What follows belongs to an exercise in optimizing a design on an open flow for a short achievable clock period and few clock cycles; a production flow would make more cautious choices. In this exercise RTL edits were held to simulation tests only and were not proved equivalent to the original. Not every run is shown, and edits may drop behaviour that the tests do not exercise. Power figures rest on the tool's default switching activity, not on a simulated workload.

[design/flow/run.sh]
#!/bin/bash
# synth_recipe.tcl (not shown) runs the flow's synth.tcl, then flattens the netlist and writes it again
# the make line also repeats each setting of config.mk as NAME=value (left out here)
make -C /OpenROAD-flow-scripts/flow DESIGN_CONFIG=/design/flow/config.mk WORK_HOME=/design/flow/orfs CLKGATE_MAP_FILE= SYNTH_SCRIPT=/design/flow/synth_recipe.tcl finish
[design/flow/config.mk]
export PLATFORM = sky130hd
export DESIGN_NAME = cpu
export DESIGN_NICKNAME = cpu
export VERILOG_FILES = /design/flow/design.v
export SDC_FILE = /design/flow/constraint.sdc
export NUM_CORES = 4
export LEC_CHECK = 0
export CAP_MARGIN = 20
export CORE_MARGIN = 2
export CORE_UTILIZATION = 40
export SLEW_MARGIN = 20
[design/flow/constraint.sdc]
create_clock -name core_clock -period 10.5 [get_ports {clk}]
set_input_delay 2.1000 -clock core_clock [delete_from_list [all_inputs] [get_ports {clk}]]
set_output_delay 2.1000 -clock core_clock [all_outputs]
set_load 0.01 [all_outputs]
[design/flow/design.v]
module register_file(clk, reset, rin1, rout1, rin2, rout2, we, waddr, win);
  input clk, reset, we;
  input [4:0] rin1, rin2, waddr;
  input [31:0] win;
  output [31:0] rout1, rout2;
  reg [31:0] R[31:0];
  assign rout1 = R[rin1];
  assign rout2 = R[rin2];
  integer i;
  always @(posedge clk) begin
    if (reset) begin
      for (i = 0; i <= 31; i = i + 1)
        R[i] <= 32'b0;
    end else begin
      if (we)
        if (waddr!=0)
          R[waddr] <= win;
    end
  end
endmodule
module fetch_stage(clk, reset, ctrbus, inst, imem_addr, imem_data);
  input clk, reset;
  input [34:0] ctrbus;
  output [31:0] inst;
  reg [31:0] inst;
  output [11:0] imem_addr;    
  input [31:0] imem_data;     
  reg [31:0] pc;
  wire valid;
  wire brch;
  wire kill;
  wire [31:0] brchaddr;
  assign valid = ctrbus[34];
  assign brch = ctrbus[33];
  assign kill = ctrbus[32];
  assign brchaddr = ctrbus[31:0];
  wire [31:0] rom_out;
  reg rom_en;
  assign imem_addr = pc[13:2];
  assign rom_out = imem_data;
  always @(posedge clk) begin
    if (reset)
      rom_en <= 0;
    else
      rom_en <= 1;
  end
  always @(posedge clk) begin
    if (reset) begin
      pc <= 0;
    end else if (brch) begin
      pc <= brchaddr;
    end else if (valid) begin
      pc <= pc + 4;
    end else begin
      pc <= pc;
    end
  end
  always @(posedge clk) begin
    if (reset)
      inst <= 0;
    else if (kill)
      inst <= 0;
    else
      inst <= rom_en ? rom_out : 32'h00000000;
  end
endmodule  
module decode_stage(clk, reset, inst, ex_dst, mem_dst, wb_dst, wbbus, ctrbus, idbus, halt);
  input clk, reset;
  output halt;   
  input [31:0] inst;
  input [4:0] ex_dst, mem_dst, wb_dst;
  input [37:0] wbbus;
  output [105:0] idbus;
  output [34:0] ctrbus;
  reg [105:0] idbus;
  reg kill;
  wire wbbus_valid;
  wire [4:0] wbbus_dst;
  wire [31:0] wbbus_data;
  reg idbus_valid;
  wire [3:0] idbus_op;
  reg [4:0] idbus_dst;
  wire [31:0] idbus_r1;
  wire [31:0] idbus_r2;
  reg [31:0] idbus_imm;
  reg ctrbus_valid;
  reg ctrbus_brch;
  reg ctrbus_kill;
  reg [31:0] ctrbus_addr;
  assign wbbus_valid = wbbus[37];
  assign wbbus_dst = wbbus[36:32];
  assign wbbus_data = wbbus[31:0];
  reg [31:0] saved_inst;
  reg saved;
  always @(posedge clk) begin
    if (reset) begin
      saved <= 1'b0;
      saved_inst <= 0;
    end else begin
      if (ctrbus_valid) begin
        saved <= 1'b0;
        saved_inst <= 0;
      end else if (!saved) begin
        saved <= 1'b1;
        saved_inst <= inst;
      end
    end
  end
  reg [31:0] cur_inst;
  always @(*) begin
    if (!saved)
      cur_inst <= inst;
    else
      cur_inst <= saved_inst;
  end
  reg [4:0] reg_addr1, reg_addr2;
  always @(*) begin
    if (cur_inst[31:28]==4'b1011 || cur_inst[31:28]==4'b1100 ||
        cur_inst[31:28]==4'b1101 || cur_inst[31:28]==4'b1110 || cur_inst[31:28]==4'b1111) begin
      reg_addr1 <= cur_inst[27:23];
      reg_addr2 <= 0;
      idbus_dst <= 0;
      idbus_imm <= {9'b000000000, cur_inst[22:0]};
    end else if (cur_inst[31:28]==4'b1001) begin
      reg_addr1 <= cur_inst[27:23];
      reg_addr2 <= cur_inst[22:18];
      idbus_dst <= 0;
      idbus_imm <= {{15{cur_inst[17]}}, cur_inst[16:0]};
    end else if (cur_inst[31:28]==4'b0100 || cur_inst[31:28]==4'b0101 ||
        cur_inst[31:28]==4'b0110 || cur_inst[31:28]==4'b0111 || cur_inst[31:28]==4'b1000) begin
      reg_addr1 <= cur_inst[22:18];
      reg_addr2 <= 0;
      idbus_dst <= cur_inst[27:23];
      idbus_imm <= {{15{cur_inst[17]}}, cur_inst[16:0]};
    end else if (cur_inst[31:28]==4'b0001 || cur_inst[31:28]==4'b0010 ||
        cur_inst[31:28]==4'b0011) begin
      reg_addr1 <= cur_inst[22:18];
      reg_addr2 <= cur_inst[17:13];
      idbus_dst <= cur_inst[27:23];
      idbus_imm <= 0;
    end else if (cur_inst[31:28]==4'b1010) begin
      reg_addr1 <= 0;
      reg_addr2 <= 0;
      idbus_dst <= 0;
      idbus_imm <= {4'b0000, cur_inst[27:0]};
    end else begin
      reg_addr1 <= 0;
      reg_addr2 <= 0;
      idbus_dst <= 0;
      idbus_imm <= 0;
    end
  end
  register_file registers(.clk(clk), .reset(reset), .rin1(reg_addr1), .rout1(idbus_r1),
  .rin2(reg_addr2), .rout2(idbus_r2), .we(wbbus_valid), .waddr(wbbus_dst), .win(wbbus_data));
  assign idbus_op = cur_inst[31:28];
  reg reset_over;
  always @(posedge clk) begin
    if (reset)
      reset_over <= 0;
    else
      reset_over <= 1;
  end
  always @(*) begin
    if (reset_over) begin
      ctrbus_valid <= 1'b1;
    end else begin
      ctrbus_valid <= 1'b0;
    end
    if (cur_inst[31:28]==4'b1111) begin
       ctrbus_valid <= 1'b0;
    end else if (cur_inst[31:28]==4'b1011 || cur_inst[31:28]==4'b1100 ||
        cur_inst[31:28]==4'b1101 || cur_inst[31:28]==4'b1110) begin
       if ((cur_inst[27:23]!=0)&&((cur_inst[27:23]==ex_dst)||(cur_inst[27:23]==mem_dst)||(cur_inst[27:23]==wb_dst)))
         ctrbus_valid <= 1'b0;
    end else if (cur_inst[31:28]==4'b1001) begin
      if (((cur_inst[27:23]!=0)&&((cur_inst[27:23]==ex_dst)||(cur_inst[27:23]==mem_dst)||(cur_inst[27:23]==wb_dst)))||
          ((cur_inst[22:18]!=0)&&((cur_inst[22:18]==ex_dst)||(cur_inst[22:18]==mem_dst)||(cur_inst[22:18]==wb_dst))))
         ctrbus_valid <= 1'b0;
    end else if (cur_inst[31:28]==4'b0100 || cur_inst[31:28]==4'b0101 ||
        cur_inst[31:28]==4'b0110 || cur_inst[31:28]==4'b0111 || cur_inst[31:28]==4'b1000) begin
      if ((cur_inst[22:18]!=0)&&((cur_inst[22:18]==ex_dst)||(cur_inst[22:18]==mem_dst)||(cur_inst[22:18]==wb_dst)))
         ctrbus_valid <= 1'b0;
    end else if (cur_inst[31:28]==4'b0001 || cur_inst[31:28]==4'b0010 || cur_inst[31:28]==4'b0011) begin
      if (((cur_inst[22:18]!=0)&&((cur_inst[22:18]==ex_dst)||(cur_inst[22:18]==mem_dst)||(cur_inst[22:18]==wb_dst)))||
          ((cur_inst[17:13]!=0)&&((cur_inst[17:13]==ex_dst)||(cur_inst[17:13]==mem_dst)||(cur_inst[17:13]==wb_dst))))
         ctrbus_valid <= 1'b0;
    end
  end
  always @(*) begin
    ctrbus_brch <= 1'b0;
    ctrbus_kill <= 1'b0;
    ctrbus_addr <= 32'h00000000;
    if (cur_inst[31:28]==4'b1010) begin
      ctrbus_brch <= 1'b1;
      ctrbus_addr <= {4'b0000, cur_inst[27:0]};
      ctrbus_kill <= 1'b1;
    end else if (cur_inst[31:28]==4'b1011 || cur_inst[31:28]==4'b1100 ||
        cur_inst[31:28]==4'b1101 || cur_inst[31:28]==4'b1110) begin
          if ((cur_inst[27:23]==0)||((cur_inst[27:23]!=ex_dst)&&(cur_inst[27:23]!=mem_dst)&&(cur_inst[27:23]!=wb_dst))) begin
            case(cur_inst[31:28])
              4'b1011:begin
                  if (idbus_r1==0) begin
                    ctrbus_brch <= 1'b1;
                    ctrbus_addr <= {9'b000000000, cur_inst[22:0]};
                    ctrbus_kill <= 1'b1;
                  end
                end
              4'b1100:begin
                  if (idbus_r1[31]==0&&idbus_r1[30:0]!=0) begin
                    ctrbus_brch <= 1'b1;
                    ctrbus_addr <= {9'b000000000, cur_inst[22:0]};
                    ctrbus_kill <= 1'b1;
                  end
                end
              4'b1101:begin
                  if (idbus_r1[31]==1) begin
                    ctrbus_brch <= 1'b1;
                    ctrbus_addr <= {9'b000000000, cur_inst[22:0]};
                    ctrbus_kill <= 1'b1;
                  end
                end
              4'b1110:begin
                  if (idbus_r1[31]==0) begin
                    ctrbus_brch <= 1'b1;
                    ctrbus_addr <= {9'b000000000, cur_inst[22:0]};
                    ctrbus_kill <= 1'b1;
                  end
                end
            endcase
          end
    end
  end
  always @(posedge clk) begin
    if (reset)
      idbus_valid <= 0;
    else
      idbus_valid <= ctrbus_valid;
  end
  assign halt = reset_over && (cur_inst[31:28]==4'b1111);
  assign ctrbus[34] = ctrbus_valid;
  assign ctrbus[33] = ctrbus_brch;
  assign ctrbus[32] = ctrbus_kill;
  assign ctrbus[31:0] = ctrbus_addr;
  always @(posedge clk) begin
    if (reset) begin
      idbus <= 0;
    end else begin
      idbus[105] <= (!reset)&(ctrbus_valid);
      idbus[104:101] <= idbus_op;
      idbus[100:96] <= idbus_dst;
      idbus[95:64] <= idbus_r1;
      idbus[63:32] <= idbus_r2;
      idbus[31:0] <= idbus_imm;
    end
  end
endmodule
module alu_stage(clk, reset, idbus, exbus, ex_dst, ex_bypass);
  input clk, reset;
  input [105:0] idbus;
  output [73:0] exbus;
  output [4:0] ex_dst;
  output [32:0] ex_bypass;
  reg [32:0] ex_bypass;
  reg [73:0] exbus;
  reg [4:0] ex_dst;
  wire idbus_valid;
  wire [3:0] idbus_op;
  wire [4:0] idbus_dst;
  wire [31:0] idbus_r1;
  wire [31:0] idbus_r2;
  wire [31:0] idbus_imm;
  reg exbus_valid;
  reg [3:0] exbus_op;
  reg [4:0] exbus_dst;
  reg [31:0] exbus_res;
  reg [31:0] exbus_stval;
  assign idbus_valid = idbus[105];
  assign idbus_op = idbus[104:101];
  assign idbus_dst = idbus[100:96];
  assign idbus_r1 = idbus[95:64];
  assign idbus_r2 = idbus[63:32];
  assign idbus_imm = idbus[31:0];
  always @(*) begin
    if (idbus_valid)
      ex_dst <= idbus_dst;
    else
      ex_dst <= 0;
  end
  always @(*) begin
    exbus_valid <= 0;
    exbus_op <= 0;
    exbus_dst <= 0;
    exbus_res <= 32'h00000000;
    exbus_stval <= 32'h00000000;
    if (idbus_valid) begin
      exbus_valid <= 1'b1;
      exbus_op <= idbus_op;
      exbus_dst <= idbus_dst;
      case(idbus_op)
        4'b0001:begin
          exbus_res <= idbus_r1 + idbus_r2;
        end
        4'b0010:begin
          exbus_res <= idbus_r1 - idbus_r2;
        end
        4'b0011:begin
          exbus_res <= idbus_r1 * idbus_r2;
        end
        4'b0100:begin
          exbus_res <= idbus_r1 + idbus_imm;
        end
        4'b0101:begin
          exbus_res <= idbus_r1 - idbus_imm;
        end
        4'b0110:begin
          exbus_res <= idbus_r1 * idbus_imm;
        end
        4'b0111:begin
          exbus_res <= idbus_r1 << idbus_imm[3:0];
        end
        4'b1000:begin
          exbus_res <= idbus_r1 + idbus_imm;
        end
        4'b1001:begin
          exbus_res <= idbus_r2 + idbus_imm;
          exbus_stval <= idbus_r1;
        end
      endcase
    end
  end
  always @(posedge clk) begin
    if (reset)
      exbus <= 0;
    else begin
      exbus[73] <= exbus_valid;
      exbus[72:69] <= exbus_op;
      exbus[68:64] <= exbus_dst;
      exbus[63:32] <= exbus_res;
      exbus[31:0] <= exbus_stval;
      if ((exbus_op[3]==1'b0)) begin
        ex_bypass[31:0] <= exbus_res;
        ex_bypass[32] <= exbus_valid;
      end else begin 
        ex_bypass <= 0;
      end
    end
  end
endmodule
module mem_stage(clk, reset, exbus, membus, mem_dst, mem_bypass, dmem_addr, dmem_we, dmem_wdata, dmem_rdata);
  input clk, reset;
  output [15:0] dmem_addr;    
  output dmem_we;             
  output [31:0] dmem_wdata;   
  input [31:0] dmem_rdata;    
  input [73:0] exbus;
  output [73:0] membus;
  output [4:0] mem_dst;
  output [32:0] mem_bypass;
  reg [73:0] membus;
  reg [4:0] mem_dst;
  reg [32:0] mem_bypass;
  wire exbus_valid;
  wire [3:0] exbus_op;
  wire [4:0] exbus_dst;
  wire [31:0] exbus_res;
  wire [31:0] exbus_stval;
  wire membus_valid;
  wire [3:0] membus_op;
  wire [5:0] membus_dst;
  wire [31:0] membus_res;
  wire [31:0] membus_memres;
  assign exbus_valid = exbus[73];
  assign exbus_op = exbus[72:69];
  assign exbus_dst = exbus[68:64];
  assign exbus_res = exbus[63:32];
  assign exbus_stval = exbus[31:0];
  always @(*) begin
    if (exbus_valid)
      mem_dst <= exbus_dst;
    else
      mem_dst <= 0;
  end
  reg rd_we;
  always @(*) begin
    rd_we <= 0;
    if (exbus_op==4'b1001)
      rd_we <= 1;
  end
  assign membus_valid = exbus_valid;
  assign membus_op = exbus_op;
  assign membus_dst = exbus_dst;
  assign membus_res = exbus_res;
  assign dmem_addr = exbus_res[17:2];
  assign dmem_we = rd_we;
  assign dmem_wdata = exbus_stval;
  assign membus_memres = dmem_rdata;
  always @(posedge clk) begin
    if (reset)
      membus <= 0;
    else begin
      membus[73] <= membus_valid;
      membus[72:69] <= membus_op;
      membus[68:64] <= membus_dst;
      membus[63:32] <= membus_res;
      membus[31:0] <= membus_memres;
      if ((membus_op[3]==1'b0)||(membus_op==4'b1000)) begin
        mem_bypass[31:0] <= (membus_op==4'b1000)? membus_memres:membus_res;
        mem_bypass[32] <= membus_valid;
      end else begin 
        mem_bypass <= 0;
      end
    end
  end
endmodule
module wb_stage(clk, reset, membus, wbbus, wb_dst);
  input clk, reset;
  input [73:0] membus;
  output [37:0] wbbus;
  output [4:0] wb_dst;
  reg [37:0] wbbus;
  reg [4:0] wb_dst;
  wire membus_valid;
  wire [3:0] membus_op;
  wire [5:0] membus_dst;
  wire [31:0] membus_res;
  wire [31:0] membus_memres;
  reg wbbus_valid;
  reg [4:0] wbbus_dst;
  reg [31:0] wbbus_data;
  assign membus_valid = membus[73];
  assign membus_op = membus[72:69];
  assign membus_dst = membus[68:64];
  assign membus_res = membus[63:32];
  assign membus_memres = membus[31:0];
  always @(*) begin
    if (membus_valid)
      wb_dst <= membus_dst;
    else
      wb_dst <= 0;
  end
  always @(*) begin
    wbbus_valid <= 0;
    wbbus_dst <= 0;
    wbbus_data <= 0;
    if (membus_valid) begin
      if ((membus_op[3]==1'b0)||(membus_op==4'b1000)) begin
        wbbus_valid <= 1'b1;
        wbbus_dst <= membus_dst;
        wbbus_data <= (membus_op==4'b1000)? membus_memres:membus_res;
      end
    end
  end
  always @(*) begin
    wbbus[37] <= wbbus_valid;
    wbbus[36:32] <= wbbus_dst;
    wbbus[31:0] <= wbbus_data;
  end
endmodule
module cpu(clk, reset, imem_addr, imem_data, dmem_addr, dmem_we, dmem_wdata, dmem_rdata, over);
  input clk, reset;
  output [11:0] imem_addr;
  input [31:0] imem_data;
  output [15:0] dmem_addr;
  output dmem_we;
  output [31:0] dmem_wdata;
  input [31:0] dmem_rdata;
  output over;
  reg over;
  wire [34:0] ctrbus;
  wire [31:0] inst;
  wire [4:0] ex_dst, mem_dst, wb_dst;
  wire [37:0] wbbus;
  wire [105:0] idbus;
  wire [73:0] exbus;
  wire [73:0] membus;
  wire halt;
  fetch_stage fetch(.clk(clk), .reset(reset), .ctrbus(ctrbus), .inst(inst), .imem_addr(imem_addr), .imem_data(imem_data));
  decode_stage decode(.clk(clk), .reset(reset), .inst(inst), .ex_dst(ex_dst), .mem_dst(mem_dst),
                      .wb_dst(wb_dst), .wbbus(wbbus), .ctrbus(ctrbus), .idbus(idbus), .halt(halt));
  alu_stage alu(.clk(clk), .reset(reset), .idbus(idbus), .exbus(exbus), .ex_dst(ex_dst));
  mem_stage mem(.clk(clk), .reset(reset), .exbus(exbus), .membus(membus), .mem_dst(mem_dst),
                .dmem_addr(dmem_addr), .dmem_we(dmem_we), .dmem_wdata(dmem_wdata), .dmem_rdata(dmem_rdata));
  wb_stage wb(.clk(clk), .reset(reset), .membus(membus), .wbbus(wbbus), .wb_dst(wb_dst));
  always @(posedge clk) begin
    if (reset)
      over <= 1'b0;
    else if (halt && !idbus[105] && !exbus[73])
      over <= 1'b1;
  end
endmodule
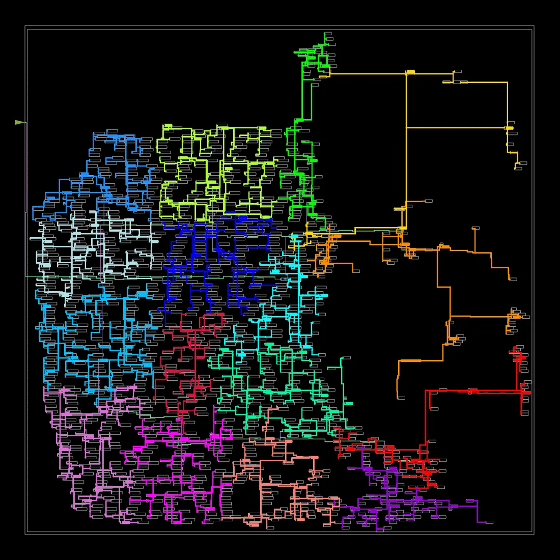
(run_1/cts.png)
clock sinks: 1,354
total CTS buffers: 157

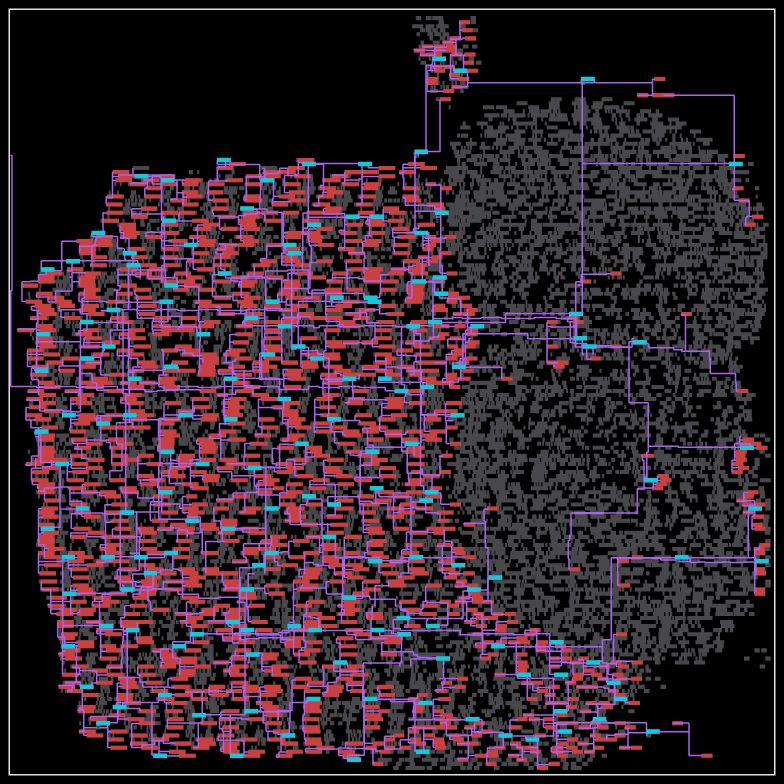
(run_1/clock_wires.png)
[cyan] clock-net drivers | count: 157
[red] flip-flops | count: 1,354
[purple] clock wires | length: 19,900 um
routed clock nets	158
clock power share: 31.2%
clk pwr: 0.00565 W
Clock Latency Late Sink: 880 ps
worst clock skew: 75.0 ps

==> impl_metrics.csv, run 1 <==
group,metric,value,unit
placement,place_ws,1960,ps
die,dieWidth,513,um
flow_run,max-cap-violations,0,
synth,synth_common_cells,"2,485 x nand2_1, 1,270 x nor2_1, 1,024 x edfxtp_1",
die,die_h,513,um
sta,hold_slack,462,ps
cts,clockRootBuffer,"clkbuf_16",
global_route,grt_max_degree,163,
sta,hold_viol_final,0,
worst_setup_path,cp_slowest_stage_delay,790,ps
route,drtPass1Iterations,6,
worst_setup_path,path_max_fanout,44,
cts,cts_hold_buffers,0,
global_route,first_global_vias,88200,
sta,fmax,0.114,GHz
synth,yosys_register_bits,1354,
cts,cts_resized,0,
sta,slew_violations,0,
final_layout,final_nets,12300,
die,ios,128,
route,detail-route-antenna-nets,0,
synth,syn_area_per_cell,8.94,um2
synth,synth_area_leaders,"edfxtp_1 30%, fa_1 16%, nand2_1 9.0%",
hold_path,min_path_type,"flop to flop",
synth,post-synth-top-area-cell,"edfxtp_1",
cts,clockBufferDepth,3,
worst_setup_path,path_buf_inv,3,
global_route,overflow,0,
cts,clk_pin_slew,60,ps
cts,htreeDepth,4,
cts,cts_setup_buffers,0,
sta,rsz0062_at_grt,"no",
global_route,grt_pass1_wl,616000,um
final_layout,drive_above_1_share,6.58,%
worst_setup_path,worstSetupPathType,"flop to flop",
synth,yosysWarnings,7,
route,routedWlPerCell,29.3,um
route,drt_wl_total,430000,um
placement,place_area,108000,um2
sta,post-route-min-period,8750,ps
global_route,track_usage,32.0,%
worst_setup_path,start_kind,"flop",
synth,synth_edf_count,1024,
worst_setup_path,cp_data_arrival_time,9440,ps
final_layout,syn2layout_area_growth,9.43,%
worst_setup_path,critical_path_required,11190,ps
final_layout,fillerInstances,24500,
placement,dp_hpwl,265000,um
route,dr_total_vias,90100,
sta,finalSetupTns,0,ps
route,drc,0,
run_status,status,"complete, no violations",
synth,yosysUniqueCellTypes,92,
placement,gp_congestion,0.962,
worst_setup_path,path_cells,"buf_4, mux2i_2, buf_4, a221o_1, o21a_4, buf_4, mux2i_1, mux2i_1, o2111ai_1, and4_1, nand4_1, nor4b_1, nand4b_1, mux2i_1, o21ai_1, nand2_2, nor4bb_1",
synth,synth_most_common_cell,"nand2_1",
synth,synthFlopType,"edfxtp_1",
pwr,irDropWorstVdd,402,uV
synth,synth_area,104000,um2
route,routed_via_density,6.13,
worst_setup_path,cp-end-kind,"flop",
worst_setup_path,cp_slowest_cell,"dfxtp_2",
Testbench counts for the RTL of run 1, summed over its fixed seeds: cycles 36,526.
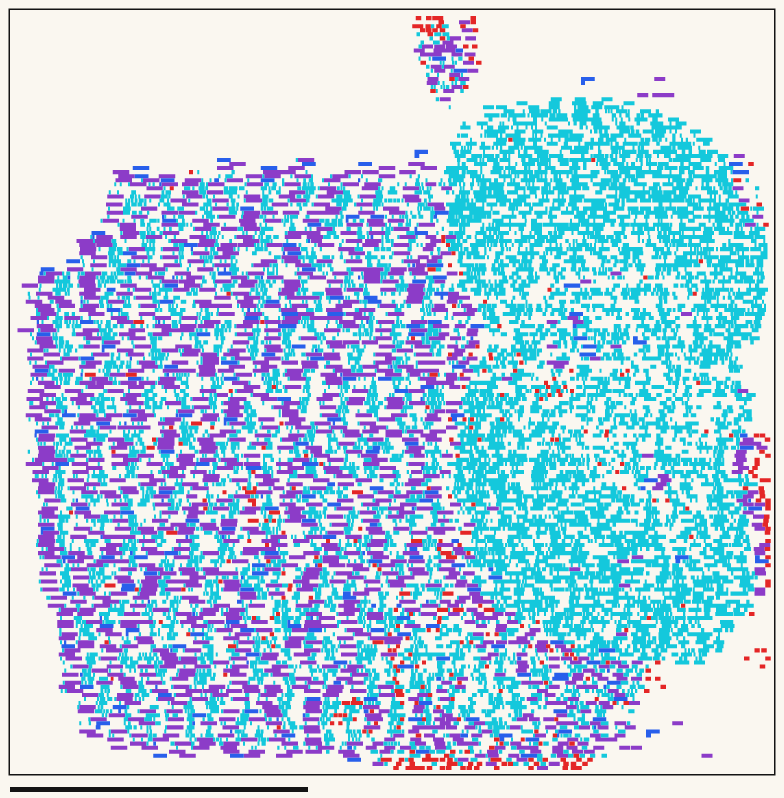
(run_1/class_map.png)
Bar = 200 um.
colour	class	cells	share of their area
red	remaining buffers and delay cells	374	3.1%
blue	clock drivers and dummy loads	292	4.8%
cyan	remaining logic cells	9,264	58%
purple	registers	1,354	34%
CORE AREA: 257,000 um2
final instance area: 113,000 um2
row count: 186
Layout Utilization: 44.1%

## run 1: state kept, by name, summed over array words and instances, names as in the netlist
name                flops
decode.registers.R   1024
decode.saved_inst      32
decode.reset_over       1
fetch.inst             32
fetch.pc               12
alu.exbus              74
decode.idbus          103
decode.saved            1
mem.membus             74
over                    1
## run 1: metrics by stage
step	utilization [%]	std cells
floorplan	-	11600
global placement	42.0	14400
detailed placement	42.0	14400
CTS	44.0	14700
global route	44.0	14700
finish	44.1	14700
## run 1: layout make-up
type	count	area (um2)	area share [%]
Multi-Input combinational cell	8406	59800	52.8
Antenna cell	18	45.0	0.0398
Tap cell	3384	4230	3.74
Clock inverter	98	963	0.850
Inverter	858	3220	2.84
Timing Repair Buffer	374	3390	3.00
Sequential cell	1354	37400	33.0
Clock buffer	194	4260	3.76
## run 1: kinds of logic (layout without fill, tap and decap cells)
| logic type | Yosys count | after routing | synth area share [%] |
|---|---|---|---|
| adders and majority gates | 1128 | 1128 | 19.6 |
| buffers and inverters | 1849 | 1524 | 6.97 |
| and+or+nand+nor | 5439 | 5439 | 23.4 |
| AOI/OAI and AO/OA | 1234 | 1234 | 8.44 |
| muxes | 325 | 325 | 3.41 |
| other | 1 | 50 | 0.00362 |
| DFF | 1354 | 1354 | 36.1 |
| xor gates and xnor gates | 248 | 248 | 2.10 |
## run 1: path summary, 6_finish.rpt
kind | depth (start not counted) | slack [ps] | endpoint | from
max | 17 | 1750 | fetch.inst[24]$_SDFF_PP0_ | decode.saved$_SDFF_PP0_
min | 1 | 460 | mem.membus[50]$_SDFF_PP0_ | alu.exbus[50]$_SDFF_PP0_
min reg2reg | 1 | 460 | mem.membus[50]$_SDFF_PP0_ | alu.exbus[50]$_SDFF_PP0_
max reg2reg | 17 | 1750 | fetch.inst[24]$_SDFF_PP0_ | decode.saved$_SDFF_PP0_
## run 1: cell usage in the layout, fill, tap and decap left out, types with 50 or more instances in the layout
master / synthesis / routed
nor3_1: 64 / 63
edfxtp_1: 1024 / 1024
nand2_2: 0 / 50
xnor2_1: 173 / 173
dfxtp_1: 330 / 306
o21ai_0: 137 / 136
clkdlybuf4s50_1: 0 / 126
buf_4: 55 / 224
a31oi_1: 158 / 157
and3_1: 191 / 191
a211oi_1: 83 / 81
clkbuf_16: 0 / 161
nor2b_1: 100 / 98
fa_1: 818 / 818
nand2_1: 2485 / 2396
and2_1: 559 / 558
nor2_1: 1270 / 1255
a21o_1: 57 / 57
inv_1: 856 / 854
a311oi_1: 210 / 209
a221oi_1: 59 / 59
mux2i_1: 257 / 254
xor2_1: 75 / 75
nand3_1: 508 / 508
ha_1: 310 / 310
a21oi_1: 208 / 206
## run 1: per-layer routing
metal / track usage (%) / up-vias / share of wire, %
met5: 0 / - / 0.053
met2: 49.1 / 6363 / 44
met1: 39.7 / 44300 / 36
met4: 21.5 / 32 / 8.1
met3: 8.20 / 1713 / 12
li1: - / 37600 / -
## run 1: power by group
part / leakage (nW) / internal (W) / switching, W
sequential: 13.2 / 0.00595 / 0.000259
combinational: 29.5 / 0.00234 / 0.00392
clock: 2.56 / 0.00312 / 0.00253
total: 45.3 / 0.0114 / 0.00671
==> run_1/closeup.png <==
Bar = 10 um. Region (236, 134) to (276, 174) um. Cells in grey, sequential cells in the stronger grey; small squares are vias.
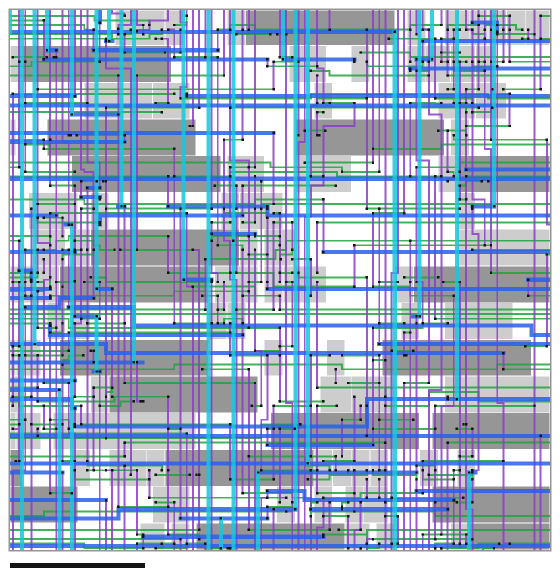

## Run 2: large edit since run 1, in outline
design/flow/design.v: 490 -> 1396 lines; modules unchanged: 0
  register_file: edited, 20 -> 32 lines
  mul_pipe: new, 1193 lines
  cpu: edited, 32 -> 171 lines
  removed: fetch_stage, decode_stage, alu_stage, mem_stage, wb_stage
==> module cpu as of run 2 <==
module cpu(clk, reset, imem_addr, imem_data, dmem_addr, dmem_we, dmem_wdata, dmem_rdata, over);
  input clk, reset;
  output [11:0] imem_addr;
  input [31:0] imem_data;
  output [15:0] dmem_addr;
  output dmem_we;
  output [31:0] dmem_wdata;
  input [31:0] dmem_rdata;
  output over;
  reg over;
  localparam OP_NOP = 4'b0000, OP_ADD = 4'b0001, OP_SUB = 4'b0010, OP_MUL = 4'b0011,
             OP_ADDI = 4'b0100, OP_SUBI = 4'b0101, OP_MULI = 4'b0110, OP_SLLI = 4'b0111,
             OP_LD = 4'b1000, OP_ST = 4'b1001, OP_JMP = 4'b1010, OP_BZ = 4'b1011,
             OP_BGTZ = 4'b1100, OP_BLTZ = 4'b1101, OP_BGEZ = 4'b1110, OP_HALT = 4'b1111;
  reg  [11:0] pc;           
  reg         vD;
  reg  [31:0] ir;
  reg  [11:0] pcD;
  reg         predD;        
  reg         vE;
  reg         wrE, ldE, stE, mulE, brE, subE, shE;
  reg  [3:0]  opE;
  reg  [4:0]  rdE;
  reg  [31:0] aE, bE, sE;   
  reg         aM_E, aW_E, bM_E, bW_E, sM_E, sW_E;   
  reg         predE;
  reg  [11:0] altE;         
  reg         wrM, ldM, mulM;
  reg  [4:0]  rdM;
  reg  [31:0] resM;
  reg  [15:0] daddrM;
  reg         weM;
  reg  [31:0] wdataM;
  reg         wrW;
  reg  [4:0]  rdW;
  reg  [31:0] resW;
  wire [31:0] a = aM_E ? resM : (aW_E ? resW : aE);
  wire [31:0] b = bM_E ? resM : (bW_E ? resW : bE);
  wire [31:0] s = sM_E ? resM : (sW_E ? resW : sE);
  wire [31:0] sum = a + b;
  wire [31:0] dif = a - b;
  wire [31:0] shl = a << b[3:0];
  wire [31:0] aluE = shE ? shl : (subE ? dif : sum);
  wire s_zero = (s == 32'd0);
  wire s_neg = s[31];
  reg  takenE;
  always @(*) begin
    case (opE[1:0])
      2'b11: takenE = s_zero;              
      2'b00: takenE = !s_neg && !s_zero;   
      2'b01: takenE = s_neg;               
      default: takenE = !s_neg;            
    endcase
  end
  wire redir = vE && brE && (takenE != predE);
  wire [31:0] mulres;
  mul_pipe mul(.clk(clk), .a(a), .b(b), .y(mulres));
  wire [3:0] op = ir[31:28];
  wire [4:0] f_rd = ir[27:23];
  wire [4:0] f_rs = ir[22:18];
  wire [4:0] f_rt = ir[17:13];
  wire [31:0] immD = {{14{ir[17]}}, ir[17:0]};
  wire isR  = (op == OP_ADD) || (op == OP_SUB) || (op == OP_MUL);
  wire isI  = (op >= OP_ADDI) && (op <= OP_LD);
  wire isST = (op == OP_ST);
  wire isBR = (op >= OP_BZ) && (op <= OP_BGEZ);
  wire isHALT = (op == OP_HALT);
  wire useA = isR || isI || isST;
  wire useB = isR;
  wire useS = isST || isBR;
  wire wrD  = (isR || isI) && (f_rd != 5'd0);
  wire [31:0] rf1, rf2, rf3;
  register_file regs(.clk(clk), .reset(reset),
                     .ra1(f_rs), .rd1(rf1), .ra2(f_rt), .rd2(rf2), .ra3(f_rd), .rd3(rf3),
                     .we(wrW), .waddr(rdW), .wdata(resW));
  wire aE_hit = useA && vE && wrE && (rdE == f_rs);
  wire bE_hit = useB && vE && wrE && (rdE == f_rt);
  wire sE_hit = useS && vE && wrE && (rdE == f_rd);
  wire aM_hit = useA && wrM && (rdM == f_rs);
  wire bM_hit = useB && wrM && (rdM == f_rt);
  wire sM_hit = useS && wrM && (rdM == f_rd);
  wire slowE = ldE || mulE;    
  wire hazard = (aE_hit || bE_hit || sE_hit) && slowE;
  wire stallD = vD && (hazard || isHALT);
  wire issue = vD && !stallD && !redir;
  wire [3:0] fop = imem_data[31:28];
  wire [11:0] ftgt = imem_data[13:2];
  wire f_jmp = (fop == OP_JMP);
  wire f_br = (fop >= OP_BZ) && (fop <= OP_BGEZ);
  wire f_r0 = (imem_data[27:23] == 5'd0);
  wire f_back = (ftgt <= pc);
  wire f_pred = f_jmp || (f_br && (f_r0 ? (fop == OP_BZ || fop == OP_BGEZ) : f_back));
  always @(posedge clk) begin
    if (reset)
      pc <= 12'd0;
    else if (redir)
      pc <= altE;
    else if (!stallD)
      pc <= f_pred ? ftgt : pc + 12'd1;
  end
  always @(posedge clk) begin
    if (reset || redir)
      vD <= 1'b0;
    else if (!stallD)
      vD <= 1'b1;
    if (!stallD) begin
      ir <= imem_data;
      pcD <= pc;
      predD <= f_pred;
    end
  end
  always @(posedge clk) begin
    if (reset)
      vE <= 1'b0;
    else
      vE <= issue && (isR || isI || isST || isBR);
    wrE  <= wrD;
    ldE  <= (op == OP_LD);
    stE  <= isST;
    mulE <= (op == OP_MUL) || (op == OP_MULI);
    brE  <= isBR;
    subE <= (op == OP_SUB) || (op == OP_SUBI);
    shE  <= (op == OP_SLLI);
    opE  <= op;
    rdE  <= f_rd;
    aE   <= rf1;
    bE   <= isR ? rf2 : immD;
    sE   <= rf3;
    aM_E <= aE_hit;
    aW_E <= !aE_hit && aM_hit;
    bM_E <= bE_hit;
    bW_E <= !bE_hit && bM_hit;
    sM_E <= sE_hit;
    sW_E <= !sE_hit && sM_hit;
    predE <= predD;
    altE <= predD ? pcD + 12'd1 : ir[13:2];
  end
  always @(posedge clk) begin
    if (reset) begin
      wrM <= 1'b0;
      weM <= 1'b0;
    end else begin
      wrM <= vE && wrE;
      weM <= vE && stE;
    end
    ldM <= ldE;
    mulM <= mulE;
    rdM <= rdE;
    resM <= aluE;
    daddrM <= aluE[17:2];
    wdataM <= s;
  end
  assign dmem_addr = daddrM;
  assign dmem_we = weM;
  assign dmem_wdata = wdataM;
  always @(posedge clk) begin
    if (reset)
      wrW <= 1'b0;
    else
      wrW <= wrM;
    rdW <= rdM;
    resW <= ldM ? dmem_rdata : (mulM ? mulres : resM);
  end
  always @(posedge clk) begin
    if (reset)
      over <= 1'b0;
    else if (vD && isHALT && !vE)
      over <= 1'b1;
  end
  assign imem_addr = pc;
endmodule
==> module register_file as of run 2 <==
module register_file(clk, reset, ra1, rd1, ra2, rd2, ra3, rd3, we, waddr, wdata);
  input clk, reset, we;
  input [4:0] ra1, ra2, ra3, waddr;
  input [31:0] wdata;
  output [31:0] rd1, rd2, rd3;
  reg [31:0] R [1:31];
  integer i;
  always @(posedge clk) begin
    if (reset) begin
      for (i = 1; i <= 31; i = i + 1)
        R[i] <= 32'b0;
    end else if (we && waddr != 5'd0) begin
      R[waddr] <= wdata;
    end
  end
  reg [31:0] rd1, rd2, rd3;
  always @(*) begin
    if (ra1 == 5'd0) rd1 = 32'b0;
    else if (we && waddr == ra1) rd1 = wdata;
    else rd1 = R[ra1];
  end
  always @(*) begin
    if (ra2 == 5'd0) rd2 = 32'b0;
    else if (we && waddr == ra2) rd2 = wdata;
    else rd2 = R[ra2];
  end
  always @(*) begin
    if (ra3 == 5'd0) rd3 = 32'b0;
    else if (we && waddr == ra3) rd3 = wdata;
    else rd3 = R[ra3];
  end
endmodule
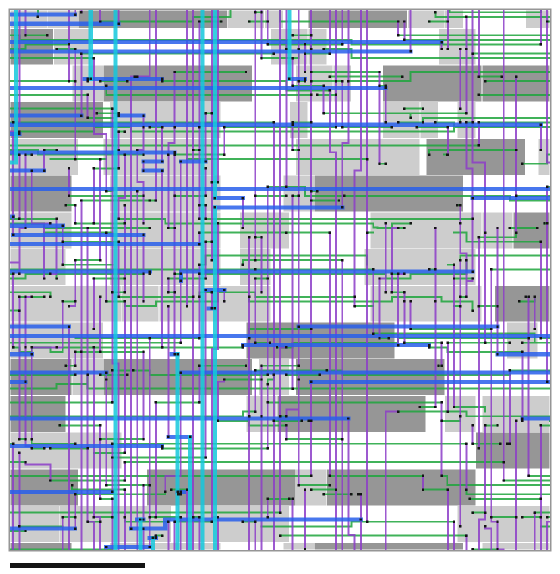
(run_2/closeup.png)
Bar = 10 um. Region (230, 130) to (270, 170) um. Cells in grey, sequential cells in the stronger grey; small squares are vias.
colour	layer
blue	M3
purple	M2
green	M1
cyan	M4
sequential cells in the window	12
cells with their middle in the window	54
most frequent	mux4_2 (19), and2_1 (10), edfxtp_1 (9)
netlist names of flops here include	`regs.R` (9), `aE` (3)

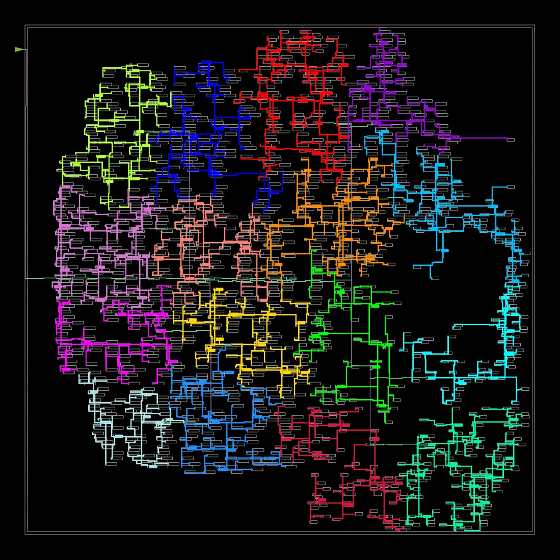
(run_2/cts.png)
seq_cells: 1,591
root buf cell: clkbuf_16

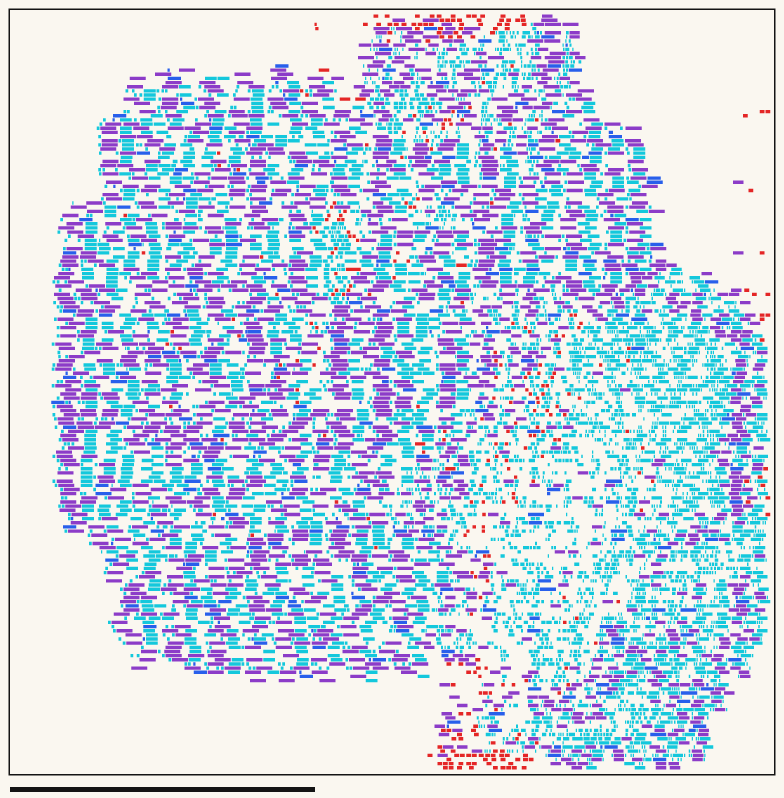
(run_2/class_map.png)
Bar = 200 um.
colour	class	cells	share of their area
purple	registers	1,591	41%
cyan	remaining logic cells	5,388	51%
red	remaining buffers and delay cells	330	2.7%
blue	clock drivers and dummy loads	331	5.7%

==> impl_metrics.csv, run 2 <==
group,metric,value,unit
route,detail-route-antenna-nets,0,
final_layout,final_cell_mix,"1,069 x edfxtp_1, 1,003 x and2_1, 961 x mux4_2, 570 x nor2_1, 517 x inv_1",
route,drtPass1Iterations,10,
synth,yosys_register_bits,1591,
worst_setup_path,start_kind,"flop",
cts,cts_setup_buffers,0,
global_route,overflow,0,
synth,synth_most_common_cell,"edfxtp_1",
pwr,intPower,0.0163,W
hold_path,min_path_type,"flop to flop",
placement,dp_hpwl,243000,um
pwr,p_comb_share,49.6,%
synth,synth_edf_count,1069,
die,die_h,500,um
worst_setup_path,path_max_fanout,79,
cts,clock_latency,880,ps
synth,synthFlopType,"edfxtp_1",
die,ios,128,
worst_setup_path,cp_data_arrival_time,6590,ps
sta,finalSetupTns,0,ps
flow_run,max-cap-violations,0,
route,dr_total_vias,66700,
final_layout,fin_util,44.5,%
final_layout,largest_reg_flops,1024,
route,drt_wl_total,368000,um
cts,clk_pin_slew,60,ps
synth,synth_area,98600,um2
global_route,first_global_vias,67400,
cts,clockBufferDepth,3,
worst_setup_path,path_cells,"o21a_2, buf_4, ha_1, and4_1, and4_1, and3_1, a21oi_1, xnor2_1, ha_1, and3_1, nand3_1, a211oi_1, o21ai_1, o21ai_1, mux2_1, a211oi_1",
final_layout,final_common_cell,"edfxtp_1",
cts,cts_buffers,177,
synth,syn_area_per_cell,12.9,um2
die,dieWidth,500,um
cts,cts_hold_buffers,0,
run_status,status,"complete, no violations",
synth,synth_area_leaders,"edfxtp_1 33%, mux4_2 22%, dfxtp_1 11%",
sta,post-route-min-period,5820,ps
worst_setup_path,cp_slowest_cell,"dfxtp_4",
sta,rsz0062_at_grt,"no",
worst_setup_path,cp_slowest_stage_delay,910,ps
synth,yosysWarnings,3,
worst_setup_path,worstSetupPathType,"flop to flop",
cts,cts_sinks,1591,
global_route,grt_pass1_wl,516000,um
pwr,swShare,44.1,%
sta,fmax,0.172,GHz
synth,synth_common_cells,"1,069 x edfxtp_1, 1,003 x and2_1, 961 x mux4_2",
cts,htreeDepth,4,
final_layout,final_nets,8069,
pwr,clockPowerShare,22.3,%
global_route,track_usage,29.2,%
placement,gp_congestion,0.978,
global_route,grt_max_degree,141,
sta,hold_slack,385,ps
final_layout,top_regs,"regs.R (1024), mul.q (252)",
sta,hold_viol_final,0,
pwr,pwr-share-seq,28.1,%
route,routed_via_density,6.13,
worst_setup_path,cp-end-kind,"flop",
sta,clock_skew,56.6,ps
pwr,p_sw,0.0129,W
worst_setup_path,critical_path_required,11270,ps
die,row_count,182,
Testbench counts for the RTL of run 2, summed over its fixed seeds: cycles 25,767.
run 2: routing by layer:
layer  routed length [um]  track usage, %  share of wire [%]  vias up
met1               137000            38.0                 37    34400
met5                   56               0              0.015        -
met3                39100            6.59                 11      971
met4                24100            16.1                6.5        8
li1                     -               -                  -    27100
met2               167000            45.3                 46     4202
run 2: logic make-up after synthesis:
family | count (synthesis) | share of synthesized area, %
AO/OA/AOI/OAI | 627 | 4.03
XOR/XNOR | 191 | 1.70
adder cells (fa/ha/maj) | 515 | 9.64
buffers and inverters | 1209 | 4.80
flip-flops | 1591 | 43.2
multiplexers | 1239 | 24.8
other | 1 | 0.00380
AND/OR/NAND/NOR | 2258 | 11.8
run 2: path summary, 6_finish.rpt:
kind                              startpoint                to  slack (ps)  cells past startpoint
worst max-delay path            bM_E$_DFF_P_  resM[30]$_DFF_P_        4680                     16
worst min-delay path             ldE$_DFF_P_       ldM$_DFF_P_         390                      0
worst max register to register  bM_E$_DFF_P_  resM[30]$_DFF_P_        4680                     16
worst min register to register   ldE$_DFF_P_       ldM$_DFF_P_         390                      0
run 2: layout make-up:
cell class                 instances  area (um2)
inverter                         526        1970
fill                           21900      136000
multi-input combinational       4862       51800
clock inverter                    92        1020
timing repair buffer             330        2890
sequential                      1591       42600
clock buffer                     239        4960
antenna                           15        37.5
tap                             3220        4030
run 2: through the flow:
stage / area, um2 / worst slack [ps] / std cells
6_report: 109000 / 4680 / 10900
4_1_cts: 109000 / 4830 / 10900
2_1_floorplan: 98700 / 5580 / 7662
3_3_place_gp: 103000 / 4510 / 10500
3_5_place_dp: 103000 / 4450 / 10500
5_1_grt: 109000 / 4430 / 10900
run 2: power by group through the flow:
stage,Clock [W],Combinational [W],Sequential (W)
2_1_floorplan,0,0.00879,0.00781
3_3_place_gp,0,0.0141,0.00831
3_5_place_dp,0,0.0141,0.00831
4_1_cts,0.00655,0.0142,0.00819
5_1_grt,0.00677,0.0155,0.00826
6_report,0.00651,0.0145,0.00821
==> run_2/clock_wires.png <==
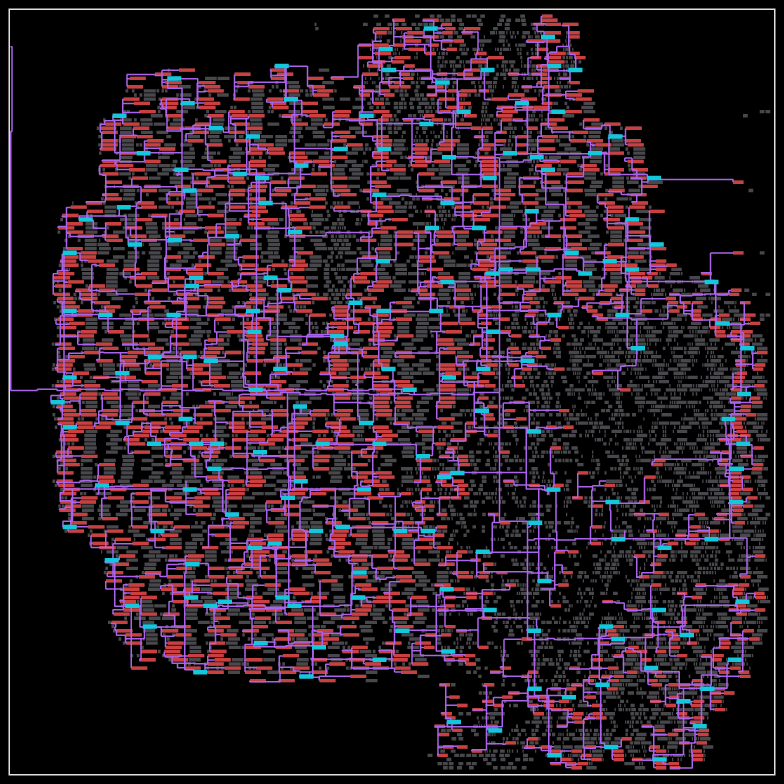

==> inputs of run 3 (changes only) <==
--- a/design/flow/design.v
+++ b/design/flow/design.v
@@ -1,39 +1,32 @@
-module register_file(clk, reset, ra1, rd1, ra2, rd2, ra3, rd3, we, waddr, wdata);
-  input clk, reset, we;
+module register_file(clk, reset, ra1, rd1, ra2, rd2, ra3, rd3, z3, we, waddr, wdata, wzero);
+  input clk, reset, we, wzero;
   input [4:0] ra1, ra2, ra3, waddr;
   input [31:0] wdata;
   output [31:0] rd1, rd2, rd3;
+  output z3;
   reg [31:0] R [1:31];
+  reg Z [1:31];
   integer i;
   always @(posedge clk) begin
     if (reset) begin
-      for (i = 1; i <= 31; i = i + 1)
+      for (i = 1; i <= 31; i = i + 1) begin
         R[i] <= 32'b0;
+        Z[i] <= 1'b1;
+      end
     end else if (we && waddr != 5'd0) begin
       R[waddr] <= wdata;
+      Z[waddr] <= wzero;
     end
   end
-  reg [31:0] rd1, rd2, rd3;
-  always @(*) begin
-    if (ra1 == 5'd0) rd1 = 32'b0;
-    else if (we && waddr == ra1) rd1 = wdata;
-    else rd1 = R[ra1];
-  end
-  always @(*) begin
-    if (ra2 == 5'd0) rd2 = 32'b0;
-    else if (we && waddr == ra2) rd2 = wdata;
-    else rd2 = R[ra2];
-  end
-  always @(*) begin
-    if (ra3 == 5'd0) rd3 = 32'b0;
-    else if (we && waddr == ra3) rd3 = wdata;
-    else rd3 = R[ra3];
-  end
+  assign rd1 = (ra1 == 5'd0) ? 32'b0 : R[ra1];
+  assign rd2 = (ra2 == 5'd0) ? 32'b0 : R[ra2];
+  assign rd3 = (ra3 == 5'd0) ? 32'b0 : R[ra3];
+  assign z3 = (ra3 == 5'd0) ? 1'b1 : Z[ra3];
 endmodule
-module mul_pipe(clk, a, b, y);
+module mul_pipe(clk, a, b, ra, rb);
   input clk;
   input [31:0] a, b;
-  output [31:0] y;
+  output [31:0] ra, rb;
   wire m1_s0 = (a[28] & b[0]) ^ (a[27] & b[1]);
   wire m1_c0 = (a[28] & b[0]) & (a[27] & b[1]);
   wire m1_s1 = (a[29] & b[0]) ^ (a[28] & b[1]) ^ (a[27] & b[2]);
@@ -1219,9 +1212,8 @@
   wire m2_c463 = (m2_s433 & m2_c401) | (m2_s433 & m2_c432) | (m2_c401 & m2_c432);
   wire m2_s464 = m2_s434 ^ m2_c403 ^ m2_c433;
   wire m2_c464 = (m2_s434 & m2_c403) | (m2_s434 & m2_c433) | (m2_c403 & m2_c433);
-  wire [31:0] ra = {m2_s464, m2_s463, m2_s462, m2_s461, m2_s460, m2_s459, m2_s458, m2_s457, m2_s456, m2_s455, m2_s454, m2_s453, m2_s452, m2_s451, m2_s450, m2_s449, m2_s448, m2_s447, m2_s446, m2_s445, m2_s444, m2_s443, m2_s442, m2_s441, m2_s440, m2_s439, m2_s438, m2_s437, m2_s436, m2_s435, q[1], q[0]};
-  wire [31:0] rb = {m2_c463, m2_c462, m2_c461, m2_c460, m2_c459, m2_c458, m2_c457, m2_c456, m2_c455, m2_c454, m2_c453, m2_c452, m2_c451, m2_c450, m2_c449, m2_c448, m2_c447, m2_c446, m2_c445, m2_c444, m2_c443, m2_c442, m2_c441, m2_c440, m2_c439, m2_c438, m2_c437, m2_c436, m2_c435, q[5], q[2], 1'b0};
-  assign y = ra + rb;
+  assign ra = {m2_s464, m2_s463, m2_s462, m2_s461, m2_s460, m2_s459, m2_s458, m2_s457, m2_s456, m2_s455, m2_s454, m2_s453, m2_s452, m2_s451, m2_s450, m2_s449, m2_s448, m2_s447, m2_s446, m2_s445, m2_s444, m2_s443, m2_s442, m2_s441, m2_s440, m2_s439, m2_s438, m2_s437, m2_s436, m2_s435, q[1], q[0]};
+  assign rb = {m2_c463, m2_c462, m2_c461, m2_c460, m2_c459, m2_c458, m2_c457, m2_c456, m2_c455, m2_c454, m2_c453, m2_c452, m2_c451, m2_c450, m2_c449, m2_c448, m2_c447, m2_c446, m2_c445, m2_c444, m2_c443, m2_c442, m2_c441, m2_c440, m2_c439, m2_c438, m2_c437, m2_c436, m2_c435, q[5], q[2], 1'b0};
 endmodule
 module cpu(clk, reset, imem_addr, imem_data, dmem_addr, dmem_we, dmem_wdata, dmem_rdata, over);
   input clk, reset;
@@ -1242,44 +1234,32 @@
   reg  [31:0] ir;
   reg  [11:0] pcD;
   reg         predD;        
+  reg         hEa, hEb, hEs, hMa, hMb, hMs, hWa, hWb, hWs;
   reg         vE;
-  reg         wrE, ldE, stE, mulE, brE, subE, shE;
-  reg  [3:0]  opE;
+  reg         wrE, ldE, stE, mulE, subE, shE;
   reg  [4:0]  rdE;
   reg  [31:0] aE, bE, sE;   
-  reg         aM_E, aW_E, bM_E, bW_E, sM_E, sW_E;   
-  reg         predE;
-  reg  [11:0] altE;         
+  reg  [31:0] maE, mbE;     
   reg         wrM, ldM, mulM;
   reg  [4:0]  rdM;
   reg  [31:0] resM;
   reg  [15:0] daddrM;
   reg         weM;
   reg  [31:0] wdataM;
-  reg         wrW;
+  reg         wrW, mulW;
   reg  [4:0]  rdW;
-  reg  [31:0] resW;
-  wire [31:0] a = aM_E ? resM : (aW_E ? resW : aE);
-  wire [31:0] b = bM_E ? resM : (bW_E ? resW : bE);
-  wire [31:0] s = sM_E ? resM : (sW_E ? resW : sE);
-  wire [31:0] sum = a + b;
-  wire [31:0] dif = a - b;
-  wire [31:0] shl = a << b[3:0];
+  reg  [31:0] raW, rbW;     
+  reg  [31:0] valW;         
+  reg         zW;           
+  wire [31:0] sum = aE + bE;
+  wire [31:0] dif = aE - bE;
+  wire [31:0] shl = aE << bE[3:0];
   wire [31:0] aluE = shE ? shl : (subE ? dif : sum);
-  wire s_zero = (s == 32'd0);
-  wire s_neg = s[31];
-  reg  takenE;
-  always @(*) begin
-    case (opE[1:0])
-      2'b11: takenE = s_zero;              
-      2'b00: takenE = !s_neg && !s_zero;   
-      2'b01: takenE = s_neg;               
-      default: takenE = !s_neg;            
-    endcase
-  end
-  wire redir = vE && brE && (takenE != predE);
-  wire [31:0] mulres;
-  mul_pipe mul(.clk(clk), .a(a), .b(b), .y(mulres));
+  wire [31:0] mra, mrb;
+  mul_pipe mul(.clk(clk), .a(maE), .b(mbE), .ra(mra), .rb(mrb));
+  wire [31:0] resMx = ldM ? dmem_rdata : resM;    
+  wire [31:0] resW = raW + rbW;
+  wire zresW = ~|(raW ^ rbW ^ {raW[30:0] | rbW[30:0], 1'b0});
   wire [3:0] op = ir[31:28];
   wire [4:0] f_rd = ir[27:23];
   wire [4:0] f_rs = ir[22:18];
@@ -1289,25 +1269,51 @@
   wire isI  = (op >= OP_ADDI) && (op <= OP_LD);
   wire isST = (op == OP_ST);
   wire isBR = (op >= OP_BZ) && (op <= OP_BGEZ);
+  wire isMUL = (op == OP_MUL) || (op == OP_MULI);
   wire isHALT = (op == OP_HALT);
   wire useA = isR || isI || isST;
   wire useB = isR;
   wire useS = isST || isBR;
   wire wrD  = (isR || isI) && (f_rd != 5'd0);
-  wire [31:0] rf1, rf2, rf3;
+  wire [31:0] rr1, rr2, rr3;
+  wire rrz3;
   register_file regs(.clk(clk), .reset(reset),
-                     .ra1(f_rs), .rd1(rf1), .ra2(f_rt), .rd2(rf2), .ra3(f_rd), .rd3(rf3),
-                     .we(wrW), .waddr(rdW), .wdata(resW));
-  wire aE_hit = useA && vE && wrE && (rdE == f_rs);
-  wire bE_hit = useB && vE && wrE && (rdE == f_rt);
-  wire sE_hit = useS && vE && wrE && (rdE == f_rd);
-  wire aM_hit = useA && wrM && (rdM == f_rs);
-  wire bM_hit = useB && wrM && (rdM == f_rt);
-  wire sM_hit = useS && wrM && (rdM == f_rd);
+                     .ra1(f_rs), .rd1(rr1), .ra2(f_rt), .rd2(rr2), .ra3(f_rd), .rd3(rr3), .z3(rrz3),
+                     .we(wrW), .waddr(rdW), .wdata(resW), .wzero(zresW));
+  wire aE_hit = useA && hEa;
+  wire bE_hit = useB && hEb;
+  wire sE_hit = useS && hEs;
+  wire aM_hit = useA && hMa;
+  wire bM_hit = useB && hMb;
+  wire sM_hit = useS && hMs;
+  wire sW_hit = hWs;
   wire slowE = ldE || mulE;    
-  wire hazard = (aE_hit || bE_hit || sE_hit) && slowE;
-  wire stallD = vD && (hazard || isHALT);
-  wire issue = vD && !stallD && !redir;
+  wire hazard = ((aE_hit || bE_hit || sE_hit) && slowE) ||
+                ((aM_hit || bM_hit || sM_hit) && mulM);
+  wire [31:0] rf1 = hWa ? resW : rr1;
+  wire [31:0] rf2 = hWb ? resW : rr2;
+  wire [31:0] rf3 = hWs ? resW : rr3;
+  wire ezero_add = ~|(aE ^ bE ^ {aE[30:0] | bE[30:0], 1'b0});
+  wire ezero_sub = (aE == bE);
+  wire ezE = subE ? ezero_sub : ezero_add;
+  wire enE = subE ? dif[31] : sum[31];
+  wire addE = !ldE && !mulE && !shE;    
+  wire availD = sE_hit ? addE : (sM_hit ? !(ldM || mulM) : !(sW_hit && mulW));
+  wire zD = sE_hit ? ezE : (sM_hit ? (resM == 32'd0) : (sW_hit ? zW : rrz3));
+  wire nD = sE_hit ? enE : (sM_hit ? resM[31] : (sW_hit ? valW[31] : rr3[31]));
+  reg  takenD;
+  always @(*) begin
+    case (op[1:0])
+      2'b11: takenD = zD;              
+      2'b00: takenD = !nD && !zD;      
+      2'b01: takenD = nD;              
+      default: takenD = !nD;           
+    endcase
+  end
+  wire stallD = vD && (hazard || isHALT || (isBR && !availD));
+  wire issue = vD && !stallD;
+  wire redirD = vD && isBR && availD && (takenD != predD);
+  wire [11:0] altD = predD ? pcD + 12'd1 : ir[13:2];
   wire [3:0] fop = imem_data[31:28];
   wire [11:0] ftgt = imem_data[13:2];
   wire f_jmp = (fop == OP_JMP);
@@ -1315,16 +1321,15 @@
   wire f_r0 = (imem_data[27:23] == 5'd0);
   wire f_back = (ftgt <= pc);
   wire f_pred = f_jmp || (f_br && (f_r0 ? (fop == OP_BZ || fop == OP_BGEZ) : f_back));
+  wire [11:0] pc_nr = stallD ? pc : (f_pred ? ftgt : pc + 12'd1);
   always @(posedge clk) begin
     if (reset)
       pc <= 12'd0;
-    else if (redir)
-      pc <= altE;
-    else if (!stallD)
-      pc <= f_pred ? ftgt : pc + 12'd1;
+    else
+      pc <= redirD ? altD : pc_nr;
   end
   always @(posedge clk) begin
-    if (reset || redir)
+    if (reset || redirD)
       vD <= 1'b0;
     else if (!stallD)
       vD <= 1'b1;
@@ -1334,31 +1339,43 @@
       predD <= f_pred;
     end
   end
+  wire [4:0] n_rs = stallD ? f_rs : imem_data[22:18];
+  wire [4:0] n_rt = stallD ? f_rt : imem_data[17:13];
+  wire [4:0] n_rd = stallD ? f_rd : imem_data[27:23];
+  wire wrEn = issue && wrD;        
+  wire wrMn = vE && wrE;           
+  always @(posedge clk) begin
+    hEa <= wrEn && (f_rd == imem_data[22:18]);
+    hEb <= wrEn && (f_rd == imem_data[17:13]);
+    hEs <= wrEn && (f_rd == imem_data[27:23]);
+    hMa <= wrMn && (rdE == n_rs);
+    hMb <= wrMn && (rdE == n_rt);
+    hMs <= wrMn && (rdE == n_rd);
+    hWa <= wrM && (rdM == n_rs);
+    hWb <= wrM && (rdM == n_rt);
+    hWs <= wrM && (rdM == n_rd);
+  end
+  wire [31:0] a_next = aE_hit ? aluE : (aM_hit ? resMx : rf1);
+  wire [31:0] b_next = bE_hit ? aluE : (bM_hit ? resMx : rf2);
   always @(posedge clk) begin
     if (reset)
       vE <= 1'b0;
     else
-      vE <= issue && (isR || isI || isST || isBR);
+      vE <= issue && (isR || isI || isST);
     wrE  <= wrD;
     ldE  <= (op == OP_LD);
     stE  <= isST;
-    mulE <= (op == OP_MUL) || (op == OP_MULI);
-    brE  <= isBR;
+    mulE <= isMUL;
     subE <= (op == OP_SUB) || (op == OP_SUBI);
     shE  <= (op == OP_SLLI);
-    opE  <= op;
     rdE  <= f_rd;
-    aE   <= rf1;
-    bE   <= isR ? rf2 : immD;
-    sE   <= rf3;
-    aM_E <= aE_hit;
-    aW_E <= !aE_hit && aM_hit;
-    bM_E <= bE_hit;
-    bW_E <= !bE_hit && bM_hit;
-    sM_E <= sE_hit;
-    sW_E <= !sE_hit && sM_hit;
-    predE <= predD;
-    altE <= predD ? pcD + 12'd1 : ir[13:2];
+    aE   <= a_next;
+    bE   <= isR ? b_next : immD;
+    sE   <= sE_hit ? aluE : (sM_hit ? resMx : rf3);
+    if (issue && isMUL) begin
+      maE <= a_next;
+      mbE <= isR ? b_next : immD;
+    end
   end
   always @(posedge clk) begin
     if (reset) begin
@@ -1373,7 +1390,7 @@
     rdM <= rdE;
     resM <= aluE;
     daddrM <= aluE[17:2];
-    wdataM <= s;
+    wdataM <= sE;
   end
   assign dmem_addr = daddrM;
   assign dmem_we = weM;
@@ -1384,7 +1401,11 @@
     else
       wrW <= wrM;
     rdW <= rdM;
-    resW <= ldM ? dmem_rdata : (mulM ? mulres : resM);
+    mulW <= mulM;
+    raW <= mulM ? mra : resMx;
+    rbW <= mulM ? mrb : 32'd0;
+    valW <= resMx;
+    zW <= (resMx == 32'd0);
   end
   always @(posedge clk) begin
     if (reset)
==> design/flow/flow/run.sh (new file) <==
#!/bin/bash
# Own flow: the standard synthesis unchanged, then the standard ORFS layout.
# From clock tree synthesis on, timing repair is given a larger setup-slack
# margin, so that it keeps working towards a shorter period than the 10.5 ns
# the constraints ask for. Constraints, clock tree and all else are standard.
set -o pipefail
MARGIN=7.5
bash standard.sh synth > synth.log 2>&1 || exit 1
bash standard.sh place > place.log 2>&1 || exit 1
bash standard.sh SETUP_SLACK_MARGIN=$MARGIN finish > finish.log 2>&1 || exit 1
==> design/flow/standard.sh (new file) <==
#!/bin/bash
# synth_recipe.tcl (not shown) runs the flow's synth.tcl, then flattens the netlist and writes it again
# the make line also repeats each setting of config.mk as NAME=value (left out here)
make -C /OpenROAD-flow-scripts/flow DESIGN_CONFIG=/design/flow/config.mk WORK_HOME=/design/flow/orfs CLKGATE_MAP_FILE= SYNTH_SCRIPT=/design/flow/synth_recipe.tcl "${@:-finish}"
--- a/design/flow/config.mk
+++ b/design/flow/config.mk
@@ -5,6 +5,7 @@
 export SDC_FILE = /design/flow/constraint.sdc
 export NUM_CORES = 4
 export LEC_CHECK = 0
+export ABC_CLOCK_PERIOD_IN_PS = 3000
 export CAP_MARGIN = 20
 export CORE_MARGIN = 2
 export CORE_UTILIZATION = 40
removed: design/flow/run.sh
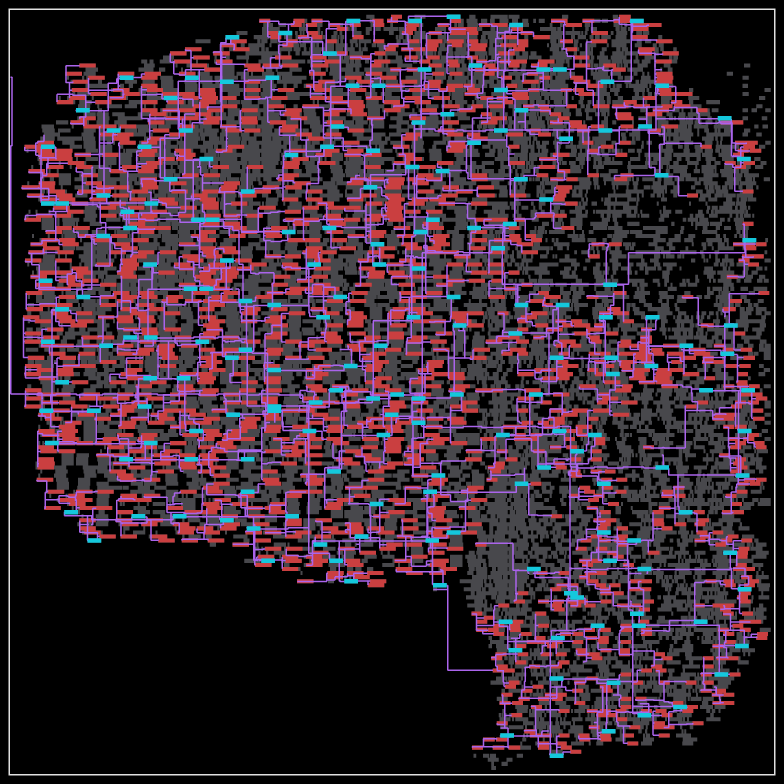
(run_3/clock_wires.png)
[purple] clock wires | length: 24.0 mm
[red] flip-flops | count: 1,708
[cyan] clock-net drivers | count: 192
flops lie	all over the die
worst clock skew: 67.4 ps
clk pwr: 0.00707 W
clock power share: 23.4%

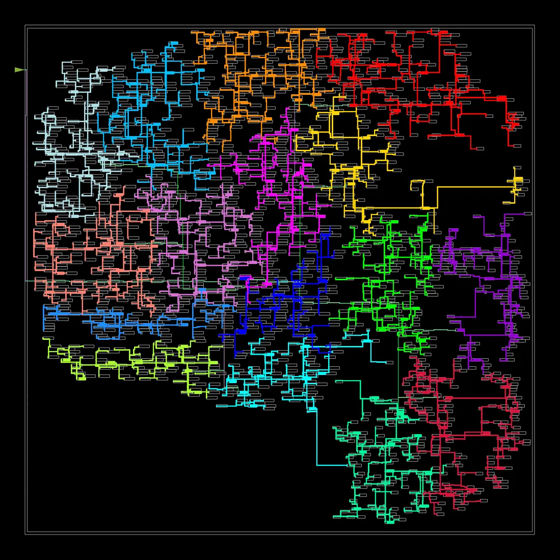
(run_3/cts.png)
clock sinks: 1,708
# H-tree levels: 4

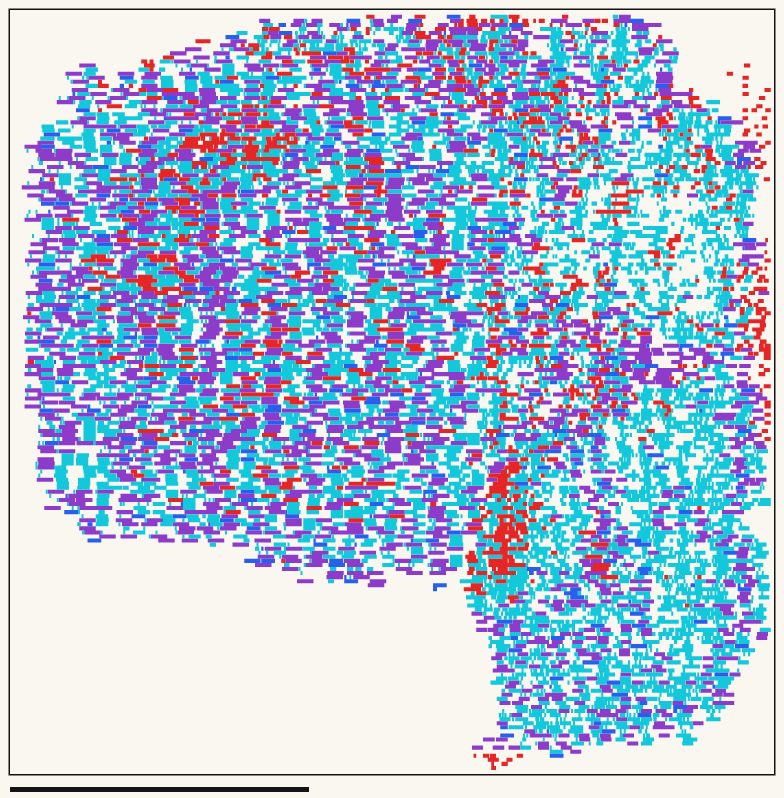
(run_3/class_map.png)
Bar = 200 um.
colour	class	cells	share of their area
blue	clock drivers and dummy loads	363	5.0%
purple	registers	1,708	35%
red	remaining buffers and delay cells	1,083	12%
cyan	remaining logic cells	5,810	48%
CORE AREA: 257,000 um2
fraction of area in registers: 34.1%

==> impl_metrics.csv, run 3 <==
group,metric,value,unit
run_status,status,"complete, no violations",
synth,syn_area_per_cell,12.7,um2
synth,synthFlopType,"edfxtp_1",
final_layout,top_regs,"regs.R (1024), mul.q (252)",
route,detail-route-antenna-nets,0,
final_layout,final_common_cell,"edfxtp_1",
worst_setup_path,cp_data_arrival_time,5050,ps
die,dieWidth,512,um
cts,clockBufferDepth,3,
global_route,overflow,0,
route,highest_layer,"met5",
placement,dp_hpwl,257000,um
sta,hold_viol_final,0,
synth,yosys_register_bits,1708,
route,drtPass1Iterations,6,
worst_setup_path,cp-end-kind,"flop",
final_layout,largest_reg_flops,1024,
synth,synth_edf_count,1134,
route,wl_met2,198000,um
sta,finalSetupTns,0,ps
cts,cts_tree,"yes",
synth,ys_async_sr_fraction,0,%
synth,synth_area_leaders,"edfxtp_1 33%, mux4_2 22%, dfxtp_1 11%",
placement,place_area,108000,um2
worst_setup_path,r2r_setup_slack,6230,ps
worst_setup_path,path_max_fanout,4,
final_layout,fillerInstances,20900,
global_route,grt_max_degree,64,
final_layout,final_area,134000,um2
cts,clock_latency,880,ps
route,dr_total_vias,81400,
hold_path,min_path_type,"flop to flop",
route,met3_length,74400,um
pwr,p_total,0.0302,W
cts,cts_hold_buffers,0,
sta,finalCritPeriodShare,40.7,%
global_route,first_global_vias,78700,
die,row_count,186,
worst_setup_path,start_kind,"flop",
sta,rsz0062_at_grt,"yes",
synth,synth_area,103000,um2
sta,fmax,0.234,GHz
route,routed_via_density,6.57,
final_layout,seqCellArea,45800,um2
cts,clockRootBuffer,"clkbuf_16",
synth,yosysWarnings,3,
sta,post-route-min-period,4270,ps
cts,clk_pin_slew,60,ps
global_route,grt_pass1_wl,624000,um
final_layout,multi_input_area,59500,um2
route,drt-met1-wl,155000,um
placement,gp_congestion,0.959,
worst_setup_path,worstSetupPathType,"flop to flop",
global_route,track_usage,34.0,%
global_route,antenna_found_initial,39,
final_layout,final_nets,9467,
die,ios,128,
Testbench counts for the RTL of run 3, summed over its fixed seeds: cycles 25,001.
run 3: cell types whose count changed after synthesis, moves of 76 or more:
cell,delta
a21oi_1,+90
and2_1,-627
ha_1,+90
inv_1,+162
mux2i_1,-76
nor2_1,+568
run 3: what timing repair did:
action                                  in CTS  in global routing
buffers inserted                           427                169
resized for setup                         1812                825
pin swaps                                  261                350
gates cloned                               154                 42
endpoints found under the setup margin    2431               1464
run 3: path summary, 6_finish.rpt:
path	from	to	cells past startpoint
min	sE[9]$_DFF_P_	wdataM[9]$_DFF_P_	0
max reg2reg	bE[3]$_DFF_P_	pc[7]$_SDFFE_PP0P_	17
max	bE[3]$_DFF_P_	pc[7]$_SDFFE_PP0P_	17
min reg2reg	sE[9]$_DFF_P_	wdataM[9]$_DFF_P_	0
run 3: metrics by stage:
stage	hold slack (ps)	worst slack, ps	utilization, %	std cells
finish	325	6230	52.3	12400
CTS	325	6130	50.1	12100
detailed placement	312	4530	42.1	11200
floorplan	310	5600	-	8172
global placement	311	4620	42.1	11200
global route	329	6140	52.3	12400
run 3: final cells by class:
class	count	area share, %
antenna	33	0.0615
timing repair inverter	2	0.00745
clock buffer	255	3.95
multi-input combinational	5125	44.3
clock inverter	108	0.895
tap	3384	3.15
inverter	683	1.94
sequential	1708	34.1
timing repair buffer	1083	11.6
run 3: cell families (layout without fill, tap and decap cells):
group,Yosys count,in the layout,synth area share (%)
xor+xnor,236,237,2.00
fa+ha+maj,606,606,10.3
other cells,1,66,0.00363
compound gates,755,757,4.78
simple gates,2252,2281,9.72
flops,1708,1708,44.1
mux,1211,1211,23.8
buf+inv,1371,2131,5.20
run 3: worst max-delay path: stages (launching register included):
cell and delay (ps):
dfxtp_4 360, buf_12 110, clkinvlp_4 130, ha_4 310, buf_4 110, o211ai_1 80
o21a_1 230, a211o_4 370, a2111oi_4 450, o211ai_1 150, a31o_2 240, a21oi_4 170
mux2i_4 320, nand4b_1 200, a31o_4 290, a21oi_4 150, buf_6 150, mux2_2 330
run 3: where the power goes:
group          switching (W)  internal [W]
Clock                0.00308       0.00398
Combinational        0.00858       0.00616
Sequential          0.000618       0.00781
Total                 0.0123        0.0180
run 3: per-layer routing:
metal	up-vias	track usage [%]
li1	30800	-
met1	41000	41.6
met2	7607	49.3
met3	1897	13.8
met4	20	23.0
met5	-	0
==> run_3/floorplan.png <==
Bar = 200 um. Pins as bars on the die edge. Tap cells in grey.
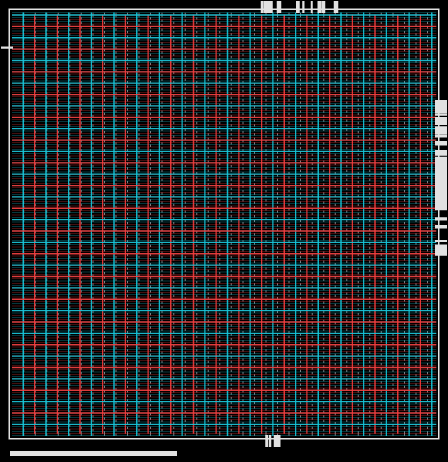

==> inputs of run 4 (changes only) <==
--- a/design/flow/design.v
+++ b/design/flow/design.v
@@ -23,6 +23,64 @@
   assign rd3 = (ra3 == 5'd0) ? 32'b0 : R[ra3];
   assign z3 = (ra3 == 5'd0) ? 1'b1 : Z[ra3];
 endmodule
+module sign_add(a, b, cin, s);
+  input [31:0] a, b;
+  input cin;
+  output s;
+  wire [31:0] g0, t0;
+  assign g0 = {1'b0, a[30:1] & b[30:1], (a[0] & b[0]) | ((a[0] | b[0]) & cin)};
+  assign t0 = {1'b1, a[30:1] | b[30:1], 1'b0};
+  wire [15:0] g1, t1;
+  wire [7:0] g2, t2;
+  wire [3:0] g3, t3;
+  wire [1:0] g4, t4;
+  genvar i;
+  generate
+    for (i = 0; i < 16; i = i + 1) begin : l1
+      assign g1[i] = g0[2*i+1] | (t0[2*i+1] & g0[2*i]);
+      assign t1[i] = t0[2*i+1] & t0[2*i];
+    end
+    for (i = 0; i < 8; i = i + 1) begin : l2
+      assign g2[i] = g1[2*i+1] | (t1[2*i+1] & g1[2*i]);
+      assign t2[i] = t1[2*i+1] & t1[2*i];
+    end
+    for (i = 0; i < 4; i = i + 1) begin : l3
+      assign g3[i] = g2[2*i+1] | (t2[2*i+1] & g2[2*i]);
+      assign t3[i] = t2[2*i+1] & t2[2*i];
+    end
+    for (i = 0; i < 2; i = i + 1) begin : l4
+      assign g4[i] = g3[2*i+1] | (t3[2*i+1] & g3[2*i]);
+      assign t4[i] = t3[2*i+1] & t3[2*i];
+    end
+  endgenerate
+  wire c31 = g4[1] | (t4[1] & g4[0]);
+  assign s = a[31] ^ b[31] ^ c31;
+endmodule
+module le12(a, b, le);
+  input [11:0] a, b;
+  output le;
+  wire [15:0] g0 = {4'b0, a & ~b};    
+  wire [15:0] l0 = {4'b0, ~a & b};    
+  wire [7:0] g1, l1;
+  wire [3:0] g2, l2;
+  wire [1:0] g3, l3;
+  genvar i;
+  generate
+    for (i = 0; i < 8; i = i + 1) begin : c1
+      assign g1[i] = g0[2*i+1] | (~l0[2*i+1] & g0[2*i]);
+      assign l1[i] = l0[2*i+1] | (~g0[2*i+1] & l0[2*i]);
+    end
+    for (i = 0; i < 4; i = i + 1) begin : c2
+      assign g2[i] = g1[2*i+1] | (~l1[2*i+1] & g1[2*i]);
+      assign l2[i] = l1[2*i+1] | (~g1[2*i+1] & l1[2*i]);
+    end
+    for (i = 0; i < 2; i = i + 1) begin : c3
+      assign g3[i] = g2[2*i+1] | (~l2[2*i+1] & g2[2*i]);
+      assign l3[i] = l2[2*i+1] | (~g2[2*i+1] & l2[2*i]);
+    end
+  endgenerate
+  assign le = !(g3[1] | (~l3[1] & g3[0]));
+endmodule
 module mul_pipe(clk, a, b, ra, rb);
   input clk;
   input [31:0] a, b;
@@ -1237,9 +1295,11 @@
   reg         hEa, hEb, hEs, hMa, hMb, hMs, hWa, hWb, hWs;
   reg         vE;
   reg         wrE, ldE, stE, mulE, subE, shE;
+  reg         eSum, eDif, eShl;   
   reg  [4:0]  rdE;
   reg  [31:0] aE, bE, sE;   
   reg  [31:0] maE, mbE;     
+  reg  [31:0] fa, fb;       
   reg         wrM, ldM, mulM;
   reg  [4:0]  rdM;
   reg  [31:0] resM;
@@ -1254,7 +1314,7 @@
   wire [31:0] sum = aE + bE;
   wire [31:0] dif = aE - bE;
   wire [31:0] shl = aE << bE[3:0];
-  wire [31:0] aluE = shE ? shl : (subE ? dif : sum);
+  wire [31:0] aluE = ({32{eSum}} & sum) | ({32{eDif}} & dif) | ({32{eShl}} & shl);
   wire [31:0] mra, mrb;
   mul_pipe mul(.clk(clk), .a(maE), .b(mbE), .ra(mra), .rb(mrb));
   wire [31:0] resMx = ldM ? dmem_rdata : resM;    
@@ -1293,10 +1353,13 @@
   wire [31:0] rf1 = hWa ? resW : rr1;
   wire [31:0] rf2 = hWb ? resW : rr2;
   wire [31:0] rf3 = hWs ? resW : rr3;
-  wire ezero_add = ~|(aE ^ bE ^ {aE[30:0] | bE[30:0], 1'b0});
-  wire ezero_sub = (aE == bE);
+  wire ezero_add = ~|(fa ^ fb ^ {fa[30:0] | fb[30:0], 1'b0});
+  wire ezero_sub = (fa == fb);
   wire ezE = subE ? ezero_sub : ezero_add;
-  wire enE = subE ? dif[31] : sum[31];
+  wire sgn_sum, sgn_dif;
+  sign_add sgs(.a(fa), .b(fb), .cin(1'b0), .s(sgn_sum));
+  sign_add sgd(.a(fa), .b(~fb), .cin(1'b1), .s(sgn_dif));
+  wire enE = subE ? sgn_dif : sgn_sum;
   wire addE = !ldE && !mulE && !shE;    
   wire availD = sE_hit ? addE : (sM_hit ? !(ldM || mulM) : !(sW_hit && mulW));
   wire zD = sE_hit ? ezE : (sM_hit ? (resM == 32'd0) : (sW_hit ? zW : rrz3));
@@ -1319,14 +1382,19 @@
   wire f_jmp = (fop == OP_JMP);
   wire f_br = (fop >= OP_BZ) && (fop <= OP_BGEZ);
   wire f_r0 = (imem_data[27:23] == 5'd0);
-  wire f_back = (ftgt <= pc);
+  wire f_back;              
+  le12 cmp(.a(ftgt), .b(pc), .le(f_back));
   wire f_pred = f_jmp || (f_br && (f_r0 ? (fop == OP_BZ || fop == OP_BGEZ) : f_back));
-  wire [11:0] pc_nr = stallD ? pc : (f_pred ? ftgt : pc + 12'd1);
+  wire [11:0] pc_seq = stallD ? pc : pc + 12'd1;
   always @(posedge clk) begin
     if (reset)
       pc <= 12'd0;
+    else if (redirD)
+      pc <= altD;
+    else if (f_pred && !stallD)
+      pc <= ftgt;
     else
-      pc <= redirD ? altD : pc_nr;
+      pc <= pc_seq;
   end
   always @(posedge clk) begin
     if (reset || redirD)
@@ -1339,24 +1407,34 @@
       predD <= f_pred;
     end
   end
-  wire [4:0] n_rs = stallD ? f_rs : imem_data[22:18];
-  wire [4:0] n_rt = stallD ? f_rt : imem_data[17:13];
-  wire [4:0] n_rd = stallD ? f_rd : imem_data[27:23];
   wire wrEn = issue && wrD;        
   wire wrMn = vE && wrE;           
+  wire [4:0] i_rs = imem_data[22:18];
+  wire [4:0] i_rt = imem_data[17:13];
+  wire [4:0] i_rd = imem_data[27:23];
   always @(posedge clk) begin
-    hEa <= wrEn && (f_rd == imem_data[22:18]);
-    hEb <= wrEn && (f_rd == imem_data[17:13]);
-    hEs <= wrEn && (f_rd == imem_data[27:23]);
-    hMa <= wrMn && (rdE == n_rs);
-    hMb <= wrMn && (rdE == n_rt);
-    hMs <= wrMn && (rdE == n_rd);
-    hWa <= wrM && (rdM == n_rs);
-    hWb <= wrM && (rdM == n_rt);
-    hWs <= wrM && (rdM == n_rd);
+    hEa <= wrEn && (f_rd == i_rs);
+    hEb <= wrEn && (f_rd == i_rt);
+    hEs <= wrEn && (f_rd == i_rd);
+    hMa <= wrMn && (stallD ? (rdE == f_rs) : (rdE == i_rs));
+    hMb <= wrMn && (stallD ? (rdE == f_rt) : (rdE == i_rt));
+    hMs <= wrMn && (stallD ? (rdE == f_rd) : (rdE == i_rd));
+    hWa <= wrM && (stallD ? (rdM == f_rs) : (rdM == i_rs));
+    hWb <= wrM && (stallD ? (rdM == f_rt) : (rdM == i_rt));
+    hWs <= wrM && (stallD ? (rdM == f_rd) : (rdM == i_rd));
   end
-  wire [31:0] a_next = aE_hit ? aluE : (aM_hit ? resMx : rf1);
-  wire [31:0] b_next = bE_hit ? aluE : (bM_hit ? resMx : rf2);
+  function [31:0] fwd;
+    input hitE, hitM, pSum, pDif, pShl;
+    input [31:0] vSum, vDif, vShl, vM, vRF;
+    begin
+      fwd = ({32{hitE && pSum}} & vSum) | ({32{hitE && pDif}} & vDif) |
+            ({32{hitE && pShl}} & vShl) | ({32{!hitE && hitM}} & vM) |
+            ({32{!hitE && !hitM}} & vRF);
+    end
+  endfunction
+  wire [31:0] a_next = fwd(aE_hit, aM_hit, eSum, eDif, eShl, sum, dif, shl, resMx, rf1);
+  wire [31:0] b_next = fwd(bE_hit, bM_hit, eSum, eDif, eShl, sum, dif, shl, resMx, rf2);
+  wire [31:0] s_next = fwd(sE_hit, sM_hit, eSum, eDif, eShl, sum, dif, shl, resMx, rf3);
   always @(posedge clk) begin
     if (reset)
       vE <= 1'b0;
@@ -1368,14 +1446,21 @@
     mulE <= isMUL;
     subE <= (op == OP_SUB) || (op == OP_SUBI);
     shE  <= (op == OP_SLLI);
+    eSum <= !(op == OP_SUB || op == OP_SUBI || op == OP_SLLI);
+    eDif <= (op == OP_SUB) || (op == OP_SUBI);
+    eShl <= (op == OP_SLLI);
     rdE  <= f_rd;
     aE   <= a_next;
     bE   <= isR ? b_next : immD;
-    sE   <= sE_hit ? aluE : (sM_hit ? resMx : rf3);
+    sE   <= s_next;
     if (issue && isMUL) begin
       maE <= a_next;
       mbE <= isR ? b_next : immD;
     end
+    if (issue && wrD) begin
+      fa <= a_next;
+      fb <= isR ? b_next : immD;
+    end
   end
   always @(posedge clk) begin
     if (reset) begin
==> design/flow/flow/run.sh (replaced) <==
#!/bin/bash
# Own flow: the standard synthesis unchanged, then the standard ORFS layout
# with three changes to how it is optimised (constraints, clock tree and all
# else are the standard flow's):
#  - the port buffers are buf_6 cells instead of the default choice;
#  - sizing may change a cell's footprint (MATCH_CELL_FOOTPRINT=0);
#  - from clock tree synthesis on, timing repair is given a larger setup-slack
#    margin, so that it keeps working towards a shorter period than the
#    10.5 ns the constraints ask for.
# Each step's output goes to its own log here; ORFS keeps its logs in orfs/.
set -o pipefail
MARGIN=7
OPTS=(MATCH_CELL_FOOTPRINT=0 "BUFFER_PORTS_ARGS=-buffer_cell sky130_fd_sc_hd__buf_6")
bash standard.sh synth > synth.log 2>&1 || exit 1
bash standard.sh "${OPTS[@]}" place > place.log 2>&1 || exit 1
bash standard.sh "${OPTS[@]}" SETUP_SLACK_MARGIN=$MARGIN finish > finish.log 2>&1 || exit 1
--- a/design/flow/config.mk
+++ b/design/flow/config.mk
@@ -8,5 +8,5 @@
 export ABC_CLOCK_PERIOD_IN_PS = 3000
 export CAP_MARGIN = 20
 export CORE_MARGIN = 2
-export CORE_UTILIZATION = 40
+export CORE_UTILIZATION = 60
 export SLEW_MARGIN = 20
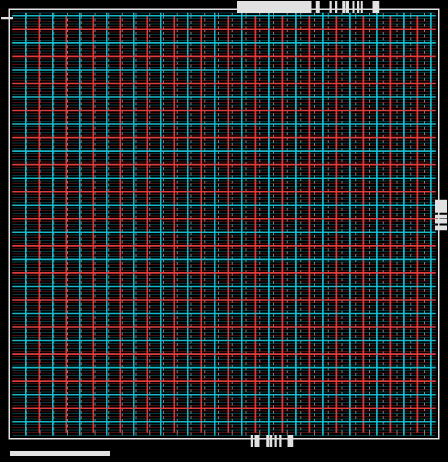
(run_4/floorplan.png)
Bar = 100 um. Pins as bars on the die edge. Tap cells in grey.
colour	net
red	VDD
cyan	VSS
met5 straps	31
signal pins	128
rows	156
met1 rails	157

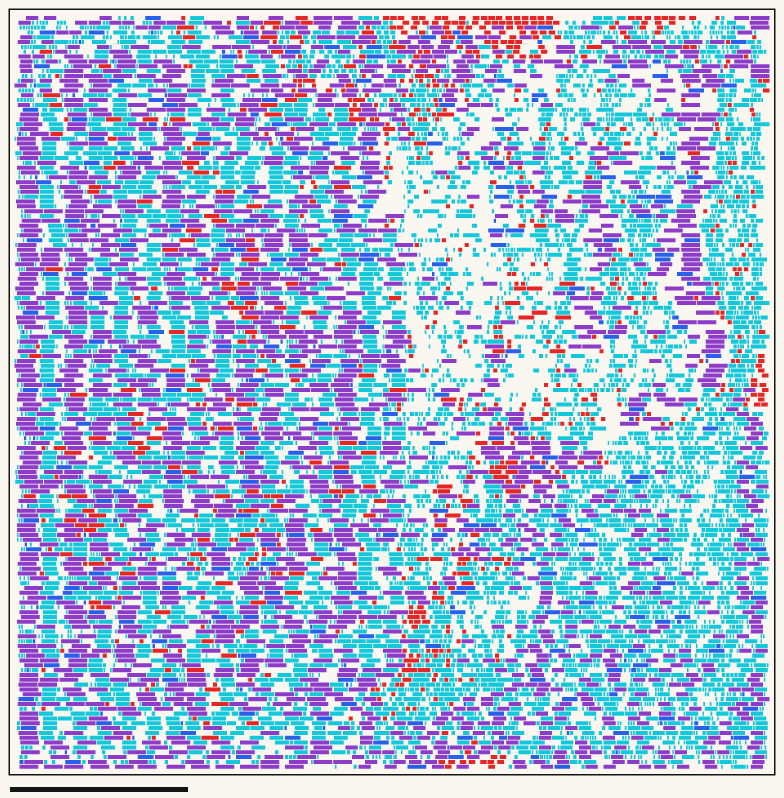
(run_4/class_map.png)
Bar = 100 um.
colour	class	cells	share of their area
cyan	remaining logic cells	6,267	50%
red	remaining buffers and delay cells	780	7.4%
purple	registers	1,773	38%
blue	clock drivers and dummy loads	353	5.0%

==> impl_metrics.csv, run 4 <==
group,metric,value,unit
run_status,status,"complete, no violations",
worst_setup_path,path_buf_inv,2,
synth,synth_area,109000,um2
worst_setup_path,cp-end-kind,"flop",
synth,synthFlopType,"edfxtp_1",
cts,cts_hold_buffers,0,
worst_setup_path,worstSetupPathType,"flop to flop",
cts,clockRootBuffer,"clkbuf_16",
worst_setup_path,reg2reg_depth,13,
placement,dp.cells,10700,
worst_setup_path,crit_top_cell,"a21o_1",
cts,cts_tree,"yes",
placement,dp_hpwl,289000,um
route,routed_via_density,7.31,
sta,finalSetupTns,0,ps
worst_setup_path,start_kind,"flop",
die,dieWidth,430,um
cts,clock_latency,900,ps
global_route,grt_max_degree,73,
global_route,overflow,0,
cts,htreeDepth,4,
sta,fmax,0.265,GHz
global_route,first_global_vias,81300,
hold_path,min_to,"wdataM[18]$_DFF_P_",
sta,finalCritPeriodShare,36.0,%
cts,clk_pin_slew,60,ps
synth,synth_edf_count,1198,
final_layout,largest_reg_flops,1024,
worst_setup_path,path_delay_family,"compound AO/OA/AOI/OAI gates",
sta,hold_viol_final,0,
sta,post-route-min-period,3780,ps
worst_setup_path,r2r_setup_slack,6720,ps
final_layout,final_common_cell,"edfxtp_1",
final_layout,seqCellArea,47700,um2
cts,clockBufferDepth,3,
die,coreArea,181000,um2
final_layout,multi_input_area,60600,um2
synth,synth_area_leaders,"edfxtp_1 33%, mux4_2 20%, dfxtp_1 11%",
global_route,grt_pass1_wl,620000,um
worst_setup_path,r2r-start,"rbW[1]$_SDFF_PN0_",
final_layout,fillerInstances,11900,
hold_path,min_path_type,"flop to flop",
hold_path,hold-path-cell-count,0,
final_layout,final_nets,9763,
sta,clock_skew,65.7,ps
placement,place_area,113000,um2
route,dr_total_vias,84500,
synth,syn_area_per_cell,12.5,um2
Testbench counts for the RTL of run 4, summed over its fixed seeds: cycles 25,001.
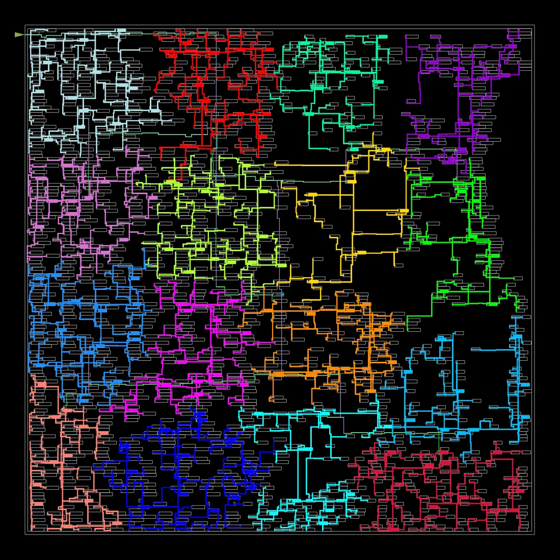
(run_4/cts.png)
total CTS buffers: 189
clock sinks: 1,773
seq_cells: 1,773

run 4: worst max-delay path by stage:
stage               depth (start not counted)                          end
CTS                                        13            maE[26]$_DFFE_PP_
detailed placement                          7  regs.R[9][18]$_SDFFCE_PN0P_
global placement                            7  regs.R[5][26]$_SDFFCE_PN0P_
floorplan                                   5  regs.R[12][0]$_SDFFCE_PN0P_
global route                               13             fa[26]$_DFFE_PP_
finish                                     13            maE[11]$_DFFE_PP_
run 4: per-stage QoR:
stage	total power (W)	hold slack, ps	worst slack [ps]
detailed placement	0.0175	312	4990
CTS	0.0260	330	6770
floorplan	0.0135	310	6190
global placement	0.0174	313	4910
global route	0.0283	335	6730
finish	0.0279	329	6720
run 4: what timing repair did:
action                                  4_1_cts  5_1_grt
cloned                                       61       21
pin swaps                                   124      154
resized for setup                           861      354
endpoints found under the setup margin     1741      858
setup buffers                               217      173
run 4: metal layers:
| metal | GRT usage [%] | part of all wire, % | up-vias |
|---|---|---|---|
| met3 | 19.4 | 16 | 2233 |
| met4 | 36.3 | 10 | 30 |
| met1 | 57.9 | 32 | 42100 |
| met2 | 70.4 | 42 | 7940 |
| met5 | 0.0260 | 0.051 | - |
| li1 | - | - | 32200 |
run 4: kinds of logic (layout without fill, tap and decap cells):
| kind of cell | count (synthesis) | in the layout | share of synthesized area (%) |
|---|---|---|---|
| compound gates | 891 | 891 | 5.42 |
| xor+xnor | 215 | 215 | 1.74 |
| fa+ha+maj | 689 | 689 | 10.7 |
| buf+inv | 1423 | 1843 | 5.22 |
| flops | 1773 | 1773 | 43.6 |
| mux | 1232 | 1232 | 22.8 |
| other cells | 1 | 44 | 0.00344 |
| simple gates | 2478 | 2497 | 10.5 |
run 4: layout make-up:
class                           instances  share of cell area, %
Inverter                              710                   2.09
Timing Repair Buffer                  780                   7.19
Sequential cell                      1773                   36.8
Antenna cell                           11                 0.0212
Multi-Input combinational cell       5557                   46.7
Clock buffer                          245                   3.98
Tap cell                             2370                   2.29
Clock inverter                        108                  0.934
run 4: report_power, final:
group	switching [W]	internal, W
Sequential	0.000671	0.00815
Combinational	0.00767	0.00441
Clock	0.00308	0.00392
==> run_4/closeup.png <==
Bar = 10 um. Region (195, 109) to (235, 149) um. Cells in grey, sequential cells in the stronger grey; small squares are vias.
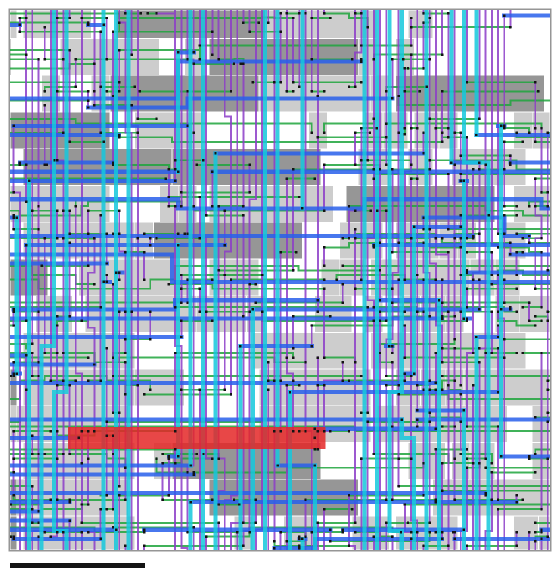

==> inputs of run 5 (changes only) <==
--- a/design/flow/design.v
+++ b/design/flow/design.v
@@ -1,9 +1,10 @@
-module register_file(clk, reset, ra1, rd1, ra2, rd2, ra3, rd3, z3, we, waddr, wdata, wzero);
+module register_file(clk, reset, ra1, rd1, ra2, rd2, ra3, rd3, z3, ra4, z4, n4,
+                     we, waddr, wdata, wzero);
   input clk, reset, we, wzero;
-  input [4:0] ra1, ra2, ra3, waddr;
+  input [4:0] ra1, ra2, ra3, ra4, waddr;
   input [31:0] wdata;
   output [31:0] rd1, rd2, rd3;
-  output z3;
+  output z3, z4, n4;
   reg [31:0] R [1:31];
   reg Z [1:31];
   integer i;
@@ -22,6 +23,9 @@
   assign rd2 = (ra2 == 5'd0) ? 32'b0 : R[ra2];
   assign rd3 = (ra3 == 5'd0) ? 32'b0 : R[ra3];
   assign z3 = (ra3 == 5'd0) ? 1'b1 : Z[ra3];
+  assign z4 = (ra4 == 5'd0) ? 1'b1 : Z[ra4];
+  wire [31:0] r4 = R[ra4];
+  assign n4 = (ra4 == 5'd0) ? 1'b0 : r4[31];
 endmodule
 module sign_add(a, b, cin, s);
   input [31:0] a, b;
@@ -1293,6 +1297,7 @@
   reg  [11:0] pcD;
   reg         predD;        
   reg         hEa, hEb, hEs, hMa, hMb, hMs, hWa, hWb, hWs;
+  reg         zP, nP;
   reg         vE;
   reg         wrE, ldE, stE, mulE, subE, shE;
   reg         eSum, eDif, eShl;   
@@ -1336,9 +1341,10 @@
   wire useS = isST || isBR;
   wire wrD  = (isR || isI) && (f_rd != 5'd0);
   wire [31:0] rr1, rr2, rr3;
-  wire rrz3;
+  wire rrz3, rfz4, rfn4;
   register_file regs(.clk(clk), .reset(reset),
                      .ra1(f_rs), .rd1(rr1), .ra2(f_rt), .rd2(rr2), .ra3(f_rd), .rd3(rr3), .z3(rrz3),
+                     .ra4(imem_data[27:23]), .z4(rfz4), .n4(rfn4),
                      .we(wrW), .waddr(rdW), .wdata(resW), .wzero(zresW));
   wire aE_hit = useA && hEa;
   wire bE_hit = useB && hEb;
@@ -1362,8 +1368,8 @@
   wire enE = subE ? sgn_dif : sgn_sum;
   wire addE = !ldE && !mulE && !shE;    
   wire availD = sE_hit ? addE : (sM_hit ? !(ldM || mulM) : !(sW_hit && mulW));
-  wire zD = sE_hit ? ezE : (sM_hit ? (resM == 32'd0) : (sW_hit ? zW : rrz3));
-  wire nD = sE_hit ? enE : (sM_hit ? resM[31] : (sW_hit ? valW[31] : rr3[31]));
+  wire zD = sE_hit ? ezE : (sM_hit ? (resM == 32'd0) : (sW_hit ? zW : zP));
+  wire nD = sE_hit ? enE : (sM_hit ? resM[31] : (sW_hit ? valW[31] : nP));
   reg  takenD;
   always @(*) begin
     case (op[1:0])
@@ -1423,6 +1429,22 @@
     hWb <= wrM && (stallD ? (rdM == f_rt) : (rdM == i_rt));
     hWs <= wrM && (stallD ? (rdM == f_rd) : (rdM == i_rd));
   end
+  always @(posedge clk) begin
+    if (stallD) begin
+      if (wrW && rdW == f_rd) begin
+        zP <= zresW;
+        nP <= resW[31];
+      end
+    end else begin
+      if (wrW && rdW == i_rd) begin
+        zP <= zresW;
+        nP <= resW[31];
+      end else begin
+        zP <= rfz4;
+        nP <= rfn4;
+      end
+    end
+  end
   function [31:0] fwd;
     input hitE, hitM, pSum, pDif, pShl;
     input [31:0] vSum, vDif, vShl, vM, vRF;
@@ -1457,7 +1479,10 @@
       maE <= a_next;
       mbE <= isR ? b_next : immD;
     end
-    if (issue && wrD) begin
+    if (reset) begin
+      fa <= 32'd0;
+      fb <= 32'd0;
+    end else begin
       fa <= a_next;
       fb <= isR ? b_next : immD;
     end
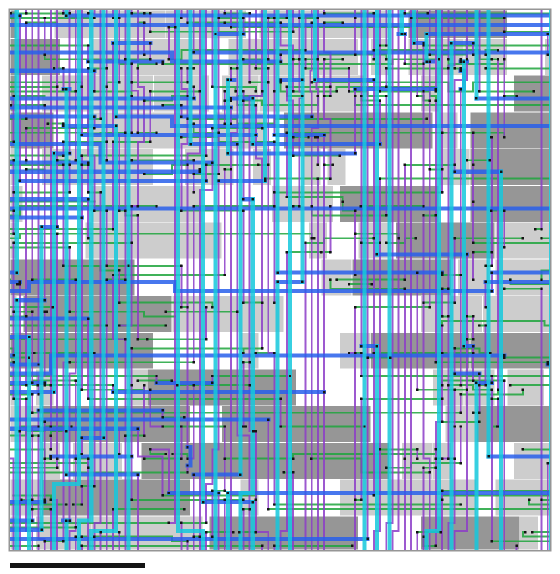
(run_5/closeup.png)
Bar = 10 um. Region (195, 109) to (235, 149) um. Cells in grey, sequential cells in the stronger grey; small squares are vias.
colour	layer
blue	M3
purple	M2
green	M1
cyan	M4
netlist names of flops here include	`regs.R` (10), `mul.q` (5), `rbW` (3)
sequential cells in the window	22
most frequent	edfxtp_1 (10), nor2_1 (9), dfxtp_1 (9)
cells with their middle in the window	79

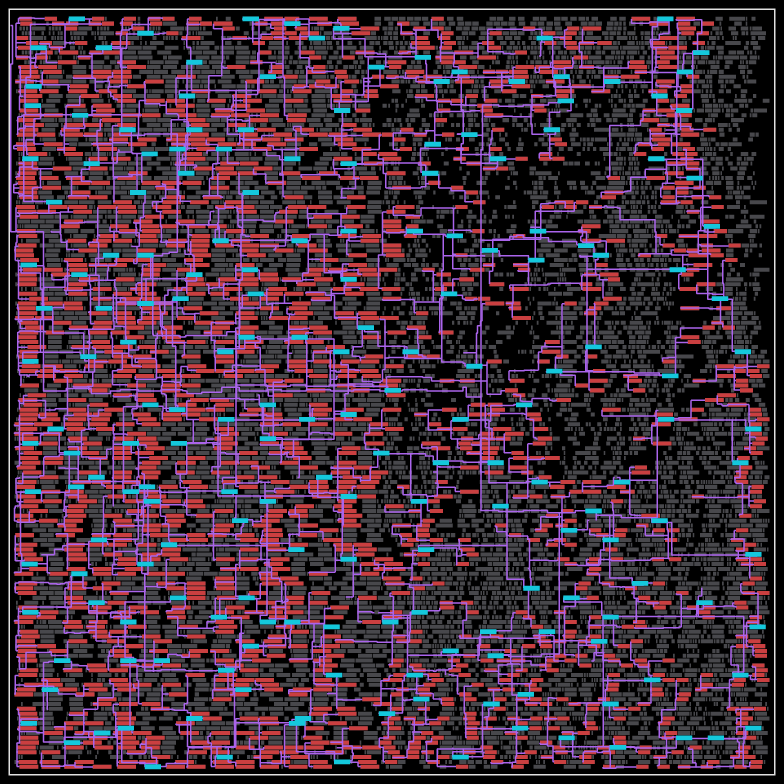
(run_5/clock_wires.png)
[purple] clock wires | length: 23.9 mm
[red] flip-flops | count: 1,775
[cyan] clock-net drivers | count: 194
routed clock nets	195

==> impl_metrics.csv, run 5 <==
group,metric,value,unit
run_status,status,"complete, no violations",
synth,post-synth-top-area-cell,"edfxtp_1",
placement,dp.cells,10800,
sta,hold_viol_final,0,
cts,clock_latency,910,ps
placement,gp_congestion,1.09,
synth,synth_edf_count,1136,
synth,synthFlopType,"edfxtp_1",
global_route,use_met1,59.7,%
sta,post-route-min-period,4010,ps
global_route,overflow,0,
final_layout,final_nets,9928,
global_route,met3_usage,24.2,%
route,dr.first_iter.drc_count,17400,
cts,clockBufferDepth,3,
cts,cts_hold_buffers,0,
sta,fmax,0.249,GHz
worst_setup_path,cp-end-kind,"flop",
sta,finalCritPeriodShare,38.2,%
synth,syn_area_per_cell,12.4,um2
cts,cts_tree,"yes",
synth,synth_area_leaders,"edfxtp_1 31%, mux4_2 21%, dfxtp_1 12%",
route,drc,0,
cts,clockRootBuffer,"clkbuf_16",
route,dr_total_vias,89300,
sta,finalSetupTns,0,ps
global_route,grt_max_degree,63,
sta,clock_skew,65.3,ps
synth,synth_area,109000,um2
final_layout,syn2layout_area_growth,20.6,%
cts,clk_pin_slew,60,ps
placement,dp_hpwl,308000,um
cts,htreeDepth,4,
placement,place_ws,4760,ps
hold_path,min_path_type,"flop to flop",
cts,cts_sinks,1775,
route,routed_via_density,7.61,
global_route,grt_pass1_wl,666000,um
cts,cts_buffers,194,
hold_path,min_to,"wdataM[9]$_DFF_P_",
sta,postLayoutSetupSlackWorst,6490,ps
global_route,met2_usage,74.2,%
worst_setup_path,reg2reg_depth,9,
die,row_count,156,
synth,synthCells,8822,
worst_setup_path,r2r_setup_slack,6490,ps
global_route,grt_busiest_layer,"met2",
final_layout,final_common_cell,"edfxtp_1",
worst_setup_path,start_kind,"flop",
die,start_util,60.4,%
placement,place_area,113000,um2
final_layout,fillerInstances,11700,
global_route,first_global_vias,84700,
final_layout,largest_reg_flops,1024,
Testbench counts for the RTL of run 5, summed over its fixed seeds: cycles 25,001.
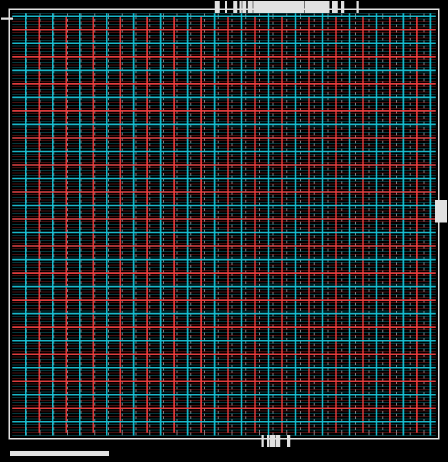
(run_5/floorplan.png)
Bar = 100 um. Pins as bars on the die edge. Tap cells in grey.
colour	net
red	VDD
cyan	VSS
rows	156
met1 rails	157
met4 straps	31
met5 straps	31
CORE AREA: 181,000 um2
die width: 431 um

## run 5: cell count changes after synthesis, sizes merged, moves of 25 or more
cell,previous run,this run
dfxtp,575,639
edfxtp,1198,1136
clkbuf,507,553
buf,205,167
nor2b,39,77
nor2,1152,1186
xor2,68,101
mux4,985,1010
## run 5: cell type report
type                       instances  area [um2]  area share (%)
sequential                      1775       47200            35.8
antenna                           29        72.6          0.0551
inverter                         698        2670            2.03
tap                             2370        2970            2.25
timing repair buffer             820        9960            7.56
clock inverter                   108        1310           0.991
timing repair inverter             1        5.00         0.00380
clock buffer                     255        5480            4.16
multi-input combinational       5686       62100            47.1
## run 5: how the worst max path moves through the flow
| stage | from | endpoint | depth (start not counted) |
|---|---|---|---|
| finish | flop | fb[9]$_SDFF_PP0_ | 9 |
| floorplan | reset | regs.R[12][0]$_SDFFCE_PN0P_ | 6 |
| detailed placement | reset | regs.R[27][6]$_SDFFCE_PN0P_ | 6 |
| CTS | rbW[1]$_SDFF_PN0_ | mbE[27]$_DFFE_PP_ | 15 |
| global placement | reset | regs.R[9][6]$_SDFFCE_PN0P_ | 7 |
| global route | flop | fb[9]$_SDFF_PP0_ | 9 |
## run 5: cell families after synthesis
family | synth area share [%]
compound gates | 5.63
buf+inv | 5.12
simple gates | 10.9
xor+xnor | 1.95
mux | 22.8
fa+ha+maj | 10.7
flops | 42.9
other cells | 0.00343
## run 5: metrics by stage
step / hold WS, ps / total power [W] / util, %
final: 325 / 0.0302 / 72.9
after floorplan: 310 / 0.0138 / -
after detailed placement: 315 / 0.0182 / 62.5
after global routing: 332 / 0.0303 / 72.9
after global placement: 310 / 0.0181 / 62.4
after CTS: 326 / 0.0277 / 70.1
## run 5: critical path, cell delays in order (launching register included)
cell and delay (ps):
dfxtp_4 450, buf_4 270, buf_6 320, mux4_2 630, mux4_2 640, mux2i_2 690, o22ai_1 290, nand2_1 240
a21oi_2 160, nor2b_1 160
## run 5: where the power goes
group	switching [W]	total [W]	leakage, nW	internal (W)
combinational	0.00884	0.0139	31.3	0.00502
clock	0.00313	0.00745	3.30	0.00432
sequential	0.000745	0.00887	17.0	0.00812
total	0.0127	0.0302	51.6	0.0175
## run 5: timing repair
item	4_1_cts	5_1_grt
setup endpoints to repair	2148	1029
resized for setup	856	581
setup buffers	218	192
gates cloned	80	21
pin swaps	116	186
endpoints found under the hold margin	0	0
## run 5: routing by layer
layer / wire length (um) / share of wire (%)
met5: 709 / 0.14
met2: 206000 / 41
met3: 86000 / 17
met4: 62400 / 12
met1: 146000 / 29
==> run_5/cts.png <==
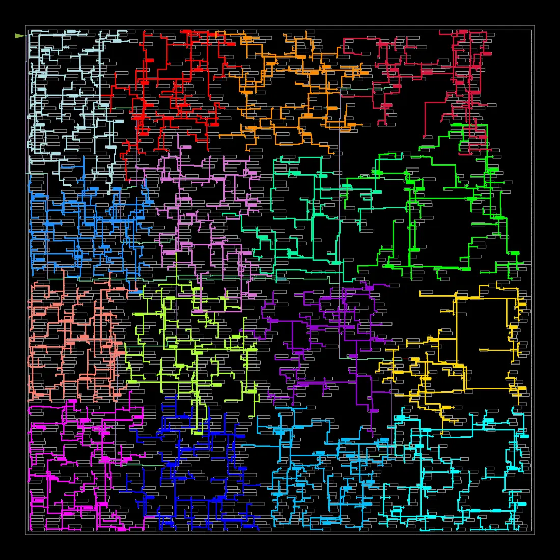

==> inputs of run 6 (changes only) <==
--- a/design/flow/flow/run.sh
+++ b/design/flow/flow/run.sh
@@ -9,7 +9,7 @@
 #    10.5 ns the constraints ask for.
 # Each step's output goes to its own log here; ORFS keeps its logs in orfs/.
 set -o pipefail
-MARGIN=7
+MARGIN=7.3
 OPTS=(MATCH_CELL_FOOTPRINT=0 "BUFFER_PORTS_ARGS=-buffer_cell sky130_fd_sc_hd__buf_6")
 bash standard.sh synth > synth.log 2>&1 || exit 1
 bash standard.sh "${OPTS[@]}" place > place.log 2>&1 || exit 1
--- a/design/flow/config.mk
+++ b/design/flow/config.mk
@@ -8,5 +8,5 @@
 export ABC_CLOCK_PERIOD_IN_PS = 3000
 export CAP_MARGIN = 20
 export CORE_MARGIN = 2
-export CORE_UTILIZATION = 60
+export CORE_UTILIZATION = 50
 export SLEW_MARGIN = 20
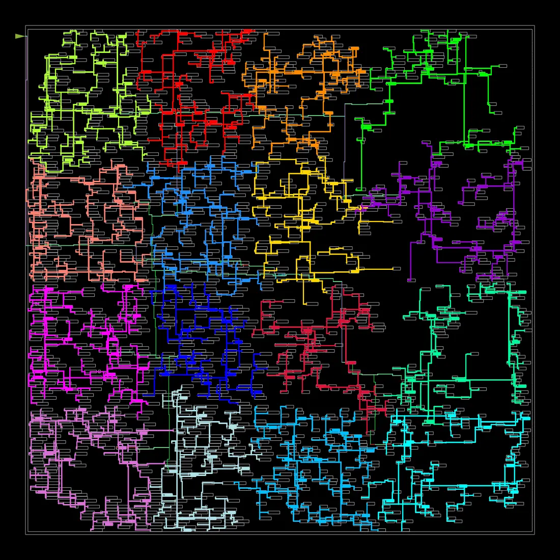
(run_6/cts.png)
seq_cells: 1,775
clock sinks: 1,775
total CTS buffers: 196

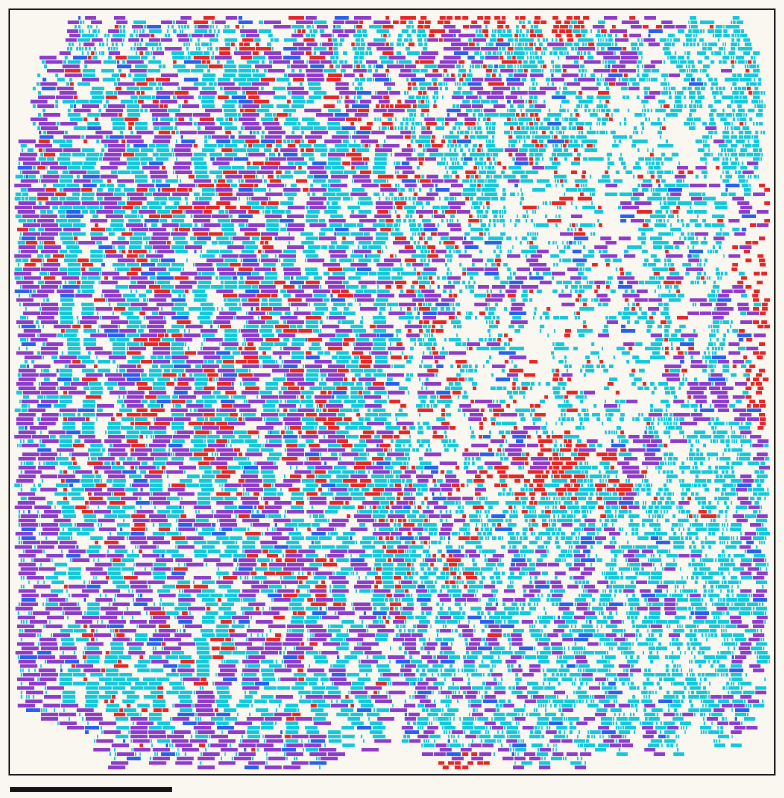
(run_6/class_map.png)
Bar = 100 um.
colour	class	cells	share of their area
red	remaining buffers and delay cells	1,161	11%
blue	clock drivers and dummy loads	367	4.9%
purple	registers	1,775	34%
cyan	remaining logic cells	6,401	49%

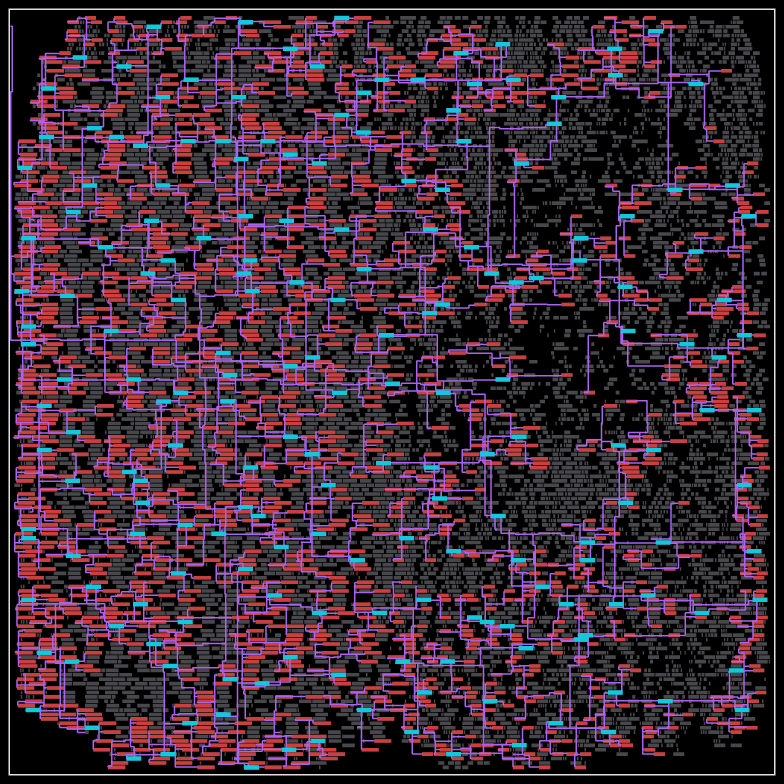
(run_6/clock_wires.png)
[purple] clock wires | length: 24.5 mm
[red] flip-flops | count: 1,775
[cyan] clock-net drivers | count: 196
flops lie	all over the die
routed clock nets	197

==> impl_metrics.csv, run 6 <==
group,metric,value,unit
pwr,pwr-share-seq,27.5,%
sta,post-route-min-period,3820,ps
sta,setup_violations,0,
worst_setup_path,path_cells,"buf_16, clkbuf_16, mux4_2, mux4_2, mux2i_1, o221ai_1, a221o_2, nor2b_4",
worst_setup_path,worstSetupPathType,"flop to flop",
final_layout,top_register,"regs.R",
final_layout,final_common_cell,"edfxtp_1",
placement,dp_hpwl,316000,um
cts,clockBufferDepth,3,
worst_setup_path,critical_path_required,11250,ps
pwr,irDropWorstVdd,299,uV
cts,clockRootBuffer,"clkbuf_16",
route,drc,0,
sta,fmax,0.262,GHz
pwr,clockPowerShare,22.8,%
synth,synth_common_cells,"1,185 x nor2_1, 1,136 x edfxtp_1, 1,010 x mux4_2",
pwr,intPower,0.0185,W
global_route,grt_pass1_wl,700000,um
cts,clock_latency,930,ps
synth,synth.top_cell.area_share,31.2,%
die,row_count,171,
sta,slew_violations,0,
cts,cts_tree,"yes",
final_layout,drive_above_1_share,39.5,%
die,die_area,222000,um2
flow_run,max-cap-violations,0,
die,ios,128,
final_layout,syn2layout_area_growth,29.5,%
final_layout,final_nets,10300,
pwr,p_sw,0.0137,W
sta,relSlewSlack,5.33,%
placement,dp.cells,11300,
synth,synthCells,8822,
route,dr.first_iter.drc_count,14800,
die,die_h,471,um
synth,synth_area,109000,um2
synth,yosys_register_bits,1775,
sta,hold_slack,323,ps
sta,finalCritPeriodShare,36.4,%
cts,cts_hold_buffers,0,
sta,rsz0062_at_grt,"yes",
run_status,status,"complete, no violations",
global_route,grt_max_degree,73,
final_layout,finalNonFillerCells,12600,
route,dr_total_vias,88800,
final_layout,top_regs,"regs.R (1024), mul.q (252)",
synth,yosysUniqueCellTypes,95,
hold_path,min_path_type,"flop to flop",
final_layout,largest_reg_flops,1024,
cts,clk_pin_slew,60,ps
synth,synth_edf_count,1136,
sta,worst_pin_slew,1420,ps
worst_setup_path,cp_slowest_stage_delay,610,ps
final_layout,final_area,141000,um2
synth,yosysWarnings,3,
worst_setup_path,path_buf_inv,2,
synth,ys_seq_area_share,42.9,%
global_route,antenna_found_initial,52,
worst_setup_path,path_delay_family,"multiplexers",
route,routed_via_density,7.05,
pwr,p_comb_share,49.8,%
pwr,swShare,42.4,%
route,detail-route-antenna-nets,0,
route,drtPass1Iterations,9,
synth,syn_area_per_cell,12.4,um2
worst_setup_path,cp_data_arrival_time,4570,ps
die,dieWidth,471,um
placement,gp_congestion,1.04,
synth,ys_async_sr_fraction,0,%
cts,htreeDepth,4,
route,routedWlPerCell,41.8,um
synth,synth_most_common_cell,"nor2_1",
pwr,p_leak,54.6,nW
die,coreArea,217000,um2
final_layout,final_cell_mix,"1,136 x edfxtp_1, 1,010 x mux4_2, 890 x nor2_1, 644 x inv_1, 486 x dfxtp_1",
synth,synth_area_leaders,"edfxtp_1 31%, mux4_2 21%, dfxtp_1 12%",
die,start_util,50.3,%
placement,port_buffers,127,
synth,synthFlopType,"edfxtp_1",
worst_setup_path,start_kind,"flop",
global_route,first_global_vias,84200,
route,drt_wl_total,526000,um
pwr,p_per_area,228,nW/um2
sta,hold_viol_final,0,
placement,place_area,114000,um2
worst_setup_path,cp_slowest_cell,"mux4_2",
synth,post-synth-top-area-cell,"edfxtp_1",
worst_setup_path,crit_top_cell,"mux4_2",
pwr,p_total,0.0322,W
sta,clock_skew,55.8,ps
worst_setup_path,path_max_fanout,19,
sta,finalSetupTns,0,ps
global_route,track_usage,46.0,%
worst_setup_path,cp-end-kind,"flop",
global_route,overflow,0,
[run 6: routing by layer]
| metal | up-vias | wire length (um) | global-route usage, % |
|---|---|---|---|
| li1 | 33500 | - | - |
| met4 | 30 | 48400 | 32.3 |
| met3 | 2211 | 82200 | 19.0 |
| met5 | - | 736 | 0.606 |
| met2 | 8088 | 221000 | 65.7 |
| met1 | 44900 | 174000 | 56.6 |
[run 6: cells by family (layout without fill, tap and decap cells)]
| family | after synthesis | in the layout | share of synthesized area, % |
|---|---|---|---|
| flip-flops | 1775 | 1775 | 42.9 |
| AO/OA/AOI/OAI | 915 | 915 | 5.63 |
| buffers and inverters | 1418 | 2228 | 5.12 |
| other | 1 | 73 | 0.00343 |
| XOR/XNOR | 243 | 243 | 1.95 |
| AND/OR/NAND/NOR | 2568 | 2608 | 10.9 |
| adder cells (fa/ha/maj) | 689 | 689 | 10.7 |
| multiplexers | 1213 | 1213 | 22.8 |
[run 6: stage by stage]
| stage | worst slack (ps) | util [%] |
|---|---|---|
| after floorplan | 6040 | - |
| after global placement | 5070 | 52.3 |
| after detailed placement | 5010 | 52.4 |
| after CTS | 6650 | 62.2 |
| after global routing | 6710 | 65.1 |
| final | 6680 | 65.1 |
[run 6: worst register-to-register path: stages (launching register included)]
cell and delay [ps]:
dfxtp_4 430, buf_16 180, clkbuf_16 270, mux4_2 530
mux4_2 610, mux2i_1 450, o221ai_1 470, a221o_2 540
nor2b_4 160
[run 6: repair_timing]
action                                  4_1_cts  5_1_grt
endpoints found under the setup margin     2326     1679
buffers inserted                            493      202
resized for setup                          1612      872
hold endpoints to repair                      0        0
pin swaps                                   272      317
gates cloned                                134       34
[run 6: final cells by class]
class | count | area [um2]
clock buffers | 254 | 5480
flip-flops and latches | 1775 | 47300
fillers | 15700 | 75800
well taps | 2854 | 3570
multi-input cells | 5701 | 65400
repair inverters | 2 | 16.3
clock inverters | 113 | 1250
diodes | 40 | 100
inverters | 698 | 2750
repair buffers | 1161 | 15600
[run 6: final timing paths]
check,start,end,slack (ps),cells after the start
max,flop,fa[27]$_SDFF_PP0_,6680,8
min,sE[6]$_DFF_P_,wdataM[6]$_DFF_P_,320,0
max reg2reg,flop,fa[27]$_SDFF_PP0_,6680,8
min reg2reg,sE[6]$_DFF_P_,wdataM[6]$_DFF_P_,320,0
[run 6: power groups by stage]
stage	Clock (W)	Sequential (W)	Combinational, W
global placement	0	0.00892	0.00914
finish	0.00733	0.00884	0.0160
global route	0.00757	0.00887	0.0161
CTS	0.00731	0.00879	0.0133
floorplan	0	0.00852	0.00524
detailed placement	0	0.00893	0.00917
==> run_6/floorplan.png <==
Bar = 100 um. Pins as bars on the die edge. Tap cells in grey.
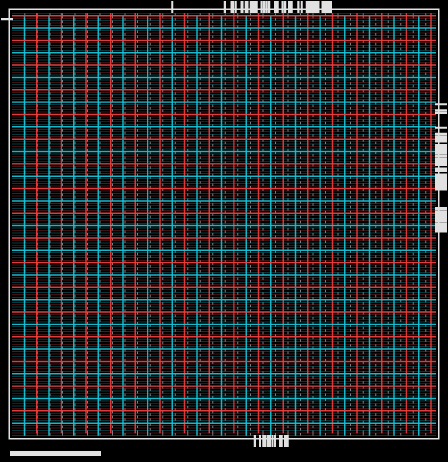

==> inputs of run 7 (changes only) <==
--- a/design/flow/design.v
+++ b/design/flow/design.v
@@ -1475,10 +1475,8 @@
     aE   <= a_next;
     bE   <= isR ? b_next : immD;
     sE   <= s_next;
-    if (issue && isMUL) begin
-      maE <= a_next;
-      mbE <= isR ? b_next : immD;
-    end
+    maE <= (issue && isMUL) ? a_next : 32'd0;
+    mbE <= (issue && isMUL) ? (isR ? b_next : immD) : 32'd0;
     if (reset) begin
       fa <= 32'd0;
       fb <= 32'd0;
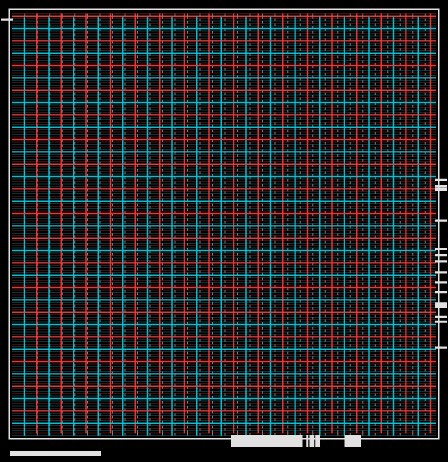
(run_7/floorplan.png)
Bar = 100 um. Pins as bars on the die edge. Tap cells in grey.
colour	net
red	VDD
cyan	VSS
signal pins	128
met1 rails	172
met4 straps	34

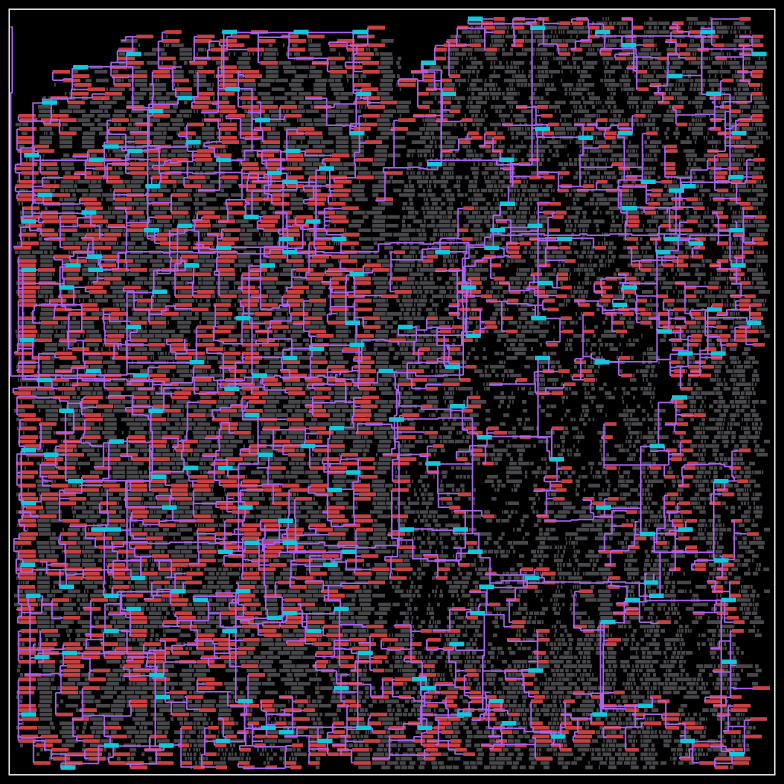
(run_7/clock_wires.png)
[purple] clock wires | length: 25.0 mm
[red] flip-flops | count: 1,775
[cyan] clock-net drivers | count: 198
flops lie	all over the die
routed clock nets	199

==> impl_metrics.csv, run 7 <==
group,metric,value,unit
final_layout,final_nets,10600,
global_route,met3_usage,18.4,%
route,drc,0,
sta,rsz0062_at_grt,"yes",
die,dieWidth,472,um
cts,clockBufferDepth,3,
synth,yosys_register_bits,1775,
synth,synth_edf_count,1072,
final_layout,fillerInstances,15800,
sta,worst_pin_slew,1350,ps
worst_setup_path,path_cells,"buf_12, buf_16, buf_16, buf_4, mux4_2, mux4_2, mux2i_4, o22ai_4, a222oi_1, o211ai_1",
final_layout,top_regs,"regs.R (1024), mul.q (252)",
die,die_h,472,um
sta,relSlewSlack,9.76,%
placement,dp_hpwl,317000,um
global_route,grt_busiest_layer,"met2",
sta,fmax,0.263,GHz
worst_setup_path,start_kind,"flop",
route,detail-route-antenna-nets,0,
worst_setup_path,cp-end-kind,"flop",
final_layout,final_common_cell,"edfxtp_1",
worst_setup_path,path_buf_inv,4,
die,ios,128,
final_layout,top_register,"regs.R",
sta,hold_viol_final,0,
cts,clockRootBuffer,"clkbuf_16",
worst_setup_path,cp_slowest_stage_delay,770,ps
synth,synth_most_common_cell,"nor2_1",
cts,cts_buffers,198,
die,die_area,223000,um2
synth,ys_seq_area_share,42.3,%
sta,clock_skew,74.7,ps
global_route,use_met1,55.6,%
cts,htreeDepth,4,
worst_setup_path,path_delay_family,"multiplexers",
die,row_count,171,
die,coreArea,217000,um2
cts,clk_pin_slew,60,ps
placement,port_buffers,127,
route,routedWlPerCell,42.6,um
sta,setup_violations,0,
synth,synth_area_leaders,"edfxtp_1 29%, mux4_2 21%, dfxtp_1 13%",
final_layout,final_cell_mix,"1,072 x edfxtp_1, 1,009 x mux4_2, 961 x nor2_1, 680 x inv_1, 621 x buf_4",
synth,ys_async_sr_fraction,0,%
pwr,irDropWorstVdd,227,uV
synth,synthCells,9020,
route,dr_total_vias,92500,
synth,post-synth-top-area-cell,"edfxtp_1",
route,drt_wl_total,551000,um
global_route,track_usage,47.6,%
placement,gp_congestion,1.00,
global_route,grt_max_degree,84,
global_route,met2_usage,69.3,%
global_route,first_global_vias,87800,
cts,cts_sinks,1775,
synth,synth_area,109000,um2
final_layout,final_area,144000,um2
die,start_util,50.4,%
synth,yosysWarnings,3,
final_layout,largest_reg_flops,1024,
final_layout,syn2layout_area_growth,31.2,%
pwr,p_leak,55.9,nW
worst_setup_path,worstSetupPathType,"flop to flop",
global_route,grt_pass1_wl,724000,um
route,drtPass1Iterations,7,
pwr,p_per_area,179,nW/um2
synth,syn_area_per_cell,12.1,um2
worst_setup_path,cp_data_arrival_time,4510,ps
placement,place_area,114000,um2
worst_setup_path,critical_path_required,11210,ps
hold_path,min_path_type,"flop to flop",
flow_run,max-cap-violations,0,
worst_setup_path,path_max_fanout,14,
worst_setup_path,cp_slowest_cell,"a222oi_1",
route,dr.first_iter.drc_count,15600,
synth,synth.top_cell.area_share,29.4,%
final_layout,drive_above_1_share,40.1,%
sta,finalSetupTns,0,ps
synth,synth_common_cells,"1,252 x nor2_1, 1,072 x edfxtp_1, 1,009 x mux4_2",
synth,synthFlopType,"edfxtp_1",
global_route,antenna_found_initial,59,
sta,finalCritPeriodShare,36.3,%
cts,cts_tree,"yes",
route,routed_via_density,7.15,
sta,post-route-min-period,3810,ps
cts,clock_latency,940,ps
global_route,overflow,0,
sta,slew_violations,0,
run_status,status,"complete, no violations",
synth,yosysUniqueCellTypes,107,
Testbench counts for the RTL of run 7, summed over its fixed seeds: cycles 25,001.
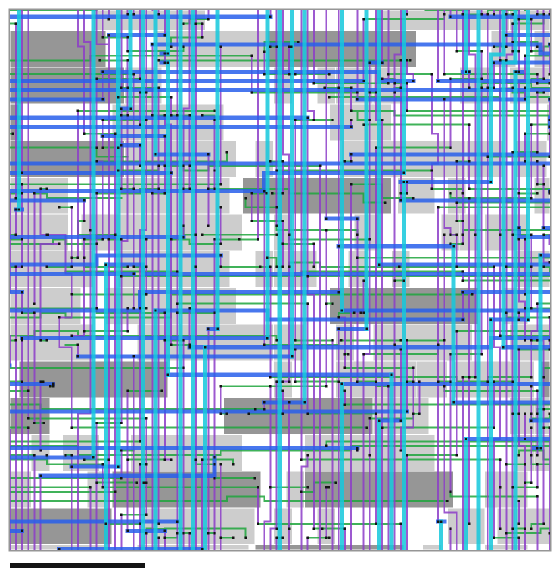
(run_7/closeup.png)
Bar = 10 um. Region (216, 122) to (256, 162) um. Cells in grey, sequential cells in the stronger grey; small squares are vias.
colour	layer
green	M1
blue	M3
cyan	M4
purple	M2
most frequent	mux4_2 (12), edfxtp_1 (11), nor2_1 (9)
netlist names of flops here include	`regs.R` (11)
sequential cells in the window	11
cells with their middle in the window	81

==> run 7: changes by cell type in the layout (fill, tap and decap cells not counted), moves of 46 or more <==
| cell | before | now |
|---|---|---|
| nand2b_4 | 66 | 6 |
| dfxtp_1 | 486 | 565 |
| edfxtp_1 | 1136 | 1072 |
| buf_4 | 457 | 621 |
| nor2_2 | 100 | 54 |
| nor2_1 | 890 | 961 |
==> run 7: cell families (layout without fill, tap and decap cells) <==
family | after synthesis | in the layout | share of synthesized area [%]
and+or+nand+nor | 2654 | 2673 | 11.1
buffers and inverters | 1485 | 2461 | 5.32
AOI/OAI and AO/OA | 950 | 950 | 5.85
DFF | 1775 | 1775 | 42.3
muxes | 1229 | 1229 | 22.9
other | 1 | 61 | 0.00343
adders and majority gates | 688 | 688 | 10.7
xor gates and xnor gates | 238 | 238 | 1.90
==> run 7: worst reg2reg max path: stages, from the launching register on <==
cell      delay [ps]
dfxtp_4          420
buf_12           200
buf_16           220
buf_16           180
buf_4            170
mux4_2           290
mux4_2           550
mux2i_4          390
o22ai_4          230
a222oi_1         770
o211ai_1         190
==> run 7: metrics by stage <==
step	worst slack [ps]	instances	total power, W	hold WS (ps)	utilization, %
6_report	6690	12900	0.0257	325	66.1
4_1_cts	6950	12600	0.0240	327	62.9
3_5_place_dp	4300	11600	0.0145	312	52.6
2_1_floorplan	5790	9052	0.0116	310	-
3_3_place_gp	4260	11600	0.0145	314	52.5
5_1_grt	6790	12900	0.0259	333	66.1
==> run 7: worst paths after layout <==
kind,slack [ps],cells past startpoint,endpoint,startpoint
max,6690,10,sE[13]$_DFF_P_,flop
min,330,0,wdataM[6]$_DFF_P_,sE[6]$_DFF_P_
max reg2reg,6690,10,sE[13]$_DFF_P_,flop
min reg2reg,330,0,wdataM[6]$_DFF_P_,sE[6]$_DFF_P_
==> run 7: layer usage <==
layer | part of all wire, % | vias up | wire length, um
met1 | 31 | 45900 | 171000
met3 | 15 | 3039 | 84300
li1 | - | 34400 | -
met5 | 0.099 | - | 544
met4 | 12 | 46 | 63700
met2 | 42 | 9065 | 231000
==> run 7: what timing repair did <==
item / in CTS / in global routing
pin swaps: 364 / 356
gates resized for setup: 1768 / 923
hold buffers: 0 / 0
cloned: 159 / 43
setup endpoints to repair: 2429 / 980
setup buffers: 511 / 260
==> run 7: layout make-up <==
class	count	area (um2)	area share [%]
Multi-Input combinational cell	5811	66500	46.3
Sequential cell	1775	46600	32.4
Timing Repair Buffer	1342	17400	12.1
Clock buffer	258	5490	3.82
Tap cell	2854	3570	2.49
Inverter	748	2910	2.03
Clock inverter	110	1200	0.837
Antenna cell	28	70.1	0.0488
Timing Repair inverter	3	27.5	0.0192
==> run 7: power breakdown <==
group	leakage (nW)	internal, W	switching (W)	total, W
Sequential	16.9	0.00788	0.000585	0.00847
Clock	3.23	0.00416	0.00319	0.00735
Combinational	35.8	0.00383	0.00606	0.00989
Total	55.9	0.0159	0.00983	0.0257

-- separate check: timing with driven ports --
The flow's constraints put no driver on any port. The routed layouts listed below were extracted and timed again, unchanged, in two steps.
Step 1 (the two cells are an assumption about what drives the block):
set clk [get_ports {clk}]
set_driving_cell -lib_cell sky130_fd_sc_hd__clkbuf_16 $clk
set_driving_cell -lib_cell sky130_fd_sc_hd__buf_2 [delete_from_list [all_inputs] $clk]
Step 2 times the ports against the registers' clock, not the clock port: input delays grow and output delays shrink by t, the midpoint of the rising clock arrivals with the driver on.
Slacks: ideal ports / drivers / drivers and shift; pairs: ideal ports / drivers.
| run | t, ns | setup slack, ns | hold slack, ns | latest minus earliest clock arrival (ns) | pins driven straight from the clock port |
|---|---|---|---|---|---|
| run 1 | 0.934 | 1.745 / 1.745 / 1.745 | 0.462 / 0.462 / 0.462 | 0.081 / 0.081 | 1 |
| run 2 | 0.941 | 4.684 / 4.684 / 4.474 | 0.385 / 0.385 / 0.385 | 0.059 / 0.059 | 1 |
| run 3 | 0.949 | 6.228 / 6.228 / 5.780 | 0.325 / 0.325 / 0.325 | 0.089 / 0.089 | 1 |
| run 4 | 0.968 | 6.724 / 6.724 / 5.995 | 0.329 / 0.329 / 0.329 | 0.069 / 0.069 | 1 |
| run 5 | 0.978 | 6.490 / 6.490 / 5.848 | 0.325 / 0.325 / 0.325 | 0.069 / 0.069 | 1 |
| run 6 | 1.002 | 6.683 / 6.683 / 5.896 | 0.323 / 0.323 / 0.323 | 0.056 / 0.056 | 1 |
| run 7 | 1.007 | 6.693 / 6.693 / 5.822 | 0.325 / 0.325 / 0.325 | 0.076 / 0.076 | 1 |
After both steps every run listed still meets setup and hold. The setup slack of run 7, which loses most, moves by 0.000 ns with the drivers and by -0.871 ns with both steps.
